This design comes from an exercise in tuning for small area, a short achievable clock period and few clock cycles per item on the open sky130 flow, not from production work. At most, simulation tests tie the RTL to the original design; equivalence was not proved. The series may have gaps, and a smaller design here may also do less where the tests do not look. Function not checked in runs 4 and 5: the RTL went through the layout flow alone.

## flow/config.mk

```make
export PLATFORM = sky130hd
export DESIGN_NAME = snitch_shared_muldiv
export DESIGN_NICKNAME = snitch_shared_muldiv
export VERILOG_FILES = /design/flow/design.v
export SDC_FILE = /design/flow/constraint.sdc
export NUM_CORES = 4
export LEC_CHECK = 0
export CAP_MARGIN = 20
export CORE_MARGIN = 2
export CORE_UTILIZATION = 40
export SLEW_MARGIN = 20
```

## flow/constraint.sdc

```tcl
create_clock -name core_clock -period 11.0 [get_ports {clk_i}]
set_input_delay 2.2000 -clock core_clock [delete_from_list [all_inputs] [get_ports {clk_i}]]
set_output_delay 2.2000 -clock core_clock [all_outputs]
set_load 0.01 [all_outputs]
```

## flow/design.v

```verilog
module lzc #(
  parameter int unsigned WIDTH = 2,
  parameter bit          MODE  = 1'b0,   
  parameter int unsigned CNT_WIDTH = (WIDTH > 1) ? $clog2(WIDTH) : 1
) (
  input  logic [WIDTH-1:0]     in_i,
  output logic [CNT_WIDTH-1:0] cnt_o,
  output logic                 empty_o
);
  always_comb begin
    cnt_o = '0;
    if (MODE) begin
      for (int i = 0; i < WIDTH; i++) begin
        if (in_i[i]) cnt_o = CNT_WIDTH'(WIDTH - 1 - i);
      end
    end else begin
      for (int i = WIDTH - 1; i >= 0; i--) begin
        if (in_i[i]) cnt_o = CNT_WIDTH'(i);
      end
    end
  end
  assign empty_o = ~(|in_i);
endmodule
module stream_arbiter #(
  parameter int unsigned DW    = 32,
  parameter int unsigned N_INP = 2
) (
  input  logic                   clk_i,
  input  logic                   rst_ni,
  input  logic [N_INP*DW-1:0]    inp_data_i,
  input  logic [N_INP-1:0]       inp_valid_i,
  output logic [N_INP-1:0]       inp_ready_o,
  output logic [DW-1:0]          oup_data_o,
  output logic                   oup_valid_o,
  input  logic                   oup_ready_i
);
  logic lock_q, lock_d;    
  logic sel_q;             
  logic sel;
  assign sel = lock_q ? sel_q : inp_valid_i[1];
  assign oup_valid_o = inp_valid_i[sel];
  assign oup_data_o  = sel ? inp_data_i[2*DW-1:DW] : inp_data_i[DW-1:0];
  assign inp_ready_o[0] = oup_ready_i & ~sel;
  assign inp_ready_o[1] = oup_ready_i & sel;
  assign lock_d = oup_valid_o & ~oup_ready_i;
  always_ff @(posedge clk_i or negedge rst_ni) begin
    if (!rst_ni) begin
      lock_q <= 1'b0;
      sel_q  <= 1'b0;
    end else begin
      lock_q <= lock_d;
      sel_q  <= sel;
    end
  end
endmodule
module snitch_shared_muldiv #(
  parameter int unsigned IdWidth = 8,
  parameter int unsigned DataWidth = 32
) (
  input  logic                clk_i,
  input  logic                rst_ni,
  input  logic  [31:0]        acc_qaddr_i,   
  input  logic  [IdWidth-1:0] acc_qid_i,
  input  logic  [31:0]        acc_qdata_op_i,   
  input  logic [DataWidth-1:0] acc_qdata_arga_i,
  input  logic [DataWidth-1:0] acc_qdata_argb_i,
  input  logic [DataWidth-1:0] acc_qdata_argc_i,
  input  logic                acc_qvalid_i,
  output logic                acc_qready_o,
  output logic [DataWidth-1:0] acc_pdata_o,
  output logic [IdWidth-1:0]  acc_pid_o,
  output logic                acc_perror_o,
  output logic                acc_pvalid_o,
  input  logic                acc_pready_i
);
  typedef struct packed {
    logic [31:0] result;
    logic [IdWidth-1:0] id;
  } result_t;
  logic div_valid_op, div_ready_op;
  logic mul_valid_op, mul_ready_op;
  logic mul_valid, mul_ready;
  logic div_valid, div_ready;
  result_t div, mul, oup;
  always_comb begin
    mul_valid_op = 1'b0;
    div_valid_op = 1'b0;
    acc_qready_o = 1'b0;
    acc_perror_o = 1'b0;
    unique casez (acc_qdata_op_i)
      32'b0000001??????????000?????0110011  , 32'b0000001??????????001?????0110011  , 32'b0000001??????????010?????0110011  , 32'b0000001??????????011?????0110011  : begin
        mul_valid_op = acc_qvalid_i;
        acc_qready_o = mul_ready_op;
      end
      32'b0000001??????????100?????0110011  , 32'b0000001??????????101?????0110011  , 32'b0000001??????????110?????0110011  , 32'b0000001??????????111?????0110011  : begin
        div_valid_op = acc_qvalid_i;
        acc_qready_o = div_ready_op;
      end
      default: ;
    endcase
  end
  snitch_shared_muldiv_multiplier #(
    .Width     (32),
    .IdWidth   (IdWidth)
  ) i_multiplier (
    .clk_i,
    .rst_ni,
    .id_i       (acc_qid_i),
    .operator_i (acc_qdata_op_i),
    .operand_a_i(acc_qdata_arga_i[31:0]),
    .operand_b_i(acc_qdata_argb_i[31:0]),
    .valid_i    (mul_valid_op),
    .ready_o    (mul_ready_op),
    .result_o   (mul.result),
    .valid_o    (mul_valid),
    .ready_i    (mul_ready),
    .id_o       (mul.id)
  );
  snitch_shared_muldiv_serdiv #(
    .WIDTH     (32),
    .IdWidth   (IdWidth)
  ) i_div (
    .clk_i     (clk_i),
    .rst_ni    (rst_ni),
    .id_i      (acc_qid_i),
    .operator_i(acc_qdata_op_i),
    .op_a_i    (acc_qdata_arga_i[31:0]),
    .op_b_i    (acc_qdata_argb_i[31:0]),
    .in_vld_i  (div_valid_op),
    .in_rdy_o  (div_ready_op),
    .out_vld_o (div_valid),
    .out_rdy_i (div_ready),
    .id_o      (div.id),
    .res_o     (div.result)
  );
  stream_arbiter #(
    .DW    (32 + IdWidth),
    .N_INP (2)
  ) i_stream_arbiter (
    .clk_i,
    .rst_ni     (rst_ni),
    .inp_data_i ({div, mul}),
    .inp_valid_i({div_valid, mul_valid}),
    .inp_ready_o({div_ready, mul_ready}),
    .oup_data_o (oup),
    .oup_valid_o(acc_pvalid_o),
    .oup_ready_i(acc_pready_i)
  );
  assign acc_pdata_o = DataWidth'(oup.result);
  assign acc_pid_o   = oup.id;
endmodule
module snitch_shared_muldiv_multiplier #(
  parameter int unsigned Width   = 64,
  parameter int unsigned IdWidth = 5
) (
  input  logic               clk_i,
  input  logic               rst_ni,
  input  logic [IdWidth-1:0] id_i,
  input  logic [       31:0] operator_i,
  input  logic [  Width-1:0] operand_a_i,
  input  logic [  Width-1:0] operand_b_i,
  input  logic               valid_i,
  output logic               ready_o,
  output logic [  Width-1:0] result_o,
  output logic               valid_o,
  input  logic               ready_i,
  output logic [IdWidth-1:0] id_o
);
  logic [IdWidth-1:0] id_q;
  logic valid_d, valid_q;
  logic select_upper_q, select_upper_d;
  logic [2*Width-1:0] result_d, result_q;
  logic sign_a, sign_b;
  assign ready_o = ~valid_o | ready_i;
  always_comb begin
    sign_a = 1'b0;
    sign_b = 1'b0;
    unique casez (operator_i)
      32'b0000001??????????001?????0110011  : begin
        sign_a = 1'b1;
        sign_b = 1'b1;
        select_upper_d = 1'b1;
      end
      32'b0000001??????????011?????0110011  : begin
        select_upper_d = 1'b1;
      end
      32'b0000001??????????010?????0110011  : begin
        sign_a = 1'b1;
        select_upper_d = 1'b1;
      end
      default: begin   
        select_upper_d = 1'b0;
      end
    endcase
  end
  assign result_d = $signed(
      {operand_a_i[Width-1] & sign_a, operand_a_i}
  ) * $signed(
      {operand_b_i[Width-1] & sign_b, operand_b_i}
  );
  always_comb begin
    result_o = result_q[Width-1:0];
    if (select_upper_q) begin
      result_o = result_q[2*Width-1:Width];
    end
  end
  always_comb begin
    valid_d = valid_q;
    if (valid_q & ready_i) valid_d = 0;
    if (valid_i & ready_o) valid_d = 1;
  end
  always_ff @(posedge clk_i or negedge rst_ni) begin
    if (!rst_ni) valid_q <= '0;
    else valid_q <= valid_d;
  end
  always_ff @(posedge clk_i or negedge rst_ni) begin
    if (!rst_ni) id_q <= '0;
    else if (valid_i & ready_o) id_q <= id_i;
  end
  always_ff @(posedge clk_i or negedge rst_ni) begin
    if (!rst_ni) result_q <= '0;
    else if (valid_i & ready_o) result_q <= result_d;
  end
  always_ff @(posedge clk_i or negedge rst_ni) begin
    if (!rst_ni) select_upper_q <= '0;
    else if (valid_i & ready_o) select_upper_q <= select_upper_d;
  end
  assign id_o = id_q;
  assign valid_o = valid_q;
endmodule
module snitch_shared_muldiv_serdiv #(
  parameter int unsigned WIDTH   = 64,
  parameter int unsigned IdWidth = 5
) (
  input  logic               clk_i,
  input  logic               rst_ni,
  input  logic [IdWidth-1:0] id_i,
  input  logic [       31:0] operator_i,
  input  logic [  WIDTH-1:0] op_a_i,
  input  logic [  WIDTH-1:0] op_b_i,
  input  logic               in_vld_i,
  output logic               in_rdy_o,
  output logic               out_vld_o,
  input  logic               out_rdy_i,
  output logic [IdWidth-1:0] id_o,
  output logic [  WIDTH-1:0] res_o
);
  logic signed_op;
  logic rem;
  always_comb begin
    signed_op = 1'b0;
    rem = 1'b0;
    unique casez (operator_i)
      32'b0000001??????????100?????0110011  : begin
        signed_op = 1'b1;
      end
      32'b0000001??????????101?????0110011  : begin
      end
      32'b0000001??????????110?????0110011  : begin
        signed_op = 1'b1;
        rem = 1'b1;
      end
      32'b0000001??????????111?????0110011  : begin
        rem = 1'b1;
      end
      default: ;
    endcase
  end
  typedef enum logic [1:0] {
    IDLE,
    DIVIDE,
    FINISH
  } state_e;
  state_e state_d, state_q;
  logic [WIDTH-1:0] res_q, res_d;
  logic [WIDTH-1:0] op_a_q, op_a_d;
  logic [WIDTH-1:0] op_b_q, op_b_d;
  logic op_a_sign, op_b_sign;
  logic op_b_zero, op_b_zero_q, op_b_zero_d;
  logic [IdWidth-1:0] id_q, id_d;
  logic rem_sel_d, rem_sel_q;
  logic comp_inv_d, comp_inv_q;
  logic res_inv_d, res_inv_q;
  logic [WIDTH-1:0] add_mux;
  logic [WIDTH-1:0] add_out;
  logic [WIDTH-1:0] add_tmp;
  logic [WIDTH-1:0] b_mux;
  logic [WIDTH-1:0] out_mux;
  localparam int unsigned SHIFT_W  = $clog2(WIDTH+1);
  localparam int unsigned DSHIFT_W = $clog2(WIDTH+1) + 1;
  logic [$clog2(WIDTH+1)-1:0] cnt_q, cnt_d;
  logic cnt_zero;
  logic [WIDTH-1:0] lzc_a_input, lzc_b_input, op_b;
  logic [$clog2(WIDTH)-1:0] lzc_a_result, lzc_b_result;
  logic [$clog2(WIDTH+1)-1:0] shift_a;
  logic [  $clog2(WIDTH+1):0] div_shift;
  logic a_reg_en, b_reg_en, res_reg_en, ab_comp, pm_sel, load_en;
  logic lzc_a_no_one, lzc_b_no_one;
  logic div_res_zero_d, div_res_zero_q;
  assign op_b_zero   = (op_b_i == 0);
  assign op_a_sign   = op_a_i[$high(op_a_i)];
  assign op_b_sign   = op_b_i[$high(op_b_i)];
  assign lzc_a_input = (signed_op & op_a_sign) ? {~op_a_i[WIDTH-2:0], 1'b0} : op_a_i;
  assign lzc_b_input = (signed_op & op_b_sign) ? ~op_b_i : op_b_i;
  lzc #(
    .MODE (1),   
    .WIDTH(WIDTH)
  ) i_lzc_a (
    .in_i   (lzc_a_input),
    .cnt_o  (lzc_a_result),
    .empty_o(lzc_a_no_one)
  );
  lzc #(
    .MODE (1),   
    .WIDTH(WIDTH)
  ) i_lzc_b (
    .in_i   (lzc_b_input),
    .cnt_o  (lzc_b_result),
    .empty_o(lzc_b_no_one)
  );
  assign shift_a = (lzc_a_no_one) ? ((signed_op & op_a_sign) ? SHIFT_W'(WIDTH - 1) : SHIFT_W'(WIDTH))
                                   : SHIFT_W'(lzc_a_result);
  assign div_shift = (lzc_b_no_one) ? DSHIFT_W'(WIDTH)
                                   : DSHIFT_W'(lzc_b_result) - DSHIFT_W'(shift_a);
  assign op_b = op_b_i <<< $unsigned(div_shift);
  assign div_res_zero_d = (load_en) ? ($signed(div_shift) < 0) : div_res_zero_q;
  assign pm_sel = load_en & ~(signed_op & (op_a_sign ^ op_b_sign));
  assign add_mux = (load_en) ? op_a_i : op_b_q;
  assign b_mux = (load_en) ? op_b : {comp_inv_q, (op_b_q[$high(op_b_q):1])};
  assign out_mux = (rem_sel_q) ? op_a_q : res_q;
  assign res_o = (res_inv_q) ? -$signed(out_mux) : out_mux;
  assign ab_comp = ((op_a_q == op_b_q)
          | ((op_a_q > op_b_q) ^ comp_inv_q)) & ((|op_a_q) | op_b_zero_q);
  assign add_tmp = (load_en) ? 0 : op_a_q;
  assign add_out = (pm_sel) ? add_tmp + add_mux : add_tmp - $signed(add_mux);
  assign cnt_zero = (cnt_q == 0);
  assign cnt_d = (load_en) ? SHIFT_W'(div_shift) : (~cnt_zero) ? cnt_q - SHIFT_W'(1) : cnt_q;
  always_comb begin : p_fsm
    state_d    = state_q;
    in_rdy_o   = 1'b0;
    out_vld_o  = 1'b0;
    load_en    = 1'b0;
    a_reg_en   = 1'b0;
    b_reg_en   = 1'b0;
    res_reg_en = 1'b0;
    unique case (state_q)
      IDLE: begin
        in_rdy_o = 1'b1;
        if (in_vld_i) begin
          a_reg_en = 1'b1;
          b_reg_en = 1'b1;
          load_en  = 1'b1;
          state_d  = DIVIDE;
        end
      end
      DIVIDE: begin
        if (!div_res_zero_q) begin
          a_reg_en   = ab_comp;
          b_reg_en   = 1'b1;
          res_reg_en = 1'b1;
        end
        if (div_res_zero_q) begin
          out_vld_o = 1'b1;
          state_d   = FINISH;
          if (out_rdy_i) begin
            state_d = IDLE;
          end
        end else if (cnt_zero) begin
          state_d = FINISH;
        end
      end
      FINISH: begin
        out_vld_o = 1'b1;
        if (out_rdy_i) begin
          state_d = IDLE;
        end
      end
      default: state_d = IDLE;
    endcase
  end
  assign rem_sel_d = (load_en) ? rem : rem_sel_q;
  assign comp_inv_d = (load_en) ? signed_op & op_b_sign : comp_inv_q;
  assign op_b_zero_d = (load_en) ? op_b_zero : op_b_zero_q;
  assign res_inv_d = (load_en) ?
          (~op_b_zero | rem) & signed_op & (op_a_sign ^ op_b_sign) : res_inv_q;
  assign id_d = (load_en) ? id_i : id_q;
  assign id_o = id_q;
  assign op_a_d = (a_reg_en) ? add_out : op_a_q;
  assign op_b_d = (b_reg_en) ? b_mux : op_b_q;
  assign res_d = (load_en) ? '0 : (res_reg_en) ? {res_q[$high(res_q)-1:0], ab_comp} : res_q;
  always_ff @(posedge clk_i or negedge rst_ni) begin
    if (!rst_ni) state_q <= IDLE;
    else state_q <= state_d;
  end
  always_ff @(posedge clk_i or negedge rst_ni) begin
    if (!rst_ni) op_a_q <= '0;
    else op_a_q <= op_a_d;
  end
  always_ff @(posedge clk_i or negedge rst_ni) begin
    if (!rst_ni) op_b_q <= '0;
    else op_b_q <= op_b_d;
  end
  always_ff @(posedge clk_i or negedge rst_ni) begin
    if (!rst_ni) res_q <= '0;
    else res_q <= res_d;
  end
  always_ff @(posedge clk_i or negedge rst_ni) begin
    if (!rst_ni) cnt_q <= '0;
    else cnt_q <= cnt_d;
  end
  always_ff @(posedge clk_i or negedge rst_ni) begin
    if (!rst_ni) id_q <= '0;
    else id_q <= id_d;
  end
  always_ff @(posedge clk_i or negedge rst_ni) begin
    if (!rst_ni) rem_sel_q <= '0;
    else rem_sel_q <= rem_sel_d;
  end
  always_ff @(posedge clk_i or negedge rst_ni) begin
    if (!rst_ni) comp_inv_q <= '0;
    else comp_inv_q <= comp_inv_d;
  end
  always_ff @(posedge clk_i or negedge rst_ni) begin
    if (!rst_ni) res_inv_q <= '0;
    else res_inv_q <= res_inv_d;
  end
  always_ff @(posedge clk_i or negedge rst_ni) begin
    if (!rst_ni) op_b_zero_q <= '0;
    else op_b_zero_q <= op_b_zero_d;
  end
  always_ff @(posedge clk_i or negedge rst_ni) begin
    if (!rst_ni) div_res_zero_q <= '0;
    else div_res_zero_q <= div_res_zero_d;
  end
endmodule
```

## flow/run.sh

```bash
#!/bin/bash
# synth_recipe.tcl (not shown) runs the flow's synth.tcl, then flattens the netlist and writes it again
# the make line also repeats each setting of config.mk as NAME=value (left out here)
make -C /OpenROAD-flow-scripts/flow DESIGN_CONFIG=/design/flow/config.mk WORK_HOME=/design/flow/orfs CLKGATE_MAP_FILE= SYNTH_SCRIPT=/design/flow/synth_recipe.tcl finish
```

**Run 1: where the registers sit**

The bar under the picture is 100 um long.
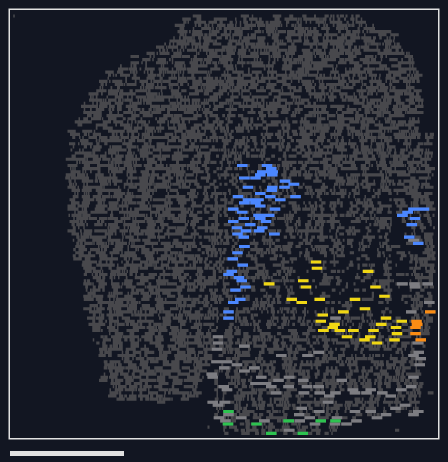
`i_div.op_b_q` -> yellow  # sequential cells 32, where bottom right
`i_div.id_q` -> green  # sequential cells 8
`i_multiplier.result_q` -> blue  # sequential cells 64
`i_div.cnt_q` -> orange  # sequential cells 6, where bottom right

**Run 1: cell classes on the final placement**

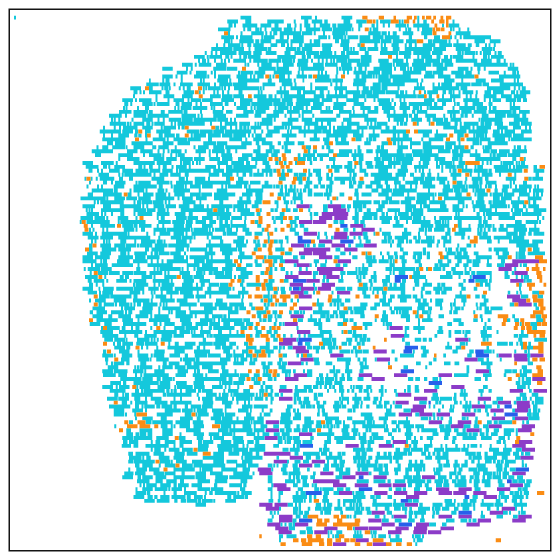
other buffers and delay cells -> orange  # cells 428, share of their area 5.9%
clock drivers and dummy loads -> blue  # cells 32, share of their area 1.1%
all other logic -> cyan  # cells 5779, share of their area 85%
flip-flops -> purple  # cells 193, share of their area 8.5%
design area: 0.0594 mm2
Core ar.: 0.136 mm2
Finished Core Util: 43.8%

==> flow_summary.yaml, run 1 <==
synth:
  synth-seq-cells: 193
  synth_cells: 6375
  synth_top_cell_by_area: "fa_1"
  syn_nets: 7962
die:
  die_y_um: 374
  pin_count: 215
  die_w_um: 374
critical_path:
  critPathSlowestCell: "fa_1"
  cp-startpoint: "acc_qdata_op_i[31]"
  slowest_delay_ns: 0.63
drt:
  routed_wl_um: 188000
  first_pass_iters: 6
timing:
  fin_crit_ns: 10.51
  fmax_mhz: 95.1
  setup-violations-final: 0
  fin_tns_setup_ns: 0
  relSlewSlack_pct: 32.2
  finalCritPeriodShare_pct: 95.6
  hold_viol: 0
  tightest_slew_ns: 0.988
cells_and_area:
  drive_gt1_share_pct: 7.68
  stdcell_count: 8217
cts:
  post-cts-setup-buffer-count: 0
  cts_htree_levels: 4
  cts_tree: "done"
  insertion_delay_ns: 0.51
  cts_root_buf: "clkbuf_16"
placed_design:
  place.port_buffers: 134
  dpl.hpwl_um: 150000
global_route:
  grt.overflow.total: 0
  grt_usage_pct: 27.2
  grt_pass1_vias: 46800
outcome:
  status: "complete, no violations"
Testbench counts for the RTL of run 1, summed over its fixed seeds: cycles 36,269, ops 8,000.
**Run 1: signal wires on met2**

The bar under the picture is 100 um long.
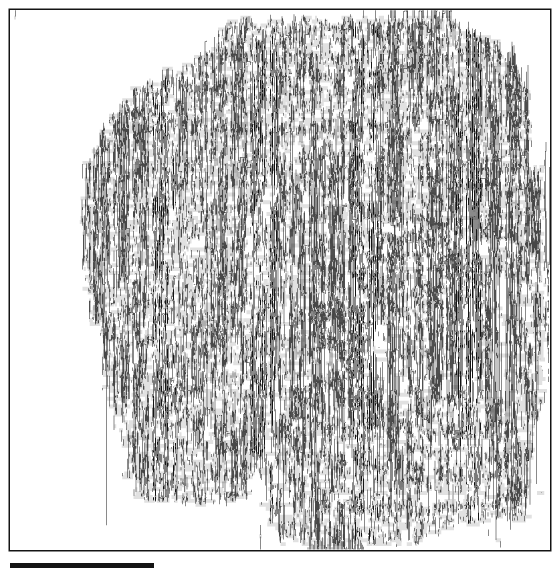
wire length on this layer = 86.2 mm
longest straight run = 144 um
main direction = vertical

## run 1: cells in the mapped netlist (38+ instances only)
cell	number
mux2_2	49
ha_1	288
buf_1	38
xor2_1	61
nand3_1	64
a21oi_1	226
nor4_1	40
nor2_1	204
fa_1	1127
clkbuf_1	337
mux2i_1	107
nor3_1	71
and2_1	263
nor2b_1	48
inv_1	1069
nand4_1	45
nand2_1	1220
dfrtp_1	193
a21o_1	58
o21ai_0	275
nand2b_1	43
xnor2_1	102
## run 1: state kept, by name (all words and copies together) (netlist names)
signal / flops
i_div.cnt_q: 6
i_div.comp_inv_q: 1
i_div.div_res_zero_q: 1
i_div.id_q: 8
i_div.op_a_q: 32
i_div.op_b_q: 32
i_div.op_b_zero_q: 1
i_div.rem_sel_q: 1
i_div.res_inv_q: 1
i_div.res_q: 32
i_div.state_q: 2
i_multiplier.id_q: 8
i_multiplier.result_q: 64
i_multiplier.select_upper_q: 1
i_multiplier.valid_q: 1
i_stream_arbiter.lock_q: 1
i_stream_arbiter.sel_q: 1
## run 1: cell type report
type,count,area [um2],area share [%]
Multi-Input combinational cell,4709,44400,74.7
Sequential cell,193,4830,8.13
Inverter,1070,4020,6.76
Timing Repair Buffer,428,3360,5.66
Tap cell,1781,2230,3.75
Clock buffer,21,470,0.792
Clock inverter,11,140,0.236
Antenna cell,4,10.0,0.0168
## run 1: metal layers
metal | share of wire, % | track usage [%] | vias to the layer above
met5 | 0.012 | 0 | -
met4 | 3.8 | 9.50 | 4
met3 | 8.9 | 4.96 | 286
met2 | 46 | 43.5 | 2003
met1 | 41 | 37.1 | 23200
li1 | - | - | 19900
## run 1: logic make-up after synthesis
kind of cell	count (synthesis)	synth area share (%)
AOI/OAI and AO/OA	861	9.82
xor gates and xnor gates	163	2.61
adders and majority gates	1415	47.8
buffers and inverters	1473	10.2
DFF	193	8.83
muxes	158	3.03
other	1	0.00685
and+or+nand+nor	2111	17.7
## run 1: placed cells by master (no fill, tap or decap), types with 40 or more instances in the layout
cell type / netlist / final
ha_1: 288 / 288
buf_4: 3 / 283
mux2i_1: 107 / 107
xnor2_1: 102 / 102
nor4_1: 40 / 40
nor3_1: 71 / 70
clkdlybuf4s50_1: 0 / 77
a21oi_1: 226 / 225
nor2_1: 204 / 203
dfrtp_1: 193 / 191
nand2b_1: 43 / 42
nor2b_1: 48 / 47
a21o_1: 58 / 58
fa_1: 1127 / 1127
buf_2: 22 / 58
nand2_1: 1220 / 1220
inv_1: 1069 / 1069
o21ai_0: 275 / 275
xor2_1: 61 / 61
nand4_1: 45 / 45
nand3_1: 64 / 63
mux2_2: 49 / 49
and2_1: 263 / 263
## run 1: timing repair
item,CTS,global route
endpoints found under the setup margin,0,3
resized for setup,0,2
hold buffers,0,0
## run 1: worst max-delay path: cells and delay by family
| family | cells | cell delay, ns |
|---|---|---|
| fa+ha+maj | 9 | 4.41 |
| compound gates | 10 | 1.96 |
| simple gates | 5 | 1.05 |
| buf+inv | 5 | 1.03 |
| xor+xnor | 1 | 0.17 |
## run 1: per-stage QoR
stage	worst slack, ns	hold slack (ns)
2_1_floorplan	0.548	0.431
3_3_place_gp	-0.0329	0.443
3_5_place_dp	-0.0374	0.453
4_1_cts	0.437	0.472
5_1_grt	0.0338	0.492
6_report	0.489	0.470
## run 1: path summary, 6_finish.rpt
path | slack (ns) | cells past startpoint | to
setup / recovery | 0.49 | 30 | i_multiplier.result_q[58]$_DFFE_PN0P_
hold / removal | 0.47 | 2 | i_multiplier.id_q[1]$_DFFE_PN0P_
setup reg to reg | 5.27 | 23 | i_div.op_a_q[30]$_DFFE_PN0P_
hold reg to reg | 0.47 | 2 | i_multiplier.id_q[1]$_DFFE_PN0P_
max in group asynchronous | 7.16 | 3 | i_multiplier.result_q[28]$_DFFE_PN0P_
min in group asynchronous | 1.74 | 1 | i_div.op_a_q[3]$_DFFE_PN0P_
**Run 1: routed metal, one colour a layer**

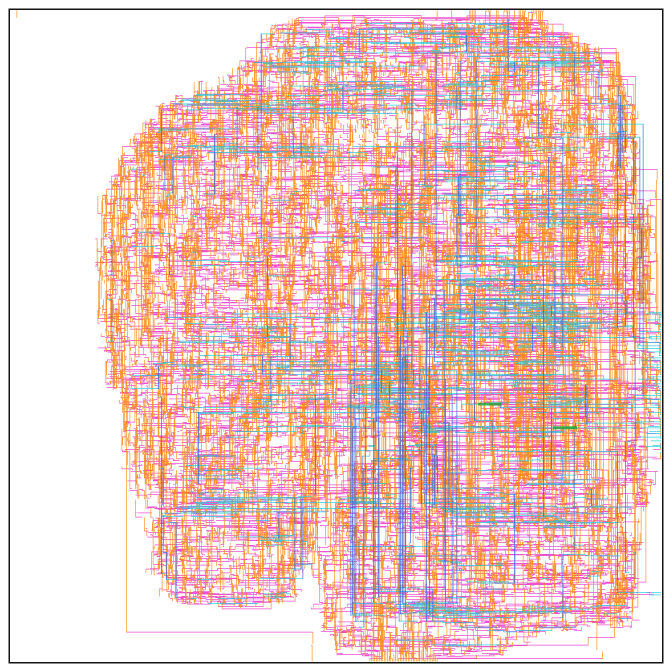

## Run 2: files that changed since run 1, shown whole
removed: flow/run.sh
==> flow/design.v <==
module lzc #(
  parameter int unsigned WIDTH = 2,
  parameter bit          MODE  = 1'b0,   
  parameter int unsigned CNT_WIDTH = (WIDTH > 1) ? $clog2(WIDTH) : 1
) (
  input  logic [WIDTH-1:0]     in_i,
  output logic [CNT_WIDTH-1:0] cnt_o,
  output logic                 empty_o
);
  always_comb begin
    cnt_o = '0;
    if (MODE) begin
      for (int i = 0; i < WIDTH; i++) begin
        if (in_i[i]) cnt_o = CNT_WIDTH'(WIDTH - 1 - i);
      end
    end else begin
      for (int i = WIDTH - 1; i >= 0; i--) begin
        if (in_i[i]) cnt_o = CNT_WIDTH'(i);
      end
    end
  end
  assign empty_o = ~(|in_i);
endmodule
module stream_arbiter #(
  parameter int unsigned DW    = 32,
  parameter int unsigned N_INP = 2
) (
  input  logic                   clk_i,
  input  logic                   rst_ni,
  input  logic [N_INP*DW-1:0]    inp_data_i,
  input  logic [N_INP-1:0]       inp_valid_i,
  output logic [N_INP-1:0]       inp_ready_o,
  output logic [DW-1:0]          oup_data_o,
  output logic                   oup_valid_o,
  input  logic                   oup_ready_i
);
  logic lock_q, lock_d;    
  logic sel_q;             
  logic sel;
  assign sel = lock_q ? sel_q : inp_valid_i[1];
  assign oup_valid_o = inp_valid_i[sel];
  assign oup_data_o  = sel ? inp_data_i[2*DW-1:DW] : inp_data_i[DW-1:0];
  assign inp_ready_o[0] = oup_ready_i & ~sel;
  assign inp_ready_o[1] = oup_ready_i & sel;
  assign lock_d = oup_valid_o & ~oup_ready_i;
  always_ff @(posedge clk_i or negedge rst_ni) begin
    if (!rst_ni) begin
      lock_q <= 1'b0;
      sel_q  <= 1'b0;
    end else begin
      lock_q <= lock_d;
      sel_q  <= sel;
    end
  end
endmodule
module snitch_shared_muldiv #(
  parameter int unsigned IdWidth = 8,
  parameter int unsigned DataWidth = 32
) (
  input  logic                 clk_i,
  input  logic                 rst_ni,
  input  logic [31:0]          acc_qaddr_i,   
  input  logic [IdWidth-1:0]   acc_qid_i,
  input  logic [31:0]          acc_qdata_op_i,   
  input  logic [DataWidth-1:0] acc_qdata_arga_i,
  input  logic [DataWidth-1:0] acc_qdata_argb_i,
  input  logic [DataWidth-1:0] acc_qdata_argc_i,
  input  logic                 acc_qvalid_i,
  output logic                 acc_qready_o,
  output logic [DataWidth-1:0] acc_pdata_o,
  output logic [IdWidth-1:0]   acc_pid_o,
  output logic                 acc_perror_o,
  output logic                 acc_pvalid_o,
  input  logic                 acc_pready_i
);
  logic st_nega_q, st_norm_q, st_dstep_q, st_mstep_q, st_fix_q, st_resp_q;
  logic idle;
  assign idle = ~(st_nega_q | st_norm_q | st_dstep_q | st_mstep_q | st_fix_q | st_resp_q);
  logic [2:0] f3;
  assign f3 = acc_qdata_op_i[14:12];
  logic in_div, in_sdiv, in_negA, in_negB, in_msa;
  assign in_div  = f3[2];
  assign in_sdiv = f3[2] & ~f3[0];                  
  assign in_negA = in_sdiv & acc_qdata_arga_i[31];
  assign in_negB = in_sdiv & acc_qdata_argb_i[31];
  assign in_msa  = (f3 == 3'b001) | (f3 == 3'b010);  
  logic xtra_q;   
  logic div_q, rem_q, negA_q, negB_q, outH_q, mext_q, bzero_q;
  logic [IdWidth-1:0] id_q;
  logic [33:0] H_q;    
  logic [31:0] L_q;    
  logic [32:0] M_q;    
  logic        bprev_q;
  logic [4:0]  cnt_q;
  logic        xsel_h, xsel_l, invx;
  logic        yone, ytwo, invy, cin;
  logic [34:0] xop, yop, sum;
  assign xop = ({35{xsel_h}} & {H_q[33], H_q}) | ({35{xsel_l}} & {3'b000, L_q});
  assign yop = ({35{yone}} & {{2{M_q[32]}}, M_q}) | ({35{ytwo}} & {M_q[32], M_q, 1'b0});
  assign sum = (xop ^ {35{invx}}) + (yop ^ {35{invy}}) + {34'b0, cin};
  logic b1, b0, bneg, bone, btwo;
  assign b1   = L_q[1] & ~xtra_q;
  assign b0   = L_q[0] & ~xtra_q;
  assign bneg = b1;
  assign bone = b0 ^ bprev_q;
  assign btwo = (b1 & ~b0 & ~bprev_q) | (~b1 & b0 & bprev_q);
  logic [31:0] lzb_in;
  logic [4:0]  za, zb;
  logic        za_empty, zb_empty;
  logic [5:0]  sdiff;
  logic        bzero;
  assign lzb_in = L_q ^ {32{negB_q}};
  lzc #(.WIDTH(32), .MODE(1'b1)) i_lzc_a (.in_i(H_q[31:0]), .cnt_o(za), .empty_o(za_empty));
  lzc #(.WIDTH(32), .MODE(1'b1)) i_lzc_b (.in_i(lzb_in), .cnt_o(zb), .empty_o(zb_empty));
  logic [4:0] zb_eff;
  assign zb_eff = zb_empty ? 5'd31 : zb;
  assign bzero  = zb_empty & ~negB_q;
  assign sdiff = {1'b0, zb_eff} - (za_empty ? 6'd32 : {1'b0, za});
  logic [32:0] dshift;
  assign dshift = {negB_q, L_q} << sdiff[4:0];
  logic last_cnt;
  assign last_cnt = (cnt_q == 5'd0);
  always_comb begin
    xsel_h = 1'b0; xsel_l = 1'b0; invx = 1'b0;
    yone = 1'b0; ytwo = 1'b0; invy = 1'b0; cin = 1'b0;
    if (st_mstep_q) begin
      xsel_h = 1'b1;
      yone = bone; ytwo = btwo; invy = bneg; cin = bneg;
    end else if (st_dstep_q) begin
      xsel_h = 1'b1;
      yone = 1'b1; invy = ~negB_q; cin = ~negB_q;
    end else if (st_nega_q) begin
      xsel_h = 1'b1; invx = 1'b1; cin = 1'b1;
    end else if (st_fix_q) begin
      if (!rem_q) begin
        if (bzero_q) begin
          invy = 1'b1;   
        end else begin
          xsel_l = 1'b1; invx = negA_q ^ negB_q; cin = negA_q ^ negB_q;
        end
      end else begin
        xsel_h = 1'b1; invx = negA_q; cin = negA_q;
      end
    end
  end
  assign acc_qready_o = idle;
  assign acc_pvalid_o = st_resp_q;
  assign acc_perror_o = 1'b0;
  assign acc_pid_o    = id_q;
  assign acc_pdata_o  = outH_q ? H_q[31:0] : L_q;
  logic accept;
  assign accept = idle & acc_qvalid_i;
  logic qbit;
  assign qbit = ~sum[34];
  logic n_nega, n_norm, n_dstep, n_mstep, n_fix, n_resp;
  always_comb begin
    n_nega = 1'b0; n_norm = 1'b0; n_dstep = 1'b0; n_mstep = 1'b0; n_fix = 1'b0; n_resp = 1'b0;
    if (idle) begin
      if (acc_qvalid_i) begin
        if (!in_div) n_mstep = 1'b1;
        else if (in_negA) n_nega = 1'b1;
        else n_norm = 1'b1;
      end
    end
    if (st_nega_q) n_norm = 1'b1;
    if (st_norm_q) begin
      if (bzero) n_fix = div_q | negA_q;
      else if (sdiff[5]) n_fix = rem_q & negA_q;
      else n_dstep = 1'b1;
      if (!(n_fix | n_dstep)) n_resp = 1'b1;
    end
    if (st_dstep_q) begin
      if (!last_cnt) n_dstep = 1'b1;
      else if (rem_q ? negA_q : (negA_q ^ negB_q)) n_fix = 1'b1;
      else n_resp = 1'b1;
    end
    if (st_mstep_q) begin
      if (~xtra_q & (~last_cnt | mext_q)) n_mstep = 1'b1;
      else n_resp = 1'b1;
    end
    if (st_fix_q) n_resp = 1'b1;
    if (st_resp_q & ~acc_pready_i) n_resp = 1'b1;
  end
  always_ff @(posedge clk_i or negedge rst_ni) begin
    if (!rst_ni) begin
      st_nega_q <= 1'b0; st_norm_q <= 1'b0; st_dstep_q <= 1'b0;
      st_mstep_q <= 1'b0; st_fix_q <= 1'b0; st_resp_q <= 1'b0;
    end else begin
      st_nega_q <= n_nega; st_norm_q <= n_norm; st_dstep_q <= n_dstep;
      st_mstep_q <= n_mstep; st_fix_q <= n_fix; st_resp_q <= n_resp;
    end
  end
  always_ff @(posedge clk_i) begin
    if (idle) begin
      id_q    <= acc_qid_i;
      div_q   <= in_div;
      rem_q   <= f3[1];
      negA_q  <= in_negA;
      negB_q  <= in_negB;
      outH_q  <= (~in_div & (f3[1:0] != 2'b00)) | (in_div & f3[1]);
      mext_q  <= ~in_div & f3[1] & acc_qdata_argb_i[31];
      H_q     <= {{2{in_negA}}, acc_qdata_arga_i & {32{in_div}}};
      L_q     <= acc_qdata_argb_i;
      M_q     <= {acc_qdata_arga_i[31] & in_msa, acc_qdata_arga_i};
      bprev_q <= 1'b0;
      xtra_q  <= 1'b0;
      cnt_q   <= 5'd15;
    end
    if (st_nega_q) H_q <= sum[33:0];
    if (st_norm_q) begin
      M_q     <= dshift;
      L_q     <= '0;
      cnt_q   <= sdiff[4:0];
      bzero_q <= bzero;
    end
    if (st_dstep_q) begin
      if (qbit) H_q <= sum[33:0];
      L_q   <= {L_q[30:0], qbit};
      M_q   <= {M_q[32], M_q[32:1]};
      cnt_q <= cnt_q - 5'd1;
    end
    if (st_mstep_q) begin
      if (xtra_q) begin
        H_q     <= sum[33:0];
      end else begin
        H_q     <= {sum[34], sum[34:2]};
        L_q     <= {sum[1:0], L_q[31:2]};
        bprev_q <= L_q[1];
        cnt_q   <= cnt_q - 5'd1;
        if (last_cnt) xtra_q <= 1'b1;
      end
    end
    if (st_fix_q) begin
      if (!rem_q) L_q <= sum[31:0];
      else H_q <= sum[33:0];
    end
  end
endmodule
==> flow/flow/run.sh <==
#!/bin/bash
set -e
sed 's/SETUP_SLACK_MARGIN=[0-9.]*/SETUP_SLACK_MARGIN=8/' standard.sh > standard_m.sh
bash standard_m.sh > standard.log 2>&1
==> flow/standard.sh <==
#!/bin/bash
# synth_recipe.tcl (not shown) runs the flow's synth.tcl, then flattens the netlist and writes it again
# the make line also repeats each setting of config.mk as NAME=value (left out here)
make -C /OpenROAD-flow-scripts/flow DESIGN_CONFIG=/design/flow/config.mk WORK_HOME=/design/flow/orfs CLKGATE_MAP_FILE= SYNTH_SCRIPT=/design/flow/synth_recipe.tcl "${@:-finish}"
==> flow/config.mk <==
export PLATFORM = sky130hd
export DESIGN_NAME = snitch_shared_muldiv
export DESIGN_NICKNAME = snitch_shared_muldiv
export VERILOG_FILES = /design/flow/design.v
export SDC_FILE = /design/flow/constraint.sdc
export NUM_CORES = 4
export LEC_CHECK = 0
export CAP_MARGIN = 20
export CORE_MARGIN = 2
export CORE_UTILIZATION = 40
export SETUP_SLACK_MARGIN = 5
export SLEW_MARGIN = 20
**Run 2: routed metal, one colour a layer**

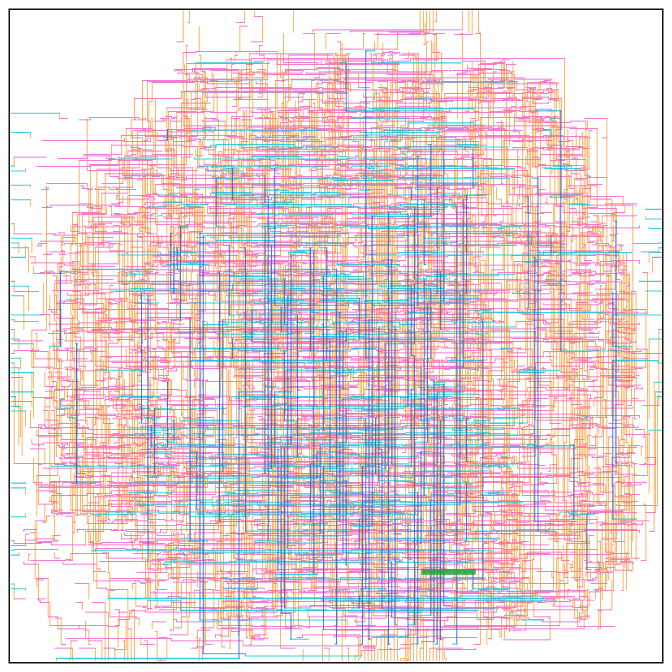
met2 -> orange  # wire length 27.8 mm
met1 -> magenta  # wire length 24.8 mm
met5 -> green  # wire length 13.8 um
met4 -> blue  # wire length 4710 um
met3 -> cyan  # wire length 8110 um

**Run 2: cell classes on the final placement**

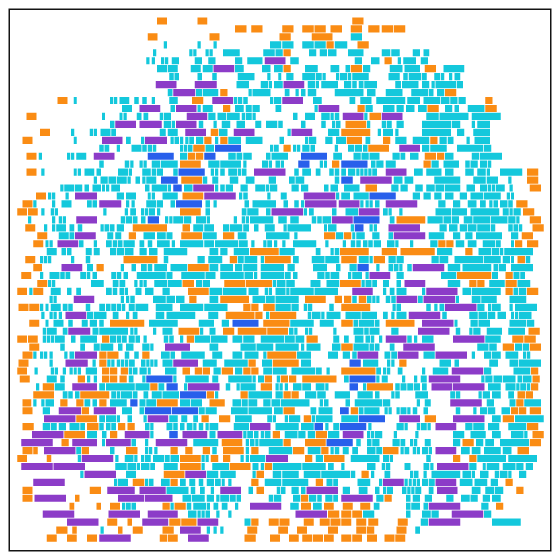
clock drivers and dummy loads -> blue  # cells 32, share of their area 3.1%
flip-flops -> purple  # cells 127, share of their area 17%
other buffers and delay cells -> orange  # cells 332, share of their area 20%
all other logic -> cyan  # cells 1448, share of their area 60%

==> run 2 against run 1 <==
Cell area shrank 67%. Register-to-register slack improved by 0.36 ns. Sequential share of layout area is 7.9 points higher. Largest cell class unchanged. Critical path depth shrank 7. Fmax up 96%. Setup slack better by 5.1 ns.
==> flow_summary.yaml, run 2 <==
critical_path:
  worst-path-buf-inv: 5
  crit_family: "compound AO/OA/AOI/OAI gates"
  slowest_delay_ns: 0.51
synth:
  syn_nets: 1946
  synth_top_cell_by_area: "dfxtp_1"
  synth-seq-cells: 127
  synth_most_common_cell: "nand2_1"
  synth_cells: 1731
cells_and_area:
  multi_input_area_mm2: 0.0111
  seqCellArea_mm2: 0.00310
  top_register: "H_q"
  final_common_cell: "nand2_1"
  post-route-util_pct: 59.8
  final_area_mm2: 0.0193
  drive_gt1_share_pct: 32.1
die:
  pin_count: 215
  die_w_um: 185
  core-area_mm2: 0.0324
  die_y_um: 185
cts:
  cts_tree: "done"
  cts_root_buf: "clkbuf_16"
  cts_htree_levels: 4
  insertion_delay_ns: 0.44
drt:
  first_pass_iters: 6
  routed_wl_um: 65400
timing:
  setup-violations-final: 0
  tightest_slew_ns: 1.19
  fmax_mhz: 186
  hold_viol: 0
global_route:
  grt_usage_pct: 36.7
  grt.overflow.total: 0
placed_design:
  place.port_buffers: 120
outcome:
  status: "complete, no violations"
Testbench counts for the RTL of run 2, summed over its fixed seeds: cycles 109,603, ops 8,000.
**Run 2: path with the least slack**

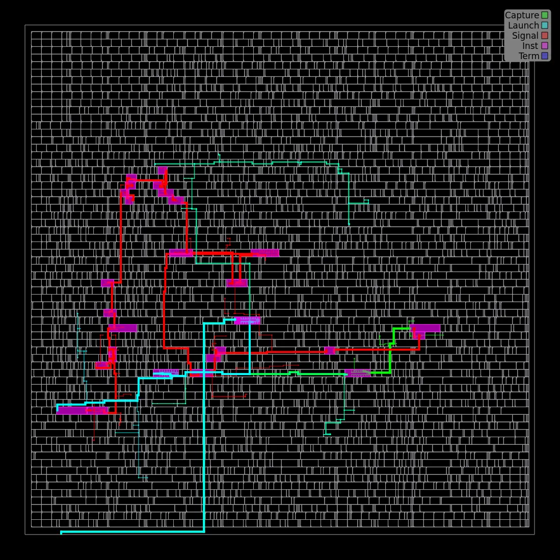
total negative setup slack: 0 ns
Final min period: 5.37 ns
Layout Cells excl Fill: 2382

**Run 2: signal wires on met2**

The bar under the picture is 50 um long.
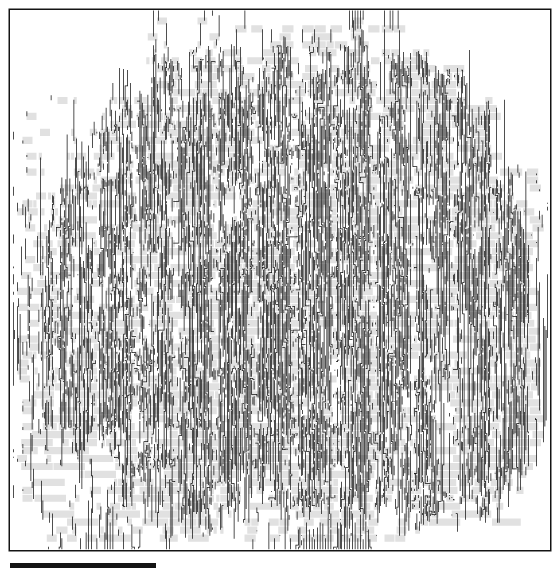
share of all routed wire = 42%
main direction = vertical
wire length on this layer = 27.8 mm
longest straight run = 75.3 um

## run 2: cell count changes after synthesis, sizes merged, moves of 207 or more
cell / previous run / this run
clkbuf: 337 / 130
inv: 1070 / 45
nand2: 1222 / 260
and2: 263 / 4
fa: 1127 / 3
ha: 288 / 40
## run 2: per-stage QoR
stage	hold slack (ns)	setup WS [ns]
final	0.509	5.63
after global routing	0.554	5.52
after CTS	0.498	5.84
after detailed placement	0.480	4.24
after global placement	0.472	4.25
after floorplan	0.453	6.44
## run 2: path summary, 6_finish.rpt
check / from / end / slack, ns / cells after the start
max in group asynchronous: rst_ni / st_dstep_q$_DFF_PN0_ / 8.78 / 1
min in group asynchronous: rst_ni / st_norm_q$_DFF_PN0_ / 1.98 / 1
worst min register to register: bprev_q$_DFF_P_ / bprev_q$_DFF_P_ / 0.51 / 2
worst max-delay path: negB_q$_DFFE_PP_ / M_q[19]$_DFFE_PP_ / 5.63 / 23
worst max register to register: negB_q$_DFFE_PP_ / M_q[19]$_DFFE_PP_ / 5.63 / 23
worst min-delay path: bprev_q$_DFF_P_ / bprev_q$_DFF_P_ / 0.51 / 2
## run 2: worst register-to-register path, stage by stage (launching register included)
cell and delay (ns):
edfxtp_1 0.45, buf_12 0.17, buf_4 0.13, buf_4 0.14, and3_4 0.15, o32ai_4 0.09
a22oi_2 0.12, o22ai_2 0.25, a21oi_2 0.08, o21bai_1 0.17, a2111oi_1 0.09, a41o_1 0.24
nor3_2 0.13, a21oi_2 0.05, a2111oi_2 0.34, ha_2 0.27, fa_2 0.51, buf_12 0.19
buf_16 0.15, mux4_2 0.35, mux2i_2 0.21, mux2i_1 0.16, a221o_1 0.39, mux2_2 0.27
## run 2: area by class of cell
type	instances	share of cell area, %
timing repair inverter	2	0.0905
clock buffer	17	2.20
antenna	1	0.0129
inverter	46	1.08
tap	442	2.86
timing repair buffer	332	19.8
multi-input combinational	1400	57.1
clock inverter	15	0.802
sequential	127	16.0
## run 2: metal layers
metal,track usage [%],wire [um],vias up
met5,0,13,-
met4,20.6,4710,2
met3,8.28,8110,262
met2,55.3,27800,1199
met1,48.4,24800,7551
li1,-,-,6756
## run 2: logic make-up (layout without fill, tap and decap cells)
logic type               after synthesis  after routing  synth area share [%]
XOR/XNOR                             111            111                  7.45
buffers and inverters                204            412                  6.15
multiplexers                         109            109                  10.8
AO/OA/AOI/OAI                        578            578                  29.3
adder cells (fa/ha/maj)               43             43                  4.29
flip-flops                           127            127                  23.4
other                                  1              2                0.0287
AND/OR/NAND/NOR                      558            558                  18.6
## run 2: repair_timing
action / CTS / global route
hold buffers: 0 / 0
gates resized for setup: 491 / 200
setup buffers: 108 / 52
pin swaps: 55 / 100
gates cloned: 20 / 6
setup endpoints to repair: 203 / 168
**Run 2: where the registers sit**

The bar under the picture is 50 um long.
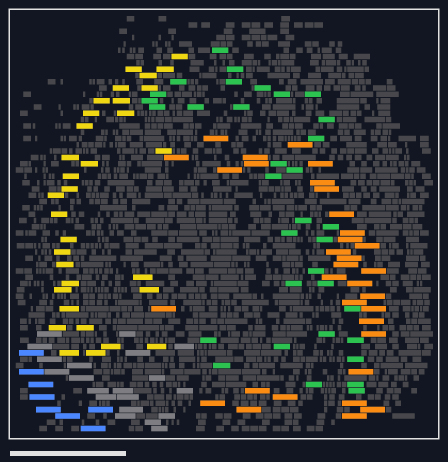

==> run 3: changes to the inputs <==
==> flow/run.sh (new file) <==
#!/bin/bash
# synth_recipe.tcl (not shown) runs the flow's synth.tcl, then flattens the netlist and writes it again
# the make line also repeats each setting of config.mk as NAME=value (left out here)
make -C /OpenROAD-flow-scripts/flow DESIGN_CONFIG=/design/flow/config.mk WORK_HOME=/design/flow/orfs CLKGATE_MAP_FILE= SYNTH_SCRIPT=/design/flow/synth_recipe.tcl finish
--- a/flow/config.mk
+++ b/flow/config.mk
@@ -8,5 +8,4 @@
 export CAP_MARGIN = 20
 export CORE_MARGIN = 2
 export CORE_UTILIZATION = 40
-export SETUP_SLACK_MARGIN = 5
 export SLEW_MARGIN = 20
removed: flow/flow/run.sh
removed: flow/standard.sh
**Run 3: where the registers sit**

The bar under the picture is 50 um long.
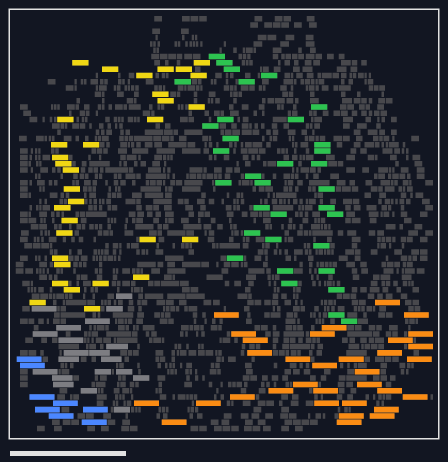
`H_q` -> green  # sequential cells 34
`M_q` -> orange  # sequential cells 33
`L_q` -> yellow  # sequential cells 32
`id_q` -> blue  # sequential cells 8, where bottom left
register area: 0.00305 mm2

**Run 3: path with the least slack**

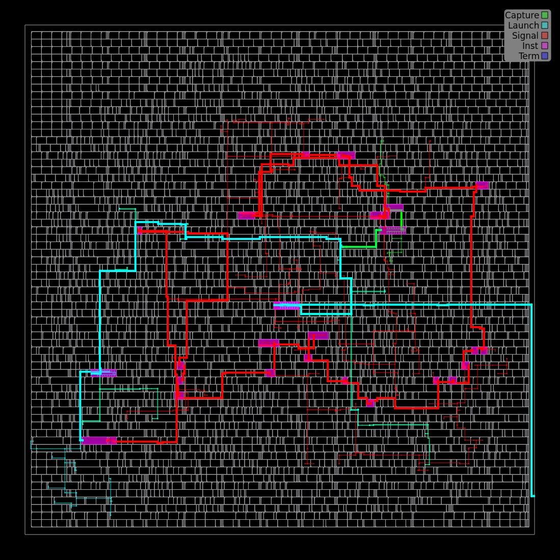
Final min period: 7.03 ns
Finished Core Util: 46.6%
post-route setup slack: 3.97 ns
Layout Cells excl Fill: 2198

**Run 3: cell classes on the final placement**

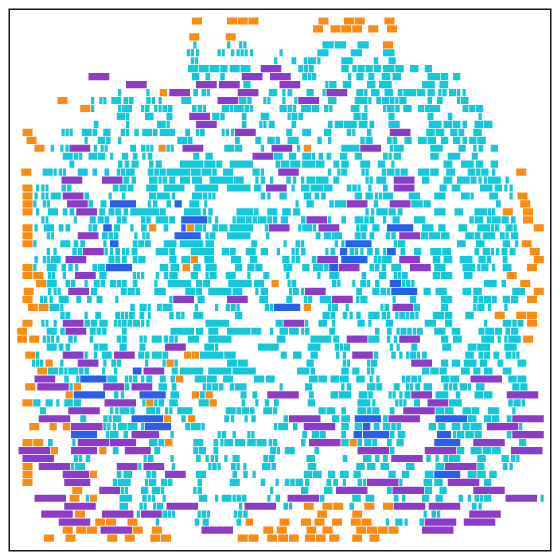
flip-flops -> purple  # cells 127, share of their area 21%
all other logic -> cyan  # cells 1446, share of their area 65%
clock drivers and dummy loads -> blue  # cells 32, share of their area 4.3%
other buffers and delay cells -> orange  # cells 151, share of their area 9.9%
design area: 0.0151 mm2
fraction of area in registers: 20.2%

**Run 3: routed metal, one colour a layer**

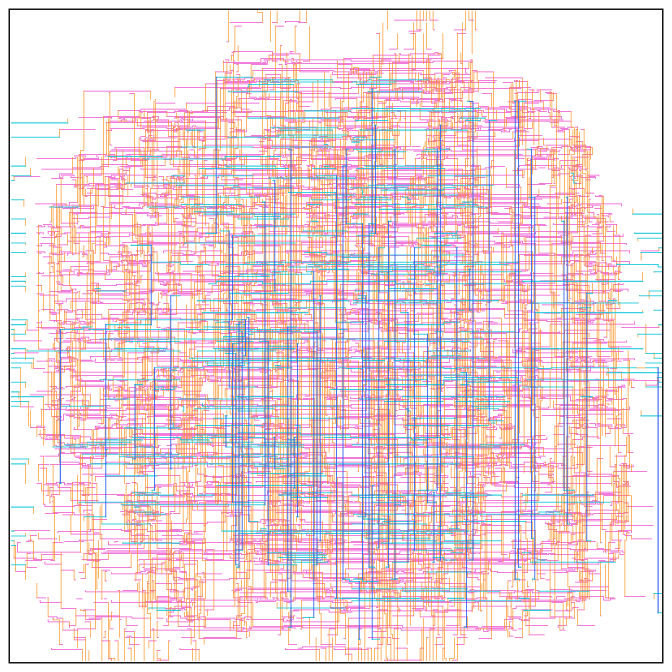
WL per Instance: 25.1 um
global-route usage over all layers: 32.1%

==> run 3 against run 2 <==
Die area stayed put. Cell area fell by 22%. First-iteration DRC count fell by 30%. Critical path depth shrank 1. Critical path type unchanged. Flip-flop and latch count unchanged. Setup slack got worse by 1.7 ns. Routed wire length down 16%. Synthesized area unchanged. Non-clock buffer count is 181 lower.
==> flow_summary.yaml, run 3 <==
outcome:
  status: "complete, no violations"
critical_path:
  worst-path-buf-inv: 3
  critPathCapture: "H_q[17]$_DFF_P_"
  reg2reg_depth: 22
  cp.depth: 22
  worstReg2RegStart: "st_mstep_q$_DFF_PN0_"
timing:
  fin_tns_setup_ns: 0
  hold_viol: 0
  fin_hold_ws_ns: 0.516
  setup-violations-final: 0
  fmax_mhz: 142
  tightest_slew_ns: 1.01
synth:
  synth_top_cell_by_area: "dfxtp_1"
  synth_cells: 1731
  synth_most_common_cell: "nand2_1"
  syn_nets: 1946
  synth-seq-cells: 127
cts:
  insertion_delay_ns: 0.45
  cts_htree_levels: 4
  cts_tree: "done"
global_route:
  grt.overflow.total: 0
die:
  die_w_um: 185
placed_design:
  place.port_buffers: 120
  dp_slack_ns: 4.19
## run 3: area by class of cell
cell class / instances / area, um2
sequential: 127 / 3050
fill: 3341 / 17300
clock buffer: 18 / 439
multi-input combinational: 1400 / 9250
inverter: 46 / 174
tap: 442 / 553
clock inverter: 14 / 181
timing repair buffer: 151 / 1430
## run 3: worst reg2reg max path: stages, from the launching register on
cell	delay [ns]
dfrtp_1	0.32
buf_4	0.33
clkinv_1	0.62
nor2_2	0.30
a21oi_1	0.11
a21o_2	0.55
xor2_1	0.33
fa_1	0.51
fa_1	0.48
a21o_1	0.19
a21oi_1	0.25
o21bai_1	0.14
a21oi_1	0.25
o21bai_1	0.10
a21o_1	0.22
nand4_1	0.11
and2_1	0.23
o31ai_2	0.19
a31o_4	0.32
a21oi_4	0.39
buf_4	0.42
mux2_2	0.39
a211oi_1	0.19
## run 3: worst min path at each step
stage | slack, ns | cells after the start | from | end
after floorplan | 0.47 | 1 | cnt_q[0]$_DFF_P_ | cnt_q[0]$_DFF_P_
after global placement | 0.49 | 2 | bprev_q$_DFF_P_ | bprev_q$_DFF_P_
after detailed placement | 0.50 | 1 | cnt_q[0]$_DFF_P_ | cnt_q[0]$_DFF_P_
after CTS | 0.51 | 2 | bprev_q$_DFF_P_ | bprev_q$_DFF_P_
after global routing | 0.53 | 2 | bprev_q$_DFF_P_ | bprev_q$_DFF_P_
final | 0.52 | 1 | cnt_q[0]$_DFF_P_ | cnt_q[0]$_DFF_P_
## run 3: kinds of logic (layout without fill, tap and decap cells)
| kind of cell | after synthesis | after routing | share of synthesized area, % |
|---|---|---|---|
| AO/OA/AOI/OAI | 578 | 578 | 29.3 |
| XOR/XNOR | 111 | 111 | 7.45 |
| adder cells (fa/ha/maj) | 43 | 43 | 4.29 |
| buffers and inverters | 204 | 229 | 6.15 |
| flip-flops | 127 | 127 | 23.4 |
| multiplexers | 109 | 109 | 10.8 |
| other | 1 | 1 | 0.0287 |
| AND/OR/NAND/NOR | 558 | 558 | 18.6 |
## run 3: metal layers
metal | GRT usage (%) | vias up | part of all wire (%)
li1 | - | 6381 | -
met1 | 44.7 | 6719 | 42
met2 | 46.4 | 816 | 42
met3 | 4.49 | 124 | 9.5
met4 | 20.5 | 0 | 7.1
met5 | 0 | - | 0
## run 3: metrics by stage
step,util [%],std cells
floorplan,-,1731
detailed placement,44.7,2166
global placement,44.7,2166
global route,46.6,2198
finish,46.6,2198
CTS,46.6,2198
**Run 3: signal wires on met2**

The bar under the picture is 50 um long.
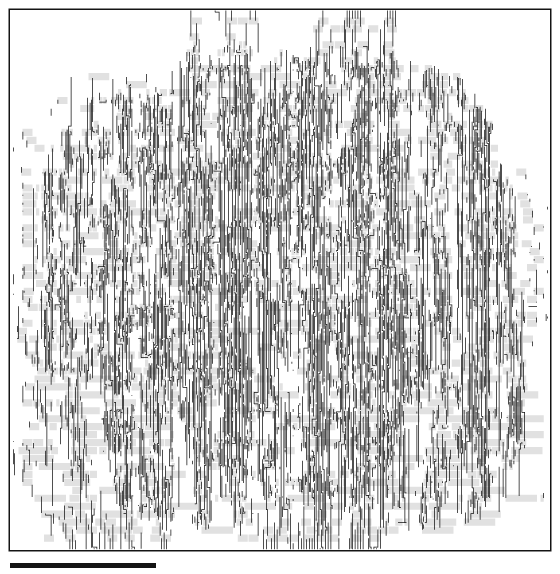

==> run 4: a larger rewrite; changed files in full <==
==> flow/design.v <==
module lzc #(
  parameter int unsigned WIDTH = 2,
  parameter bit          MODE  = 1'b0,   
  parameter int unsigned CNT_WIDTH = (WIDTH > 1) ? $clog2(WIDTH) : 1
) (
  input  logic [WIDTH-1:0]     in_i,
  output logic [CNT_WIDTH-1:0] cnt_o,
  output logic                 empty_o
);
  always_comb begin
    cnt_o = '0;
    if (MODE) begin
      for (int i = 0; i < WIDTH; i++) begin
        if (in_i[i]) cnt_o = CNT_WIDTH'(WIDTH - 1 - i);
      end
    end else begin
      for (int i = WIDTH - 1; i >= 0; i--) begin
        if (in_i[i]) cnt_o = CNT_WIDTH'(i);
      end
    end
  end
  assign empty_o = ~(|in_i);
endmodule
module stream_arbiter #(
  parameter int unsigned DW    = 32,
  parameter int unsigned N_INP = 2
) (
  input  logic                   clk_i,
  input  logic                   rst_ni,
  input  logic [N_INP*DW-1:0]    inp_data_i,
  input  logic [N_INP-1:0]       inp_valid_i,
  output logic [N_INP-1:0]       inp_ready_o,
  output logic [DW-1:0]          oup_data_o,
  output logic                   oup_valid_o,
  input  logic                   oup_ready_i
);
  logic lock_q, lock_d;    
  logic sel_q;             
  logic sel;
  assign sel = lock_q ? sel_q : inp_valid_i[1];
  assign oup_valid_o = inp_valid_i[sel];
  assign oup_data_o  = sel ? inp_data_i[2*DW-1:DW] : inp_data_i[DW-1:0];
  assign inp_ready_o[0] = oup_ready_i & ~sel;
  assign inp_ready_o[1] = oup_ready_i & sel;
  assign lock_d = oup_valid_o & ~oup_ready_i;
  always_ff @(posedge clk_i or negedge rst_ni) begin
    if (!rst_ni) begin
      lock_q <= 1'b0;
      sel_q  <= 1'b0;
    end else begin
      lock_q <= lock_d;
      sel_q  <= sel;
    end
  end
endmodule
module snitch_shared_muldiv #(
  parameter int unsigned IdWidth = 8,
  parameter int unsigned DataWidth = 32
) (
  input  logic                 clk_i,
  input  logic                 rst_ni,
  input  logic [31:0]          acc_qaddr_i,   
  input  logic [IdWidth-1:0]   acc_qid_i,
  input  logic [31:0]          acc_qdata_op_i,   
  input  logic [DataWidth-1:0] acc_qdata_arga_i,
  input  logic [DataWidth-1:0] acc_qdata_argb_i,
  input  logic [DataWidth-1:0] acc_qdata_argc_i,
  input  logic                 acc_qvalid_i,
  output logic                 acc_qready_o,
  output logic [DataWidth-1:0] acc_pdata_o,
  output logic [IdWidth-1:0]   acc_pid_o,
  output logic                 acc_perror_o,
  output logic                 acc_pvalid_o,
  input  logic                 acc_pready_i
);
  logic st_nega_q, st_norm_q, st_shift_q, st_dstep_q, st_mstep_q, st_fix_q, st_resp_q;
  logic idle;
  assign idle = ~(st_nega_q | st_norm_q | st_shift_q | st_dstep_q | st_mstep_q |
                  st_fix_q | st_resp_q);
  logic [2:0] f3;
  assign f3 = acc_qdata_op_i[14:12];
  logic in_div, in_sdiv, in_negA, in_negB;
  assign in_div  = f3[2];
  assign in_sdiv = f3[2] & ~f3[0];                         
  assign in_negA = in_sdiv & acc_qdata_arga_i[31];
  assign in_negB = in_sdiv & acc_qdata_argb_i[31];
  logic div_q, rem_q, negA_q, negB_q, sa_q, sb_q, outh_q, bzero_q, xtra_q, mext_q;
  logic [IdWidth-1:0] id_q;
  logic [33:0] H_q;    
  logic [31:0] L_q;    
  logic [32:0] M_q;    
  logic        bprev_q;
  logic [4:0]  cnt_q;  
  logic [4:0]  ksh_q;  
  logic        xsel_h, xsel_l, invx, yone, ytwo, invy, cin;
  logic        n_xh, n_xl, n_invx, n_one, n_two, n_invy, n_cin;
  logic [34:0] xop, yop, sum;
  assign xop = ({35{xsel_h}} & {H_q[33], H_q}) | ({35{xsel_l}} & {3'b000, L_q});
  assign yop = ({35{yone}} & {{2{M_q[32]}}, M_q}) | ({35{ytwo}} & {M_q[32], M_q, 1'b0});
  assign sum = (xop ^ {35{invx}}) + (yop ^ {35{invy}}) + {34'b0, cin};
  logic        xa, xb;
  logic [4:0]  za, zb;
  logic        za_empty, zb_empty;
  assign xa = ~div_q & sa_q & H_q[31];
  assign xb = div_q ? negB_q : (sb_q & L_q[31]);
  lzc #(.WIDTH(32), .MODE(1'b1)) i_lzc_a (.in_i(H_q[31:0] ^ {32{xa}}), .cnt_o(za), .empty_o(za_empty));
  lzc #(.WIDTH(32), .MODE(1'b1)) i_lzc_b (.in_i(L_q ^ {32{xb}}), .cnt_o(zb), .empty_o(zb_empty));
  logic [5:0] za6, zb6;
  assign za6 = za_empty ? 6'd32 : {1'b0, za};
  assign zb6 = zb_empty ? 6'd32 : {1'b0, zb};
  logic [5:0] sdiff;
  logic       bzero;
  assign sdiff = (zb_empty ? 6'd31 : {1'b0, zb}) - za6;
  assign bzero = zb_empty & ~negB_q;
  logic       swap;
  logic [5:0] zmin;
  logic [4:0] ndig;     
  assign swap = za6 > zb6;
  assign zmin = swap ? za6 : zb6;
  assign ndig = 5'((6'd34 - zmin) >> 1);
  logic       nfull;    
  assign nfull = (zmin < 6'd3);
  logic [31:0] fhi, flo, fout;
  logic [4:0]  fk;
  assign fk  = ksh_q;
  always_comb begin
    if (st_shift_q) begin             
      fhi = {1'b0, L_q[31:1]};
      flo = {L_q[0], 31'b0};
    end else if (outh_q) begin        
      fhi = {32{H_q[33]}};
      flo = H_q[31:0];
    end else begin                    
      fhi = H_q[31:0];
      flo = L_q;
    end
  end
  logic [47:0] f16;
  logic [39:0] f8;
  logic [35:0] f4;
  logic [33:0] f2;
  assign f16  = fk[4] ? {fhi, flo[31:16]}       : {fhi[15:0], flo};
  assign f8   = fk[3] ? f16[47:8]               : f16[39:0];
  assign f4   = fk[2] ? f8[39:4]                : f8[35:0];
  assign f2   = fk[1] ? f4[35:2]                : f4[33:0];
  assign fout = fk[0] ? f2[32:1]                : f2[31:0];
  logic last_cnt;
  assign last_cnt = (cnt_q == 5'd0);
  logic negq;
  assign negq = negA_q ^ negB_q;
  assign acc_qready_o = idle;
  assign acc_pvalid_o = st_resp_q;
  assign acc_perror_o = 1'b0;
  assign acc_pid_o    = id_q;
  assign acc_pdata_o  = fout;
  logic qbit;
  assign qbit = ~sum[34];
  logic n_nega, n_norm, n_shift, n_dstep, n_mstep, n_fix, n_resp;
  logic [31:0] l_next;
  logic        nb1, nb0, nbp;
  always_comb begin
    n_xh = 1'b0; n_xl = 1'b0; n_invx = 1'b0; n_one = 1'b0; n_two = 1'b0; n_invy = 1'b0; n_cin = 1'b0;
    if (st_norm_q) begin
      l_next = swap ? H_q[31:0] : L_q;
      nb1 = l_next[1]; nb0 = l_next[0]; nbp = 1'b0;
    end else begin
      l_next = L_q;
      nb1 = L_q[3] & ~last_cnt; nb0 = L_q[2] & ~last_cnt; nbp = L_q[1];
    end
    if (n_mstep) begin
      n_xh = 1'b1; n_invy = nb1; n_cin = nb1;
      n_one = nb0 ^ nbp;
      n_two = (nb1 & ~nb0 & ~nbp) | (~nb1 & nb0 & nbp);
    end
    if (n_dstep) begin
      n_xh = 1'b1; n_one = 1'b1; n_invy = ~negB_q; n_cin = ~negB_q;
    end
    if (n_nega) begin
      n_xh = 1'b1; n_invx = 1'b1; n_cin = 1'b1;
    end
    if (n_fix) begin
      if (rem_q) begin
        n_xh = 1'b1; n_invx = negA_q; n_cin = negA_q;
      end else if (st_norm_q & bzero) begin
        n_invy = 1'b1;   
      end else begin
        n_xl = 1'b1; n_invx = 1'b1; n_cin = 1'b1;
      end
    end
  end
  always_comb begin
    n_nega = 1'b0; n_norm = 1'b0; n_shift = 1'b0; n_dstep = 1'b0;
    n_mstep = 1'b0; n_fix = 1'b0; n_resp = 1'b0;
    if (idle & acc_qvalid_i) begin
      if (in_negA) n_nega = 1'b1;
      else n_norm = 1'b1;
    end
    if (st_nega_q) n_norm = 1'b1;
    if (st_norm_q) begin
      if (!div_q) n_mstep = 1'b1;
      else if (bzero) begin
        if (rem_q ? negA_q : 1'b1) n_fix = 1'b1;
        else n_resp = 1'b1;
      end else if (sdiff[5]) begin
        if (rem_q & negA_q) n_fix = 1'b1;
        else n_resp = 1'b1;
      end else n_shift = 1'b1;
    end
    if (st_shift_q) n_dstep = 1'b1;
    if (st_dstep_q) begin
      if (!last_cnt) n_dstep = 1'b1;
      else if (rem_q ? negA_q : negq) n_fix = 1'b1;
      else n_resp = 1'b1;
    end
    if (st_mstep_q) begin
      if (~xtra_q & (~last_cnt | mext_q)) n_mstep = 1'b1;
      else n_resp = 1'b1;
    end
    if (st_fix_q) n_resp = 1'b1;
    if (st_resp_q & ~acc_pready_i) n_resp = 1'b1;
  end
  always_ff @(posedge clk_i) begin
    xsel_h <= n_xh; xsel_l <= n_xl; invx <= n_invx;
    yone <= n_one; ytwo <= n_two; invy <= n_invy; cin <= n_cin;
  end
  always_ff @(posedge clk_i or negedge rst_ni) begin
    if (!rst_ni) begin
      st_nega_q <= 1'b0; st_norm_q <= 1'b0; st_shift_q <= 1'b0; st_dstep_q <= 1'b0;
      st_mstep_q <= 1'b0; st_fix_q <= 1'b0; st_resp_q <= 1'b0;
    end else begin
      st_nega_q <= n_nega; st_norm_q <= n_norm; st_shift_q <= n_shift; st_dstep_q <= n_dstep;
      st_mstep_q <= n_mstep; st_fix_q <= n_fix; st_resp_q <= n_resp;
    end
  end
  always_ff @(posedge clk_i) begin
    if (idle) begin
      id_q    <= acc_qid_i;
      div_q   <= in_div;
      rem_q   <= f3[1];
      negA_q  <= in_negA;
      negB_q  <= in_negB;
      sa_q    <= ~f3[1] | ~f3[0];                  
      sb_q    <= ~f3[1];                           
      outh_q  <= in_div ? f3[1] : (f3[1] | f3[0]);   
      H_q     <= {{2{in_negA}}, acc_qdata_arga_i};
      L_q     <= acc_qdata_argb_i;
      M_q     <= {acc_qdata_arga_i[31] & (~f3[1] | ~f3[0]), acc_qdata_arga_i};
    end
    if (st_nega_q) H_q <= sum[33:0];
    if (st_norm_q) begin
      if (div_q) begin
        cnt_q   <= sdiff[4:0];
        ksh_q   <= (bzero | sdiff[5]) ? 5'd0 : ~sdiff[4:0];
        bzero_q <= bzero;
        if (bzero | sdiff[5]) L_q <= '0;
      end else begin
        cnt_q   <= nfull ? 5'd15 : ndig - 5'd1;
        ksh_q   <= nfull ? 5'd0 : {4'(5'd16 - ndig), 1'b0};
        mext_q  <= (zmin == 6'd0);
        xtra_q  <= 1'b0;
        bprev_q <= 1'b0;
        H_q     <= '0;
        if (swap) begin
          L_q <= H_q[31:0];
          M_q <= {L_q[31] & sb_q, L_q};
        end
      end
    end
    if (st_shift_q) begin
      M_q <= {negB_q, fout};
      L_q <= '0;
      ksh_q <= 5'd0;
    end
    if (st_dstep_q) begin
      if (qbit) H_q <= sum[33:0];
      L_q   <= {L_q[30:0], qbit};
      M_q   <= {M_q[32], M_q[32:1]};
      cnt_q <= cnt_q - 5'd1;
    end
    if (st_mstep_q) begin
      if (xtra_q) begin
        H_q <= sum[33:0];
      end else begin
        H_q     <= {sum[34], sum[34:2]};
        L_q     <= {sum[1:0], L_q[31:2]};
        bprev_q <= L_q[1];
        cnt_q   <= cnt_q - 5'd1;
        if (last_cnt) xtra_q <= 1'b1;
      end
    end
    if (st_fix_q) begin
      if (rem_q) H_q <= sum[33:0];
      else L_q <= sum[31:0];
    end
  end
endmodule
==> flow/config.mk <==
export PLATFORM = sky130hd
export DESIGN_NAME = snitch_shared_muldiv
export DESIGN_NICKNAME = snitch_shared_muldiv
export VERILOG_FILES = /design/flow/design.v
export SDC_FILE = /design/flow/constraint.sdc
export NUM_CORES = 4
export LEC_CHECK = 0
export CAP_MARGIN = 20
export CORE_MARGIN = 2
export CORE_UTILIZATION = 40
export SETUP_SLACK_MARGIN = 5
export SLEW_MARGIN = 20
**Run 4: signal wires on met2**

The bar under the picture is 50 um long.
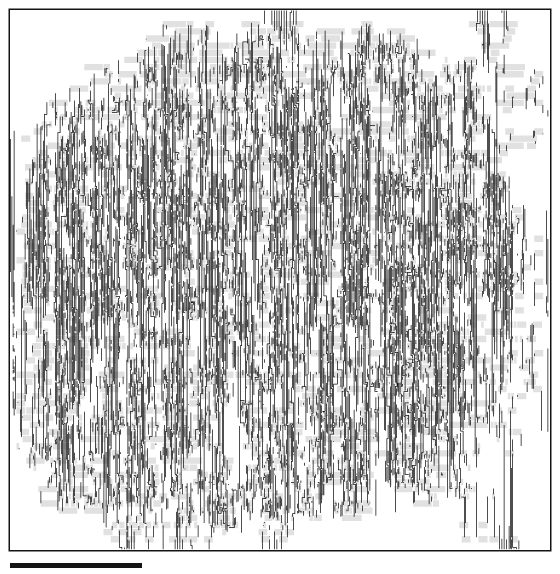
WL final: 75600 um
met2 Use GR: 51.2%

**Run 4: routed metal, one colour a layer**

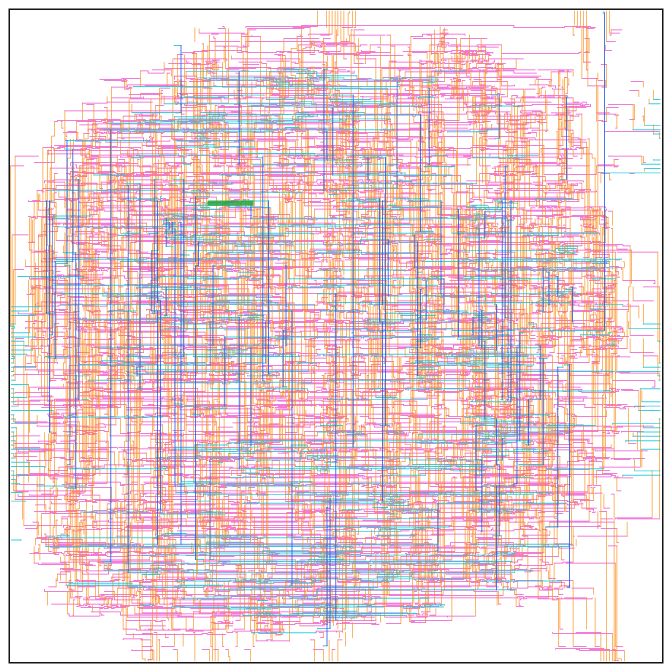
met3 -> cyan  # wire length 8770 um
met5 -> green  # wire length 12.9 um
met2 -> orange  # wire length 31.6 mm
met4 -> blue  # wire length 3660 um
met1 -> magenta  # wire length 31.5 mm

**Run 4: where the registers sit**

The bar under the picture is 50 um long.
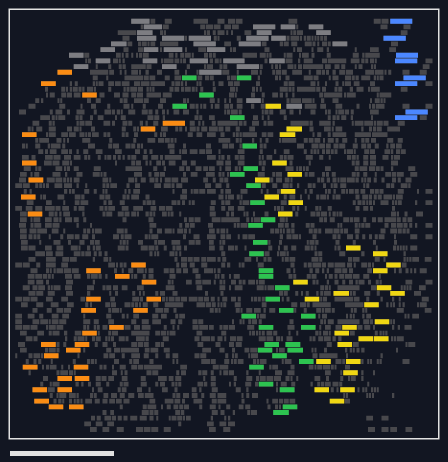
Finished Core Util: 46.4%
register area: 0.00303 mm2
fraction of area in registers: 16.4%

**Run 4: path with the least slack**

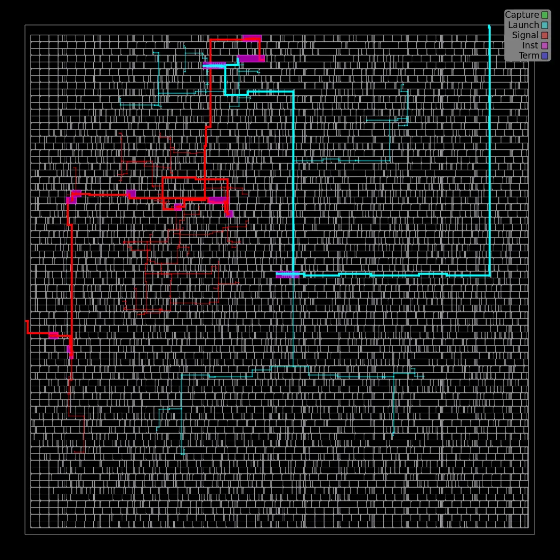
Layout Cells excl Fill: 2806
post-route setup slack: 5.01 ns
Final min period: 5.99 ns

==> run 4 against run 3 <==
Still clean. Critical path depth decreased by 12. Core utilization decreased by 0.20 points. Highest routed layer is now met5. Sequential share of layout area decreased by 3.9 points. Routed wire length increased by 37%. Cell count increased by 28%. Register-to-register slack improved by 1.2 ns. Synthesized area increased by 24%. Fmax increased by 17%.
==> flow_summary.yaml, run 4 <==
timing:
  fin_tns_setup_ns: 0
  hold_viol: 0
  fmax_mhz: 167
  fin_hold_ws_ns: 0.506
  tightest_slew_ns: 1.13
  setup-violations-final: 0
synth:
  synth_most_common_cell: "nand2_1"
  synth-seq-cells: 140
  synth_xor_area_share_pct: 5.77
  synth_top_cell_by_area: "dfxtp_1"
  synth_mux_area_share_pct: 11.0
  synth_cells: 2288
  synth_compound_area_share_pct: 33.7
  synth_cell_types: 96
  synth_top_family_by_area: "compound AO/OA/AOI/OAI gates"
  synthSimpleGateAreaFrac_pct: 19.8
  synthAdderAreaFrac_pct: 4.14
cells_and_area:
  largest_registers: "H_q: 34 flops, M_q: 33 flops, L_q: 32 flops"
  multi_input_area_mm2: 0.0122
  nNetsFinal: 2491
  fill_cells: 4122
drt:
  met3_wirelength_um: 8770
  wl_met1_um: 31500
  detail_route.wl_per_cell_um: 26.9
  dr_wl_met2_um: 31600
  routed.top_layer: "met5"
  postRouteAntennaNets: 0
global_route:
  grt_usage_pct: 34.9
  grt.overflow.total: 0
cts:
  insertion_delay_ns: 0.47
  cts_htree_levels: 4
  cts_tree: "done"
placed_design:
  dp_slack_ns: 4.63
  place_inst: 2755
  place.port_buffers: 120
outcome:
  status: "complete, no violations"
die:
  die_w_um: 205
critical_path:
  path_class: "reg2out"
[run 4: area by class of cell]
type / instances / area share [%]
clock buffer: 21 / 2.55
clock inverter: 11 / 0.711
inverter: 74 / 1.57
multi-input combinational: 1854 / 66.0
sequential: 140 / 16.4
tap: 525 / 3.55
timing repair buffer: 180 / 9.18
timing repair inverter: 1 / 0.0406
[run 4: metrics by stage]
step / cell area (um2)
4_1_cts: 18300
3_3_place_gp: 17600
2_1_floorplan: 16200
6_report: 18500
3_5_place_dp: 17600
5_1_grt: 18500
[run 4: logic make-up (layout without fill, tap and decap cells)]
kind of cell	count (synthesis)	after routing
AOI/OAI and AO/OA	823	823
and+or+nand+nor	697	699
buffers and inverters	296	287
muxes	173	173
DFF	140	140
xor gates and xnor gates	106	106
adders and majority gates	52	52
other	1	1
[run 4: worst paths after layout]
path	from	slack [ns]	endpoint	cells after the start
max	outh_q$_DFFE_PP_	5.01	acc_pdata_o[17]	10
min	M_q[5]$_DFF_P_	0.51	M_q[4]$_DFF_P_	2
max reg2reg	div_q$_DFFE_PP_	5.13	cnt_q[2]$_DFF_P_	23
min reg2reg	M_q[5]$_DFF_P_	0.51	M_q[4]$_DFF_P_	2
max in group asynchronous	rst_ni	8.69	st_dstep_q$_DFF_PN0_	1
min in group asynchronous	rst_ni	2.02	st_shift_q$_DFF_PN0_	1
[run 4: worst max-delay path, cell delays in order (launching register included)]
cell	delay (ns)
edfxtp_1	0.42
buf_12	0.22
and2_2	0.37
a21o_1	0.20
mux4_2	0.50
mux2i_1	0.28
mux2i_1	0.14
mux2_2	0.34
nand2_1	0.07
o21ai_0	0.19
clkdlybuf4s50_1	0.56
[run 4: what timing repair did]
action,4_1_cts,5_1_grt
setup endpoints to repair,39,45
gates cloned,1,2
setup buffers,9,7
gates resized for setup,19,31
[run 4: metal layers]
layer | up-vias | global-route usage [%]
met5 | - | 0
met3 | 205 | 7.70
met4 | 2 | 16.3
met2 | 1184 | 51.2
met1 | 8825 | 48.4
li1 | 8391 | -
**Run 4: cell classes on the final placement**

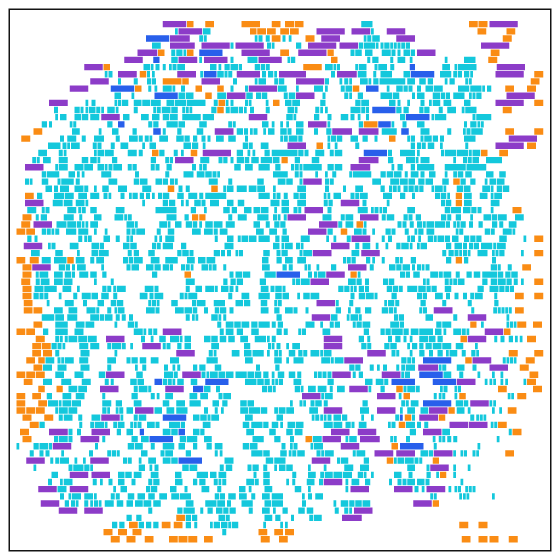

==> run 5: changes to the inputs <==
==> flow/flow/run.sh (new file) <==
#!/bin/bash
set -e
sed 's/SETUP_SLACK_MARGIN=[0-9.]*/SETUP_SLACK_MARGIN=6.5/' standard.sh > standard_m.sh
bash standard_m.sh > standard.log 2>&1
==> flow/standard.sh (new file) <==
#!/bin/bash
# synth_recipe.tcl (not shown) runs the flow's synth.tcl, then flattens the netlist and writes it again
# the make line also repeats each setting of config.mk as NAME=value (left out here)
make -C /OpenROAD-flow-scripts/flow DESIGN_CONFIG=/design/flow/config.mk WORK_HOME=/design/flow/orfs CLKGATE_MAP_FILE= SYNTH_SCRIPT=/design/flow/synth_recipe.tcl "${@:-finish}"
removed: flow/run.sh
**Run 5: cell classes on the final placement**

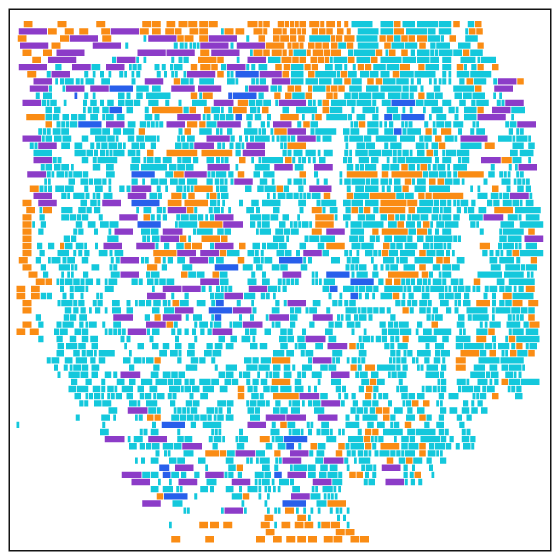
other buffers and delay cells -> orange  # cells 385, share of their area 17%
clock drivers and dummy loads -> blue  # cells 32, share of their area 2.7%
all other logic -> cyan  # cells 1930, share of their area 66%
flip-flops -> purple  # cells 140, share of their area 14%
# rows: 73
fraction of area in registers: 13.8%
Core ar.: 0.0398 mm2
Finished Core Util: 56.0%

**Run 5: path with the least slack**

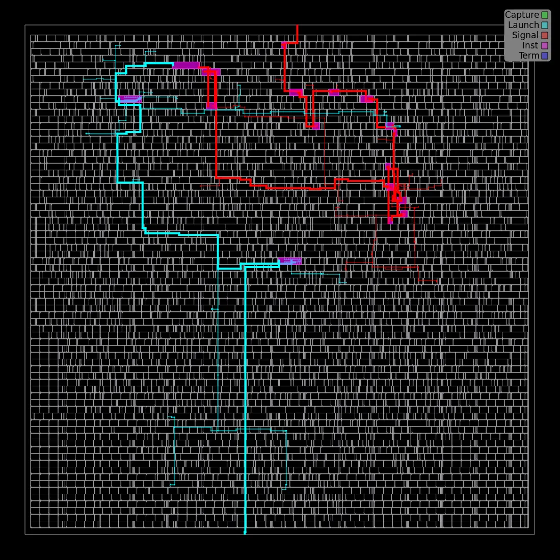
post-route setup slack: 5.56 ns
Layout Cells excl Fill: 3015
Final min period: 5.44 ns

==> run 5 against run 4 <==
Register-to-register slack better by 0.95 ns. Cell area is 21% higher. Global-route usage is 5.5 points higher. Critical path type unchanged. Non-clock buffer count is 205 higher. Die area stayed put. Fmax is 10% higher. Critical endpoint is now acc_pdata_o[23]. Highest routed layer is now met4. Cell count is 7.4% higher.
==> flow_summary.yaml, run 5 <==
outcome:
  status: "complete, no violations"
synth:
  synth-seq-cells: 140
  synth_cell_types: 96
  synth_cells: 2288
global_route:
  grt.overflow.total: 0
critical_path:
  path_class: "reg2out"
cts:
  cts_tree: "done"
  insertion_delay_ns: 0.48
drt:
  wl_met1_um: 32300
  met3_wirelength_um: 12200
  postRouteAntennaNets: 0
  dr_wl_met2_um: 36900
  routed.top_layer: "met4"
timing:
  fin_hold_ws_ns: 0.494
  hold_viol: 0
  setup-violations-final: 0
cells_and_area:
  seqCellArea_mm2: 0.00307
  fill_cells: 3635
  largest_registers: "H_q: 34 flops, M_q: 33 flops, L_q: 32 flops"
  nNetsFinal: 2697
placed_design:
  dp_slack_ns: 4.57
  place.port_buffers: 120
die:
  die_w_um: 205
**Run 5: signal wires on met2**

The bar under the picture is 50 um long.
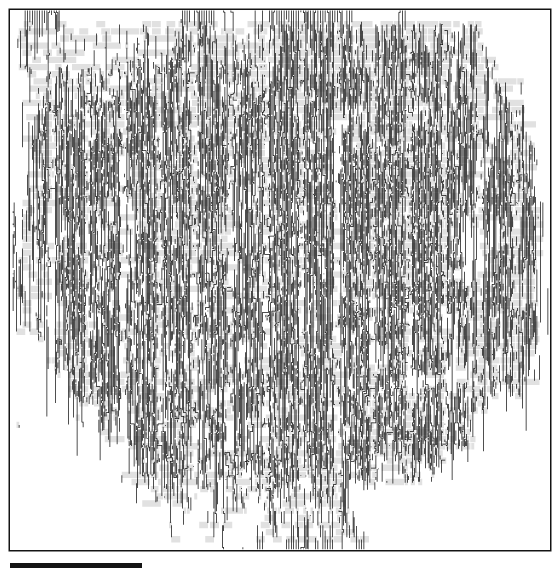
wire length on this layer = 36.9 mm
nets with wire on the layer = 2252
share of all routed wire = 41%
main direction = vertical
WL final: 90000 um
met2 Use GR: 59.5%
DR vias: 20700

**Run 5: routed metal, one colour a layer**

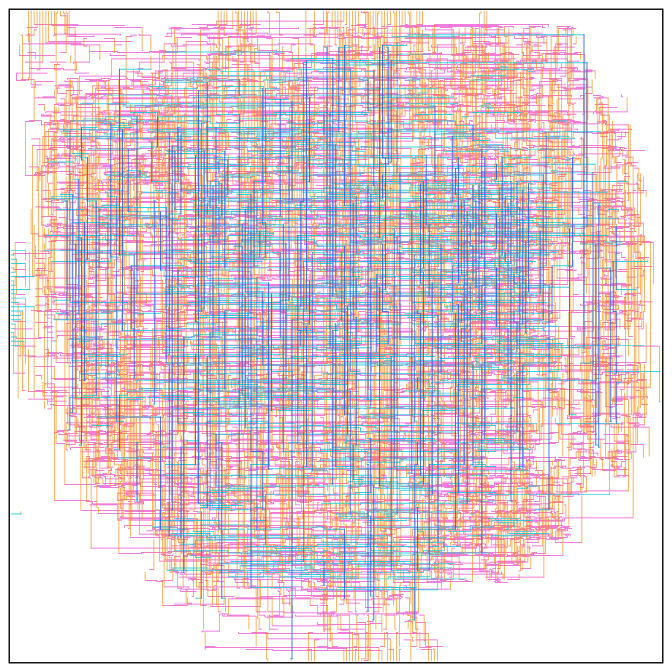
met4 -> blue  # wire length 8630 um
met2 -> orange  # wire length 36.9 mm
met3 -> cyan  # wire length 12200 um
met1 -> magenta  # wire length 32.3 mm
WL per Instance: 29.9 um
global-route usage over all layers: 40.4%

-- run 5: final timing paths --
check / from / slack (ns) / to / cells after the start
setup / recovery: outh_q$_DFFE_PP_ / 5.56 / acc_pdata_o[23] / 14
hold / removal: M_q[7]$_DFF_P_ / 0.49 / M_q[6]$_DFF_P_ / 2
setup reg to reg: div_q$_DFFE_PP_ / 6.08 / cnt_q[3]$_DFF_P_ / 24
hold reg to reg: M_q[7]$_DFF_P_ / 0.49 / M_q[6]$_DFF_P_ / 2
max in group asynchronous: rst_ni / 8.45 / st_shift_q$_DFF_PN0_ / 1
min in group asynchronous: rst_ni / 2.10 / st_dstep_q$_DFF_PN0_ / 1
-- run 5: repair_timing --
| item | in CTS | in global routing |
|---|---|---|
| resized for setup | 521 | 166 |
| endpoints found under the hold margin | 0 | 0 |
| pin swaps | 73 | 62 |
| setup endpoints to repair | 152 | 148 |
| cloned | 17 | 7 |
| buffers inserted | 155 | 31 |
-- run 5: stage by stage --
step / instance area [um2]
after global placement: 17800
final: 22300
after CTS: 21200
after floorplan: 16300
after global routing: 22300
after detailed placement: 17800
-- run 5: layout make-up --
class                           instances  share of cell area [%]
Timing Repair inverter                  1                  0.0337
Antenna cell                            3                  0.0337
Clock buffer                           19                    1.99
Sequential cell                       140                    13.8
Multi-Input combinational cell       1855                    62.3
Clock inverter                         13                   0.589
Inverter                               74                    1.43
Tap cell                              525                    2.94
Timing Repair Buffer                  385                    16.9
-- run 5: layer usage --
| layer | vias up | global-route usage, % |
|---|---|---|
| li1 | 8810 | - |
| met1 | 9812 | 49.2 |
| met2 | 1620 | 59.5 |
| met3 | 499 | 12.3 |
| met4 | 0 | 31.0 |
| met5 | - | 0 |
-- run 5: worst max-delay path, stage by stage, from the launching register on --
cell and delay [ns]:
edfxtp_1 0.39, buf_6 0.15, buf_12 0.15, clkinvlp_4 0.23, buf_4 0.23, a21oi_1 0.18, o21ai_0 0.13, mux2i_1 0.27
nand2_1 0.11, o21ai_2 0.12, mux2i_2 0.12, mux2i_1 0.25, buf_4 0.17, mux2i_2 0.08, buf_2 0.17
-- run 5: cells by family (layout without fill, tap and decap cells) --
kind of cell,after synthesis,after routing,synth area share [%]
DFF,140,140,18.6
adders and majority gates,52,52,4.14
buffers and inverters,296,492,7.05
muxes,173,173,11.0
other,1,4,0.0231
xor gates and xnor gates,106,106,5.77
and+or+nand+nor,697,700,19.8
AOI/OAI and AO/OA,823,823,33.7
**Run 5: where the registers sit**

The bar under the picture is 50 um long.
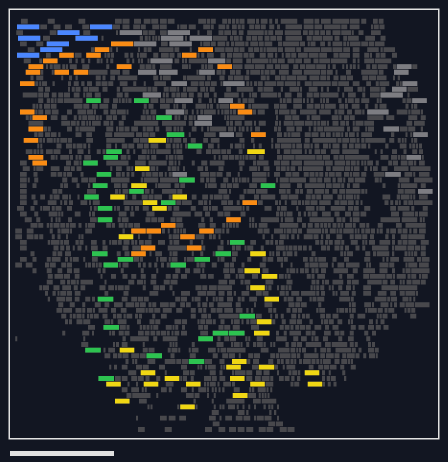

==> run 6: changes to the inputs <==
--- a/flow/design.v
+++ b/flow/design.v
@@ -89,15 +89,19 @@
   logic [33:0] H_q;    
   logic [31:0] L_q;    
   logic [32:0] M_q;    
-  logic        bprev_q;
   logic [4:0]  cnt_q;  
   logic [4:0]  ksh_q;  
-  logic        xsel_h, xsel_l, invx, yone, ytwo, invy, cin;
-  logic        n_xh, n_xl, n_invx, n_one, n_two, n_invy, n_cin;
-  logic [34:0] xop, yop, sum;
-  assign xop = ({35{xsel_h}} & {H_q[33], H_q}) | ({35{xsel_l}} & {3'b000, L_q});
-  assign yop = ({35{yone}} & {{2{M_q[32]}}, M_q}) | ({35{ytwo}} & {M_q[32], M_q, 1'b0});
-  assign sum = (xop ^ {35{invx}}) + (yop ^ {35{invy}}) + {34'b0, cin};
+  logic        xsel_h, xsel_l, invx, one0, two0, inv0, cin0, one1, two1, inv1;
+  logic        n_xh, n_xl, n_invx, n_one0, n_two0, n_inv0, n_cin0, n_one1, n_two1, n_inv1;
+  logic [36:0] xop, y0, y1, csa_s, csa_c, sum;
+  logic [36:0] msx;
+  assign msx = {{4{M_q[32]}}, M_q};
+  assign xop = (({37{xsel_h}} & {{3{H_q[33]}}, H_q}) | ({37{xsel_l}} & {5'b0, L_q})) ^ {37{invx}};
+  assign y0  = (({37{one0}} & msx) | ({37{two0}} & {msx[35:0], 1'b0})) ^ {37{inv0}};
+  assign y1  = (({37{one1}} & {msx[34:0], 2'b0}) | ({37{two1}} & {msx[33:0], 3'b0})) ^ {37{inv1}};
+  assign csa_s = xop ^ y0 ^ y1;
+  assign csa_c = {(xop[35:0] & y0[35:0]) | (xop[35:0] & y1[35:0]) | (y0[35:0] & y1[35:0]), inv1};
+  assign sum = csa_s + csa_c + {36'b0, cin0};
   logic        xa, xb;
   logic [4:0]  za, zb;
   logic        za_empty, zb_empty;
@@ -114,12 +118,10 @@
   assign bzero = zb_empty & ~negB_q;
   logic       swap;
   logic [5:0] zmin;
-  logic [4:0] ndig;     
-  assign swap = za6 > zb6;
-  assign zmin = swap ? za6 : zb6;
-  assign ndig = 5'((6'd34 - zmin) >> 1);
-  logic       nfull;    
-  assign nfull = (zmin < 6'd3);
+  logic [3:0] nstep;    
+  assign swap  = za6 > zb6;
+  assign zmin  = swap ? za6 : zb6;
+  assign nstep = (zmin < 6'd3) ? 4'd8 : 4'((6'd36 - zmin) >> 2);
   logic [31:0] fhi, flo, fout;
   logic [4:0]  fk;
   assign fk  = ksh_q;
@@ -154,37 +156,38 @@
   assign acc_pid_o    = id_q;
   assign acc_pdata_o  = fout;
   logic qbit;
-  assign qbit = ~sum[34];
+  assign qbit = ~sum[36];
   logic n_nega, n_norm, n_shift, n_dstep, n_mstep, n_fix, n_resp;
-  logic [31:0] l_next;
-  logic        nb1, nb0, nbp;
-  always_comb begin
-    n_xh = 1'b0; n_xl = 1'b0; n_invx = 1'b0; n_one = 1'b0; n_two = 1'b0; n_invy = 1'b0; n_cin = 1'b0;
-    if (st_norm_q) begin
-      l_next = swap ? H_q[31:0] : L_q;
-      nb1 = l_next[1]; nb0 = l_next[0]; nbp = 1'b0;
-    end else begin
-      l_next = L_q;
-      nb1 = L_q[3] & ~last_cnt; nb0 = L_q[2] & ~last_cnt; nbp = L_q[1];
-    end
+  logic [4:0] nb;   
+  always_comb begin
+    n_xh = 1'b0; n_xl = 1'b0; n_invx = 1'b0;
+    n_one0 = 1'b0; n_two0 = 1'b0; n_inv0 = 1'b0; n_cin0 = 1'b0;
+    n_one1 = 1'b0; n_two1 = 1'b0; n_inv1 = 1'b0;
+    if (st_norm_q) nb = {swap ? H_q[3:0] : L_q[3:0], 1'b0};
+    else if (last_cnt) nb = {4'b0000, L_q[3]};    
+    else nb = L_q[7:3];
     if (n_mstep) begin
-      n_xh = 1'b1; n_invy = nb1; n_cin = nb1;
-      n_one = nb0 ^ nbp;
-      n_two = (nb1 & ~nb0 & ~nbp) | (~nb1 & nb0 & nbp);
+      n_xh   = 1'b1;
+      n_inv0 = nb[2]; n_cin0 = nb[2];
+      n_one0 = nb[1] ^ nb[0];
+      n_two0 = (nb[2] & ~nb[1] & ~nb[0]) | (~nb[2] & nb[1] & nb[0]);
+      n_inv1 = nb[4];
+      n_one1 = nb[3] ^ nb[2];
+      n_two1 = (nb[4] & ~nb[3] & ~nb[2]) | (~nb[4] & nb[3] & nb[2]);
     end
     if (n_dstep) begin
-      n_xh = 1'b1; n_one = 1'b1; n_invy = ~negB_q; n_cin = ~negB_q;
+      n_xh = 1'b1; n_one0 = 1'b1; n_inv0 = ~negB_q; n_cin0 = ~negB_q;
     end
     if (n_nega) begin
-      n_xh = 1'b1; n_invx = 1'b1; n_cin = 1'b1;
+      n_xh = 1'b1; n_invx = 1'b1; n_cin0 = 1'b1;
     end
     if (n_fix) begin
       if (rem_q) begin
-        n_xh = 1'b1; n_invx = negA_q; n_cin = negA_q;
+        n_xh = 1'b1; n_invx = negA_q; n_cin0 = negA_q;
       end else if (st_norm_q & bzero) begin
-        n_invy = 1'b1;   
+        n_inv0 = 1'b1;   
       end else begin
-        n_xl = 1'b1; n_invx = 1'b1; n_cin = 1'b1;
+        n_xl = 1'b1; n_invx = 1'b1; n_cin0 = 1'b1;
       end
     end
   end
@@ -221,7 +224,8 @@
   end
   always_ff @(posedge clk_i) begin
     xsel_h <= n_xh; xsel_l <= n_xl; invx <= n_invx;
-    yone <= n_one; ytwo <= n_two; invy <= n_invy; cin <= n_cin;
+    one0 <= n_one0; two0 <= n_two0; inv0 <= n_inv0; cin0 <= n_cin0;
+    one1 <= n_one1; two1 <= n_two1; inv1 <= n_inv1;
   end
   always_ff @(posedge clk_i or negedge rst_ni) begin
     if (!rst_ni) begin
@@ -254,11 +258,10 @@
         bzero_q <= bzero;
         if (bzero | sdiff[5]) L_q <= '0;
       end else begin
-        cnt_q   <= nfull ? 5'd15 : ndig - 5'd1;
-        ksh_q   <= nfull ? 5'd0 : {4'(5'd16 - ndig), 1'b0};
+        cnt_q   <= {1'b0, nstep - 4'd1};
+        ksh_q   <= {3'(4'd8 - nstep), 2'b00};
         mext_q  <= (zmin == 6'd0);
         xtra_q  <= 1'b0;
-        bprev_q <= 1'b0;
         H_q     <= '0;
         if (swap) begin
           L_q <= H_q[31:0];
@@ -281,9 +284,8 @@
       if (xtra_q) begin
         H_q <= sum[33:0];
       end else begin
-        H_q     <= {sum[34], sum[34:2]};
-        L_q     <= {sum[1:0], L_q[31:2]};
-        bprev_q <= L_q[1];
+        H_q     <= {sum[36], sum[36:4]};
+        L_q     <= {sum[3:0], L_q[31:4]};
         cnt_q   <= cnt_q - 5'd1;
         if (last_cnt) xtra_q <= 1'b1;
       end
==> flow/flow/run.sh (replaced) <==
#!/bin/bash
set -e
sed 's/SETUP_SLACK_MARGIN=[0-9.]*/SETUP_SLACK_MARGIN=6/' standard.sh > standard_m.sh
bash standard_m.sh > standard.log 2>&1
--- a/flow/config.mk
+++ b/flow/config.mk
@@ -5,6 +5,7 @@
 export SDC_FILE = /design/flow/constraint.sdc
 export NUM_CORES = 4
 export LEC_CHECK = 0
+export ABC_AREA = 1
 export CAP_MARGIN = 20
 export CORE_MARGIN = 2
 export CORE_UTILIZATION = 40
**Run 6: where the registers sit**

The bar under the picture is 50 um long.
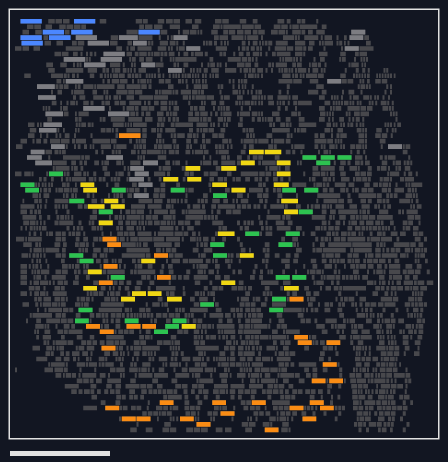
register area: 0.00311 mm2

**Run 6: path with the least slack**

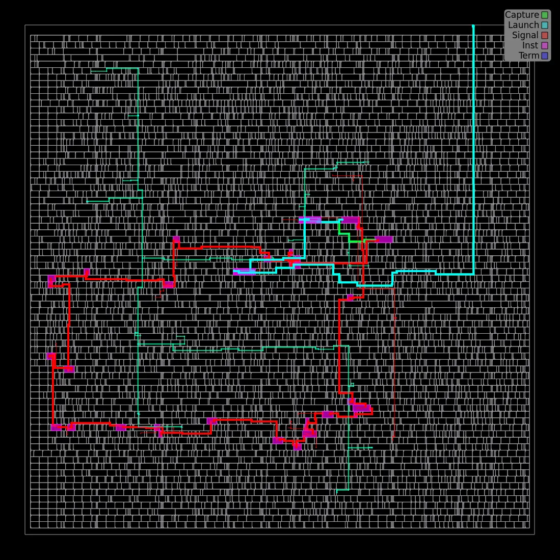
Finished Core Util: 55.3%
post-route setup slack: 5.54 ns

==> run 6 against run 5 <==
Routed wire length rose by 3.9%. Cell area rose by 7.3%. Cell count rose by 18%. Non-clock buffer count fell by 7. Worst hold slack improved by 0.033 ns. Via count rose by 7.4%. Clock skew fell by 0.010 ns. First-iteration DRC count fell by 7.3%. Sequential share of layout area fell by 0.76 points.
==> flow_summary.yaml, run 6 <==
critical_path:
  slowest_delay_ns: 0.53
  critPathSlowestCell: "dfxtp_1"
  r2r_slack_ns: 5.54
  worst-path-buf-inv: 4
  cp_common_cell: "a21boi_2"
  crit_family: "compound AO/OA/AOI/OAI gates"
placed_design:
  place.port_buffers: 120
  dp_slack_ns: 3.91
synth:
  synth_top_family_by_area: "compound AO/OA/AOI/OAI gates"
  synth-seq-cells: 143
  synthSimpleGateAreaFrac_pct: 17.2
  synth_cell_types: 59
  synth_xor_area_share_pct: 10.1
  synthAdderAreaFrac_pct: 7.81
cells_and_area:
  largest_registers: "H_q: 34 flops, M_q: 33 flops, L_q: 32 flops"
  nNetsFinal: 3208
  antenna_cells: 0
timing:
  fin_crit_ns: 5.46
  hold_viol: 0
  setup-violations-final: 0
cts:
  insertion_delay_ns: 0.48
  cts_tree: "done"
die:
  die_w_um: 214
  rows: 76
  core-area_mm2: 0.0433
drt:
  postRouteAntennaNets: 0
  detail_route.wl_per_cell_um: 26.4
global_route:
  grt_usage_pct: 39.6
  grt.overflow.total: 0
outcome:
  status: "complete, no violations"
Testbench counts for the RTL of run 6, summed over its fixed seeds: cycles 68,118, ops 8,000.
**Run 6: cell classes on the final placement**

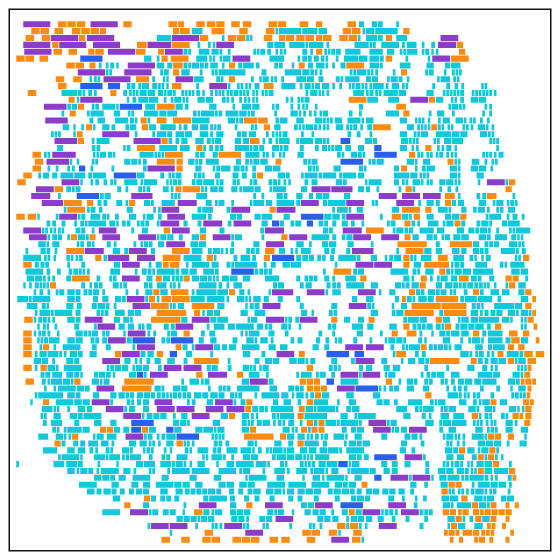
all other logic -> cyan  # cells 2409, share of their area 68%
flip-flops -> purple  # cells 143, share of their area 13%
other buffers and delay cells -> orange  # cells 378, share of their area 16%
clock drivers and dummy loads -> blue  # cells 32, share of their area 2.5%

**Run 6: signal wires on met2**

The bar under the picture is 50 um long.
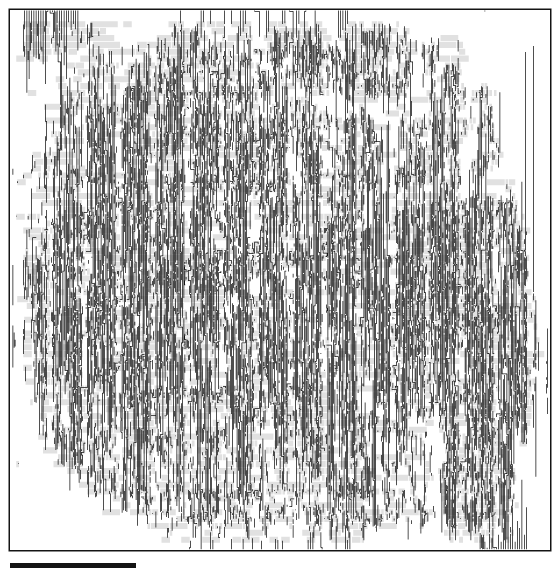
WL final: 93500 um
met2 Use GR: 58.2%

run 6: changes by cell type in the layout (fill, tap and decap cells not counted), moves of 36 or more:
cell,before,now
a21o_1,42,2
nand2_1,309,462
xor2_1,14,177
mux2i_1,84,16
o21ai_1,29,83
o22ai_1,22,98
o21ai_2,30,106
o211ai_1,21,157
inv_1,57,341
a21oi_1,168,125
xnor2_1,88,14
mux2i_2,46,10
run 6: what timing repair did:
action	in CTS	in global routing
buffers inserted	140	69
pin swaps	67	118
endpoints found under the setup margin	156	149
hold endpoints to repair	0	0
gates cloned	23	5
resized for setup	515	314
run 6: metal layers:
| metal | vias up | global-route usage [%] | share of wire, % |
|---|---|---|---|
| met3 | 444 | 11.5 | 12 |
| met2 | 1506 | 58.2 | 42 |
| met4 | 4 | 27.7 | 8.7 |
| met5 | - | 0 | 0.11 |
| li1 | 9801 | - | - |
| met1 | 10500 | 49.8 | 37 |
run 6: final timing paths:
| path | from | cells after the start | endpoint |
|---|---|---|---|
| max | L_q[8]$_DFF_P_ | 28 | H_q[14]$_DFF_P_ |
| min | cnt_q[0]$_DFF_P_ | 1 | cnt_q[0]$_DFF_P_ |
| max reg2reg | L_q[8]$_DFF_P_ | 28 | H_q[14]$_DFF_P_ |
| min reg2reg | cnt_q[0]$_DFF_P_ | 1 | cnt_q[0]$_DFF_P_ |
| max in group asynchronous | rst_ni | 1 | st_dstep_q$_DFF_PN0_ |
| min in group asynchronous | rst_ni | 1 | st_resp_q$_DFF_PN0_ |
run 6: logic make-up (layout without fill, tap and decap cells):
| group | after synthesis | count (layout) |
|---|---|---|
| adders and majority gates | 87 | 87 |
| buffers and inverters | 575 | 808 |
| DFF | 143 | 143 |
| AOI/OAI and AO/OA | 942 | 943 |
| other | 1 | 1 |
| muxes | 29 | 29 |
| xor gates and xnor gates | 202 | 202 |
| and+or+nand+nor | 744 | 749 |
run 6: area by class of cell:
type / instances / area, um2
clock buffer: 19 / 464
clock inverter: 13 / 120
fill: 4177 / 19300
inverter: 391 / 1600
multi-input combinational: 2011 / 14100
sequential: 143 / 3110
tap: 585 / 732
timing repair buffer: 378 / 3760
timing repair inverter: 7 / 51.3
run 6: worst register-to-register path: cells and delay by family (launching register included):
kind | cells | cell delay [ns]
buf+inv | 4 | 0.64
flops | 1 | 0.53
xor+xnor | 2 | 0.39
simple gates | 7 | 0.99
compound gates | 13 | 1.95
fa+ha+maj | 2 | 0.88
run 6: stage by stage:
stage | std cells | area [um2] | hold slack (ns)
4_1_cts | 3473 | 22100 | 0.504
3_5_place_dp | 3278 | 19000 | 0.481
3_3_place_gp | 3277 | 19000 | 0.467
5_1_grt | 3547 | 23900 | 0.542
2_1_floorplan | 2723 | 17600 | 0.453
6_report | 3547 | 23900 | 0.527
**Run 6: routed metal, one colour a layer**

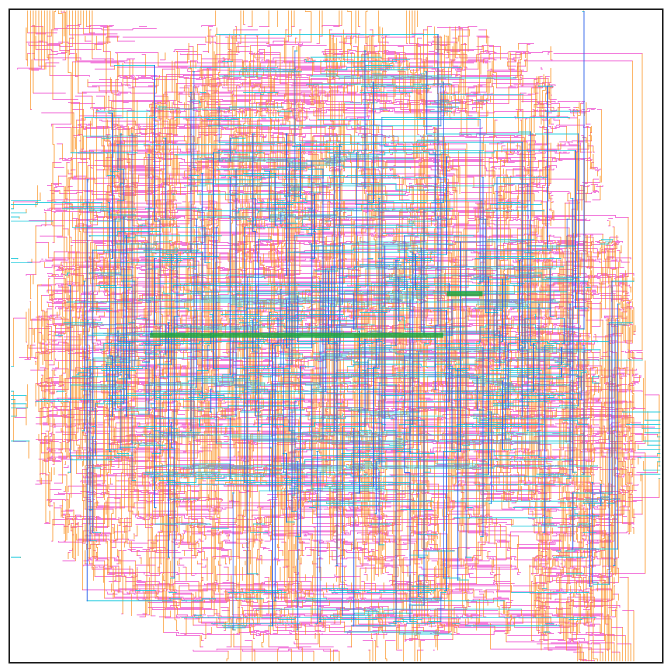

==> run 7: changes to the inputs <==
==> flow/run.sh (new file) <==
#!/bin/bash
# synth_recipe.tcl (not shown) runs the flow's synth.tcl, then flattens the netlist and writes it again
# the make line also repeats each setting of config.mk as NAME=value (left out here)
make -C /OpenROAD-flow-scripts/flow DESIGN_CONFIG=/design/flow/config.mk WORK_HOME=/design/flow/orfs CLKGATE_MAP_FILE= SYNTH_SCRIPT=/design/flow/synth_recipe.tcl finish
removed: flow/flow/run.sh
removed: flow/standard.sh
**Run 7: routed metal, one colour a layer**

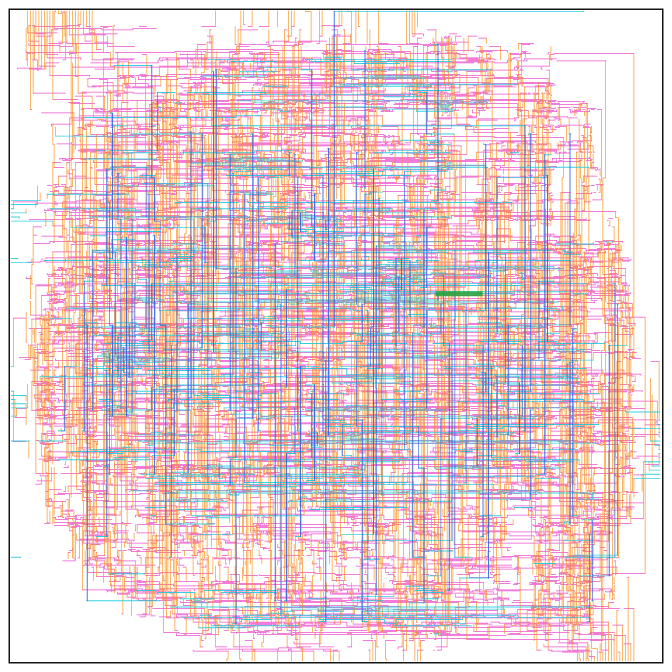
met2 -> orange  # wire length 36.7 mm
met4 -> blue  # wire length 6270 um
met5 -> green  # wire length 13.8 um
met1 -> magenta  # wire length 33.2 mm
met3 -> cyan  # wire length 10000 um
global-route usage over all layers: 36.9%
WL per Instance: 25.7 um
DR vias: 20500
WL final: 86200 um

**Run 7: path with the least slack**

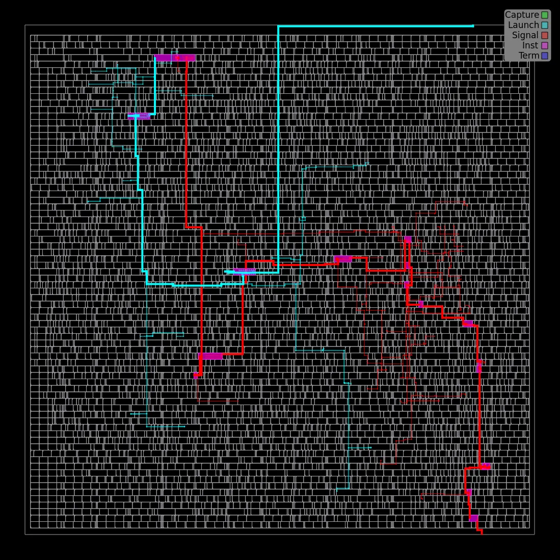
post-route setup slack: 5.07 ns
Final min period: 5.93 ns
Finished Core Util: 47.3%
Layout Cells excl Fill: 3359

**Run 7: where the registers sit**

The bar under the picture is 50 um long.
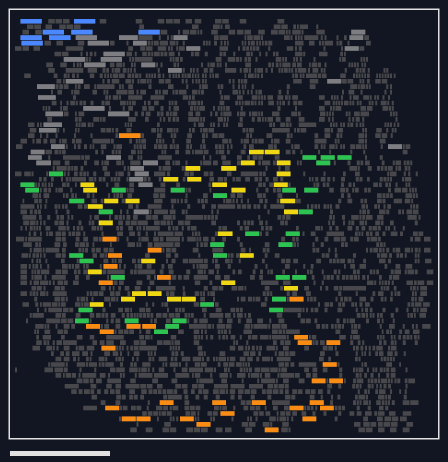
`L_q` -> yellow  # sequential cells 32
`H_q` -> green  # sequential cells 34
`id_q` -> blue  # sequential cells 8, where top left
`M_q` -> orange  # sequential cells 33
not coloured = 36
fraction of area in registers: 15.1%
register area: 0.00309 mm2

**Run 7: cell classes on the final placement**

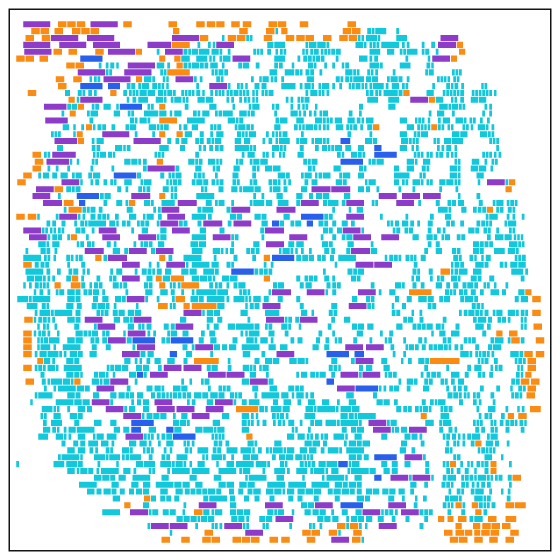
other buffers and delay cells -> orange  # cells 197, share of their area 10%
clock drivers and dummy loads -> blue  # cells 32, share of their area 3.0%
all other logic -> cyan  # cells 2402, share of their area 71%
flip-flops -> purple  # cells 143, share of their area 16%
Core ar.: 0.0433 mm2
design area: 0.0205 mm2
# rows: 76

==> run 7 against run 6 <==
Routed wire length fell by 7.9%. Worst hold slack worse by 0.017 ns. Fmax shrank 8.0%. Highest routed layer unchanged. First-iteration DRC count decreased by 17%. Largest cell class unchanged. Core utilization is 8.0 points lower. Critical path depth decreased by 13. Still clean. Clock-buffer cell count unchanged.
==> flow_summary.yaml, run 7 <==
cts:
  insertion_delay_ns: 0.48
  clkTransAtPathRegs_ns: 0.08
  cts_tree: "done"
  cts_htree_levels: 4
die:
  pin_count: 215
  die_w_um: 214
critical_path:
  r2r_end: "H_q[3]$_DFF_P_"
  r2r_slack_ns: 5.07
  reg2reg_depth: 29
  worstReg2RegStart: "L_q[7]$_DFF_P_"
placed_design:
  placed_cell_area_mm2: 0.0190
  place.port_buffers: 120
min_path:
  hold_depth: 1
  hold_end: "cnt_q[0]$_DFF_P_"
  min-delay-start: "cnt_q[0]$_DFF_P_"
synth:
  synth_most_common_cell: "nand2_1"
  synth-seq-cells: 143
  synthSimpleGateAreaFrac_pct: 17.2
  synthAdderAreaFrac_pct: 7.81
  synth_top_family_by_area: "compound AO/OA/AOI/OAI gates"
  synth_mux_area_share_pct: 1.65
  synth_cell_types: 59
  synth_xor_area_share_pct: 10.1
  synth_cells: 2723
cells_and_area:
  fill_cells: 4509
  largest_registers: "H_q: 34 flops, M_q: 33 flops, L_q: 32 flops"
  largest_register_ff_count: 34
  nNetsFinal: 3020
  antenna_cells: 0
  final_common_cell: "nand2_1"
global_route:
  grt.overflow.total: 0
  grt_pass1_wl_um: 122000
timing:
  hold_viol: 0
  finalCritPeriodShare_pct: 53.9
  fin_hold_ws_ns: 0.510
  setup-violations-final: 0
  fin_tns_setup_ns: 0
drt:
  postRouteAntennaNets: 0
outcome:
  status: "complete, no violations"
run 7: cell types whose count changed in the layout (fill, tap and decap cells not counted), sizes merged, moves of 2 or more:
cell / before / now
buf: 275 / 73
bufbuf: 9 / 1
bufinv: 2 / 0
clkbuf: 25 / 22
clkdlybuf4s50: 88 / 115
clkinvlp: 15 / 11
dlygate4sd2: 0 / 2
dlymetal6s2s: 0 / 3
inv: 383 / 386
nand2: 520 / 518
run 7: worst max-delay path by stage:
stage	startpoint	depth (start not counted)	end	slack, ns
finish	st_shift_q$_DFF_PN0_	15	acc_pdata_o[19]	5.07
global placement	st_shift_q$_DFF_PN0_	13	acc_pdata_o[31]	3.97
global route	outh_q$_DFFE_PP_	14	acc_pdata_o[26]	4.91
detailed placement	st_shift_q$_DFF_PN0_	13	acc_pdata_o[31]	3.91
CTS	st_shift_q$_DFF_PN0_	13	acc_pdata_o[31]	4.92
floorplan	inv1$_SDFF_PP0_	30	H_q[8]$_DFF_P_	6.05
run 7: layer usage:
metal | GRT usage [%] | part of all wire (%) | vias to the layer above
met5 | 0 | 0.015 | -
met1 | 46.8 | 39 | 9560
li1 | - | - | 9397
met2 | 55.6 | 43 | 1261
met4 | 23.8 | 7.3 | 2
met3 | 9.74 | 12 | 290
run 7: critical path, stage by stage (launching register included):
cell             delay [ns]
dfrtp_2                0.39
buf_12                 0.19
inv_2                  0.10
buf_16                 0.18
nand2_8                0.18
clkinvlp_4             0.18
o21ai_0                0.12
o21ai_0                0.15
o21ai_1                0.24
mux2i_1                0.16
nand2_1                0.08
o21ai_0                0.15
nand2_1                0.10
o21ai_0                0.14
o21ai_1                0.27
clkdlybuf4s50_1        0.59
run 7: what timing repair did:
| action | CTS | global route |
|---|---|---|
| setup endpoints to repair | 111 | 107 |
| gates resized for setup | 66 | 89 |
| pin swaps | 3 | 22 |
| setup buffers | 11 | 28 |
| gates cloned | 5 | 5 |
run 7: kinds of logic after synthesis:
kind of cell | Yosys count
other | 1
buffers and inverters | 575
XOR/XNOR | 202
multiplexers | 29
AO/OA/AOI/OAI | 942
flip-flops | 143
adder cells (fa/ha/maj) | 87
AND/OR/NAND/NOR | 744
run 7: cell type report:
cell class                      count  area, um2  share of cell area [%]
Multi-Input combinational cell   2008      12600                    61.4
Sequential cell                   143       3090                    15.1
Timing Repair Buffer              197       1970                    9.65
Inverter                          391       1500                    7.35
Tap cell                          585        732                    3.58
Clock buffer                       19        464                    2.27
Clock inverter                     13        120                   0.587
Timing Repair inverter              3       20.0                  0.0979
run 7: stage by stage:
| stage | utilization (%) | instances | setup slack, ns |
|---|---|---|---|
| floorplan | - | 2723 | 6.05 |
| global route | 47.3 | 3359 | 4.91 |
| CTS | 46.0 | 3326 | 4.92 |
| detailed placement | 44.0 | 3278 | 3.91 |
| finish | 47.3 | 3359 | 5.07 |
| global placement | 44.0 | 3277 | 3.97 |

port drivers added, routing unchanged:
No port has a modelled driver above. Below, the same layouts with a new extraction and two added sets of constraints. Step 1: set_driving_cell puts a clkbuf_16 on clk_i and a buf_2 on each other input, an assumption about the parent block. Step 2 moves the port delays by t, midway between the first and last clock arrival at a register: inputs arrive t later, outputs are due t later. That takes back most of the time a late clock gives input paths. Three values: ideal, step 1, step 2; two values: the first two.
run | shift t [ns] | setup WS [ns] | worst setup path after step 2 | worst register clock-pin slew, ns | worst slew at a driven data input, ns
run 1 | 0.559 | 0.489 / 0.521 / -0.038 | input to register | 0.09 / 0.09 | 0.17
run 2 | 0.481 | 5.633 / 5.633 / 5.633 | register to register | 0.08 / 0.08 | 0.05
run 3 | 0.492 | 3.975 / 3.975 / 3.975 | register to register | 0.08 / 0.08 | 0.04
run 4 | 0.515 | 5.011 / 4.953 / 5.128 | register to register | 0.08 / 0.08 | 0.06
run 5 | 0.514 | 5.563 / 5.517 / 6.031 | register to output | 0.08 / 0.08 | 0.06
run 6 | 0.542 | 5.542 / 5.542 / 5.542 | register to register | 0.08 / 0.08 | 0.04
run 7 | 0.528 | 5.067 / 5.010 / 5.071 | register to register | 0.08 / 0.08 | 0.04
With both steps, setup timing fails in run 1, where it was met with ideal ports. For run 1, which loses most, drivers alone change the setup slack by +0.032 ns; drivers and shift together by -0.527 ns.
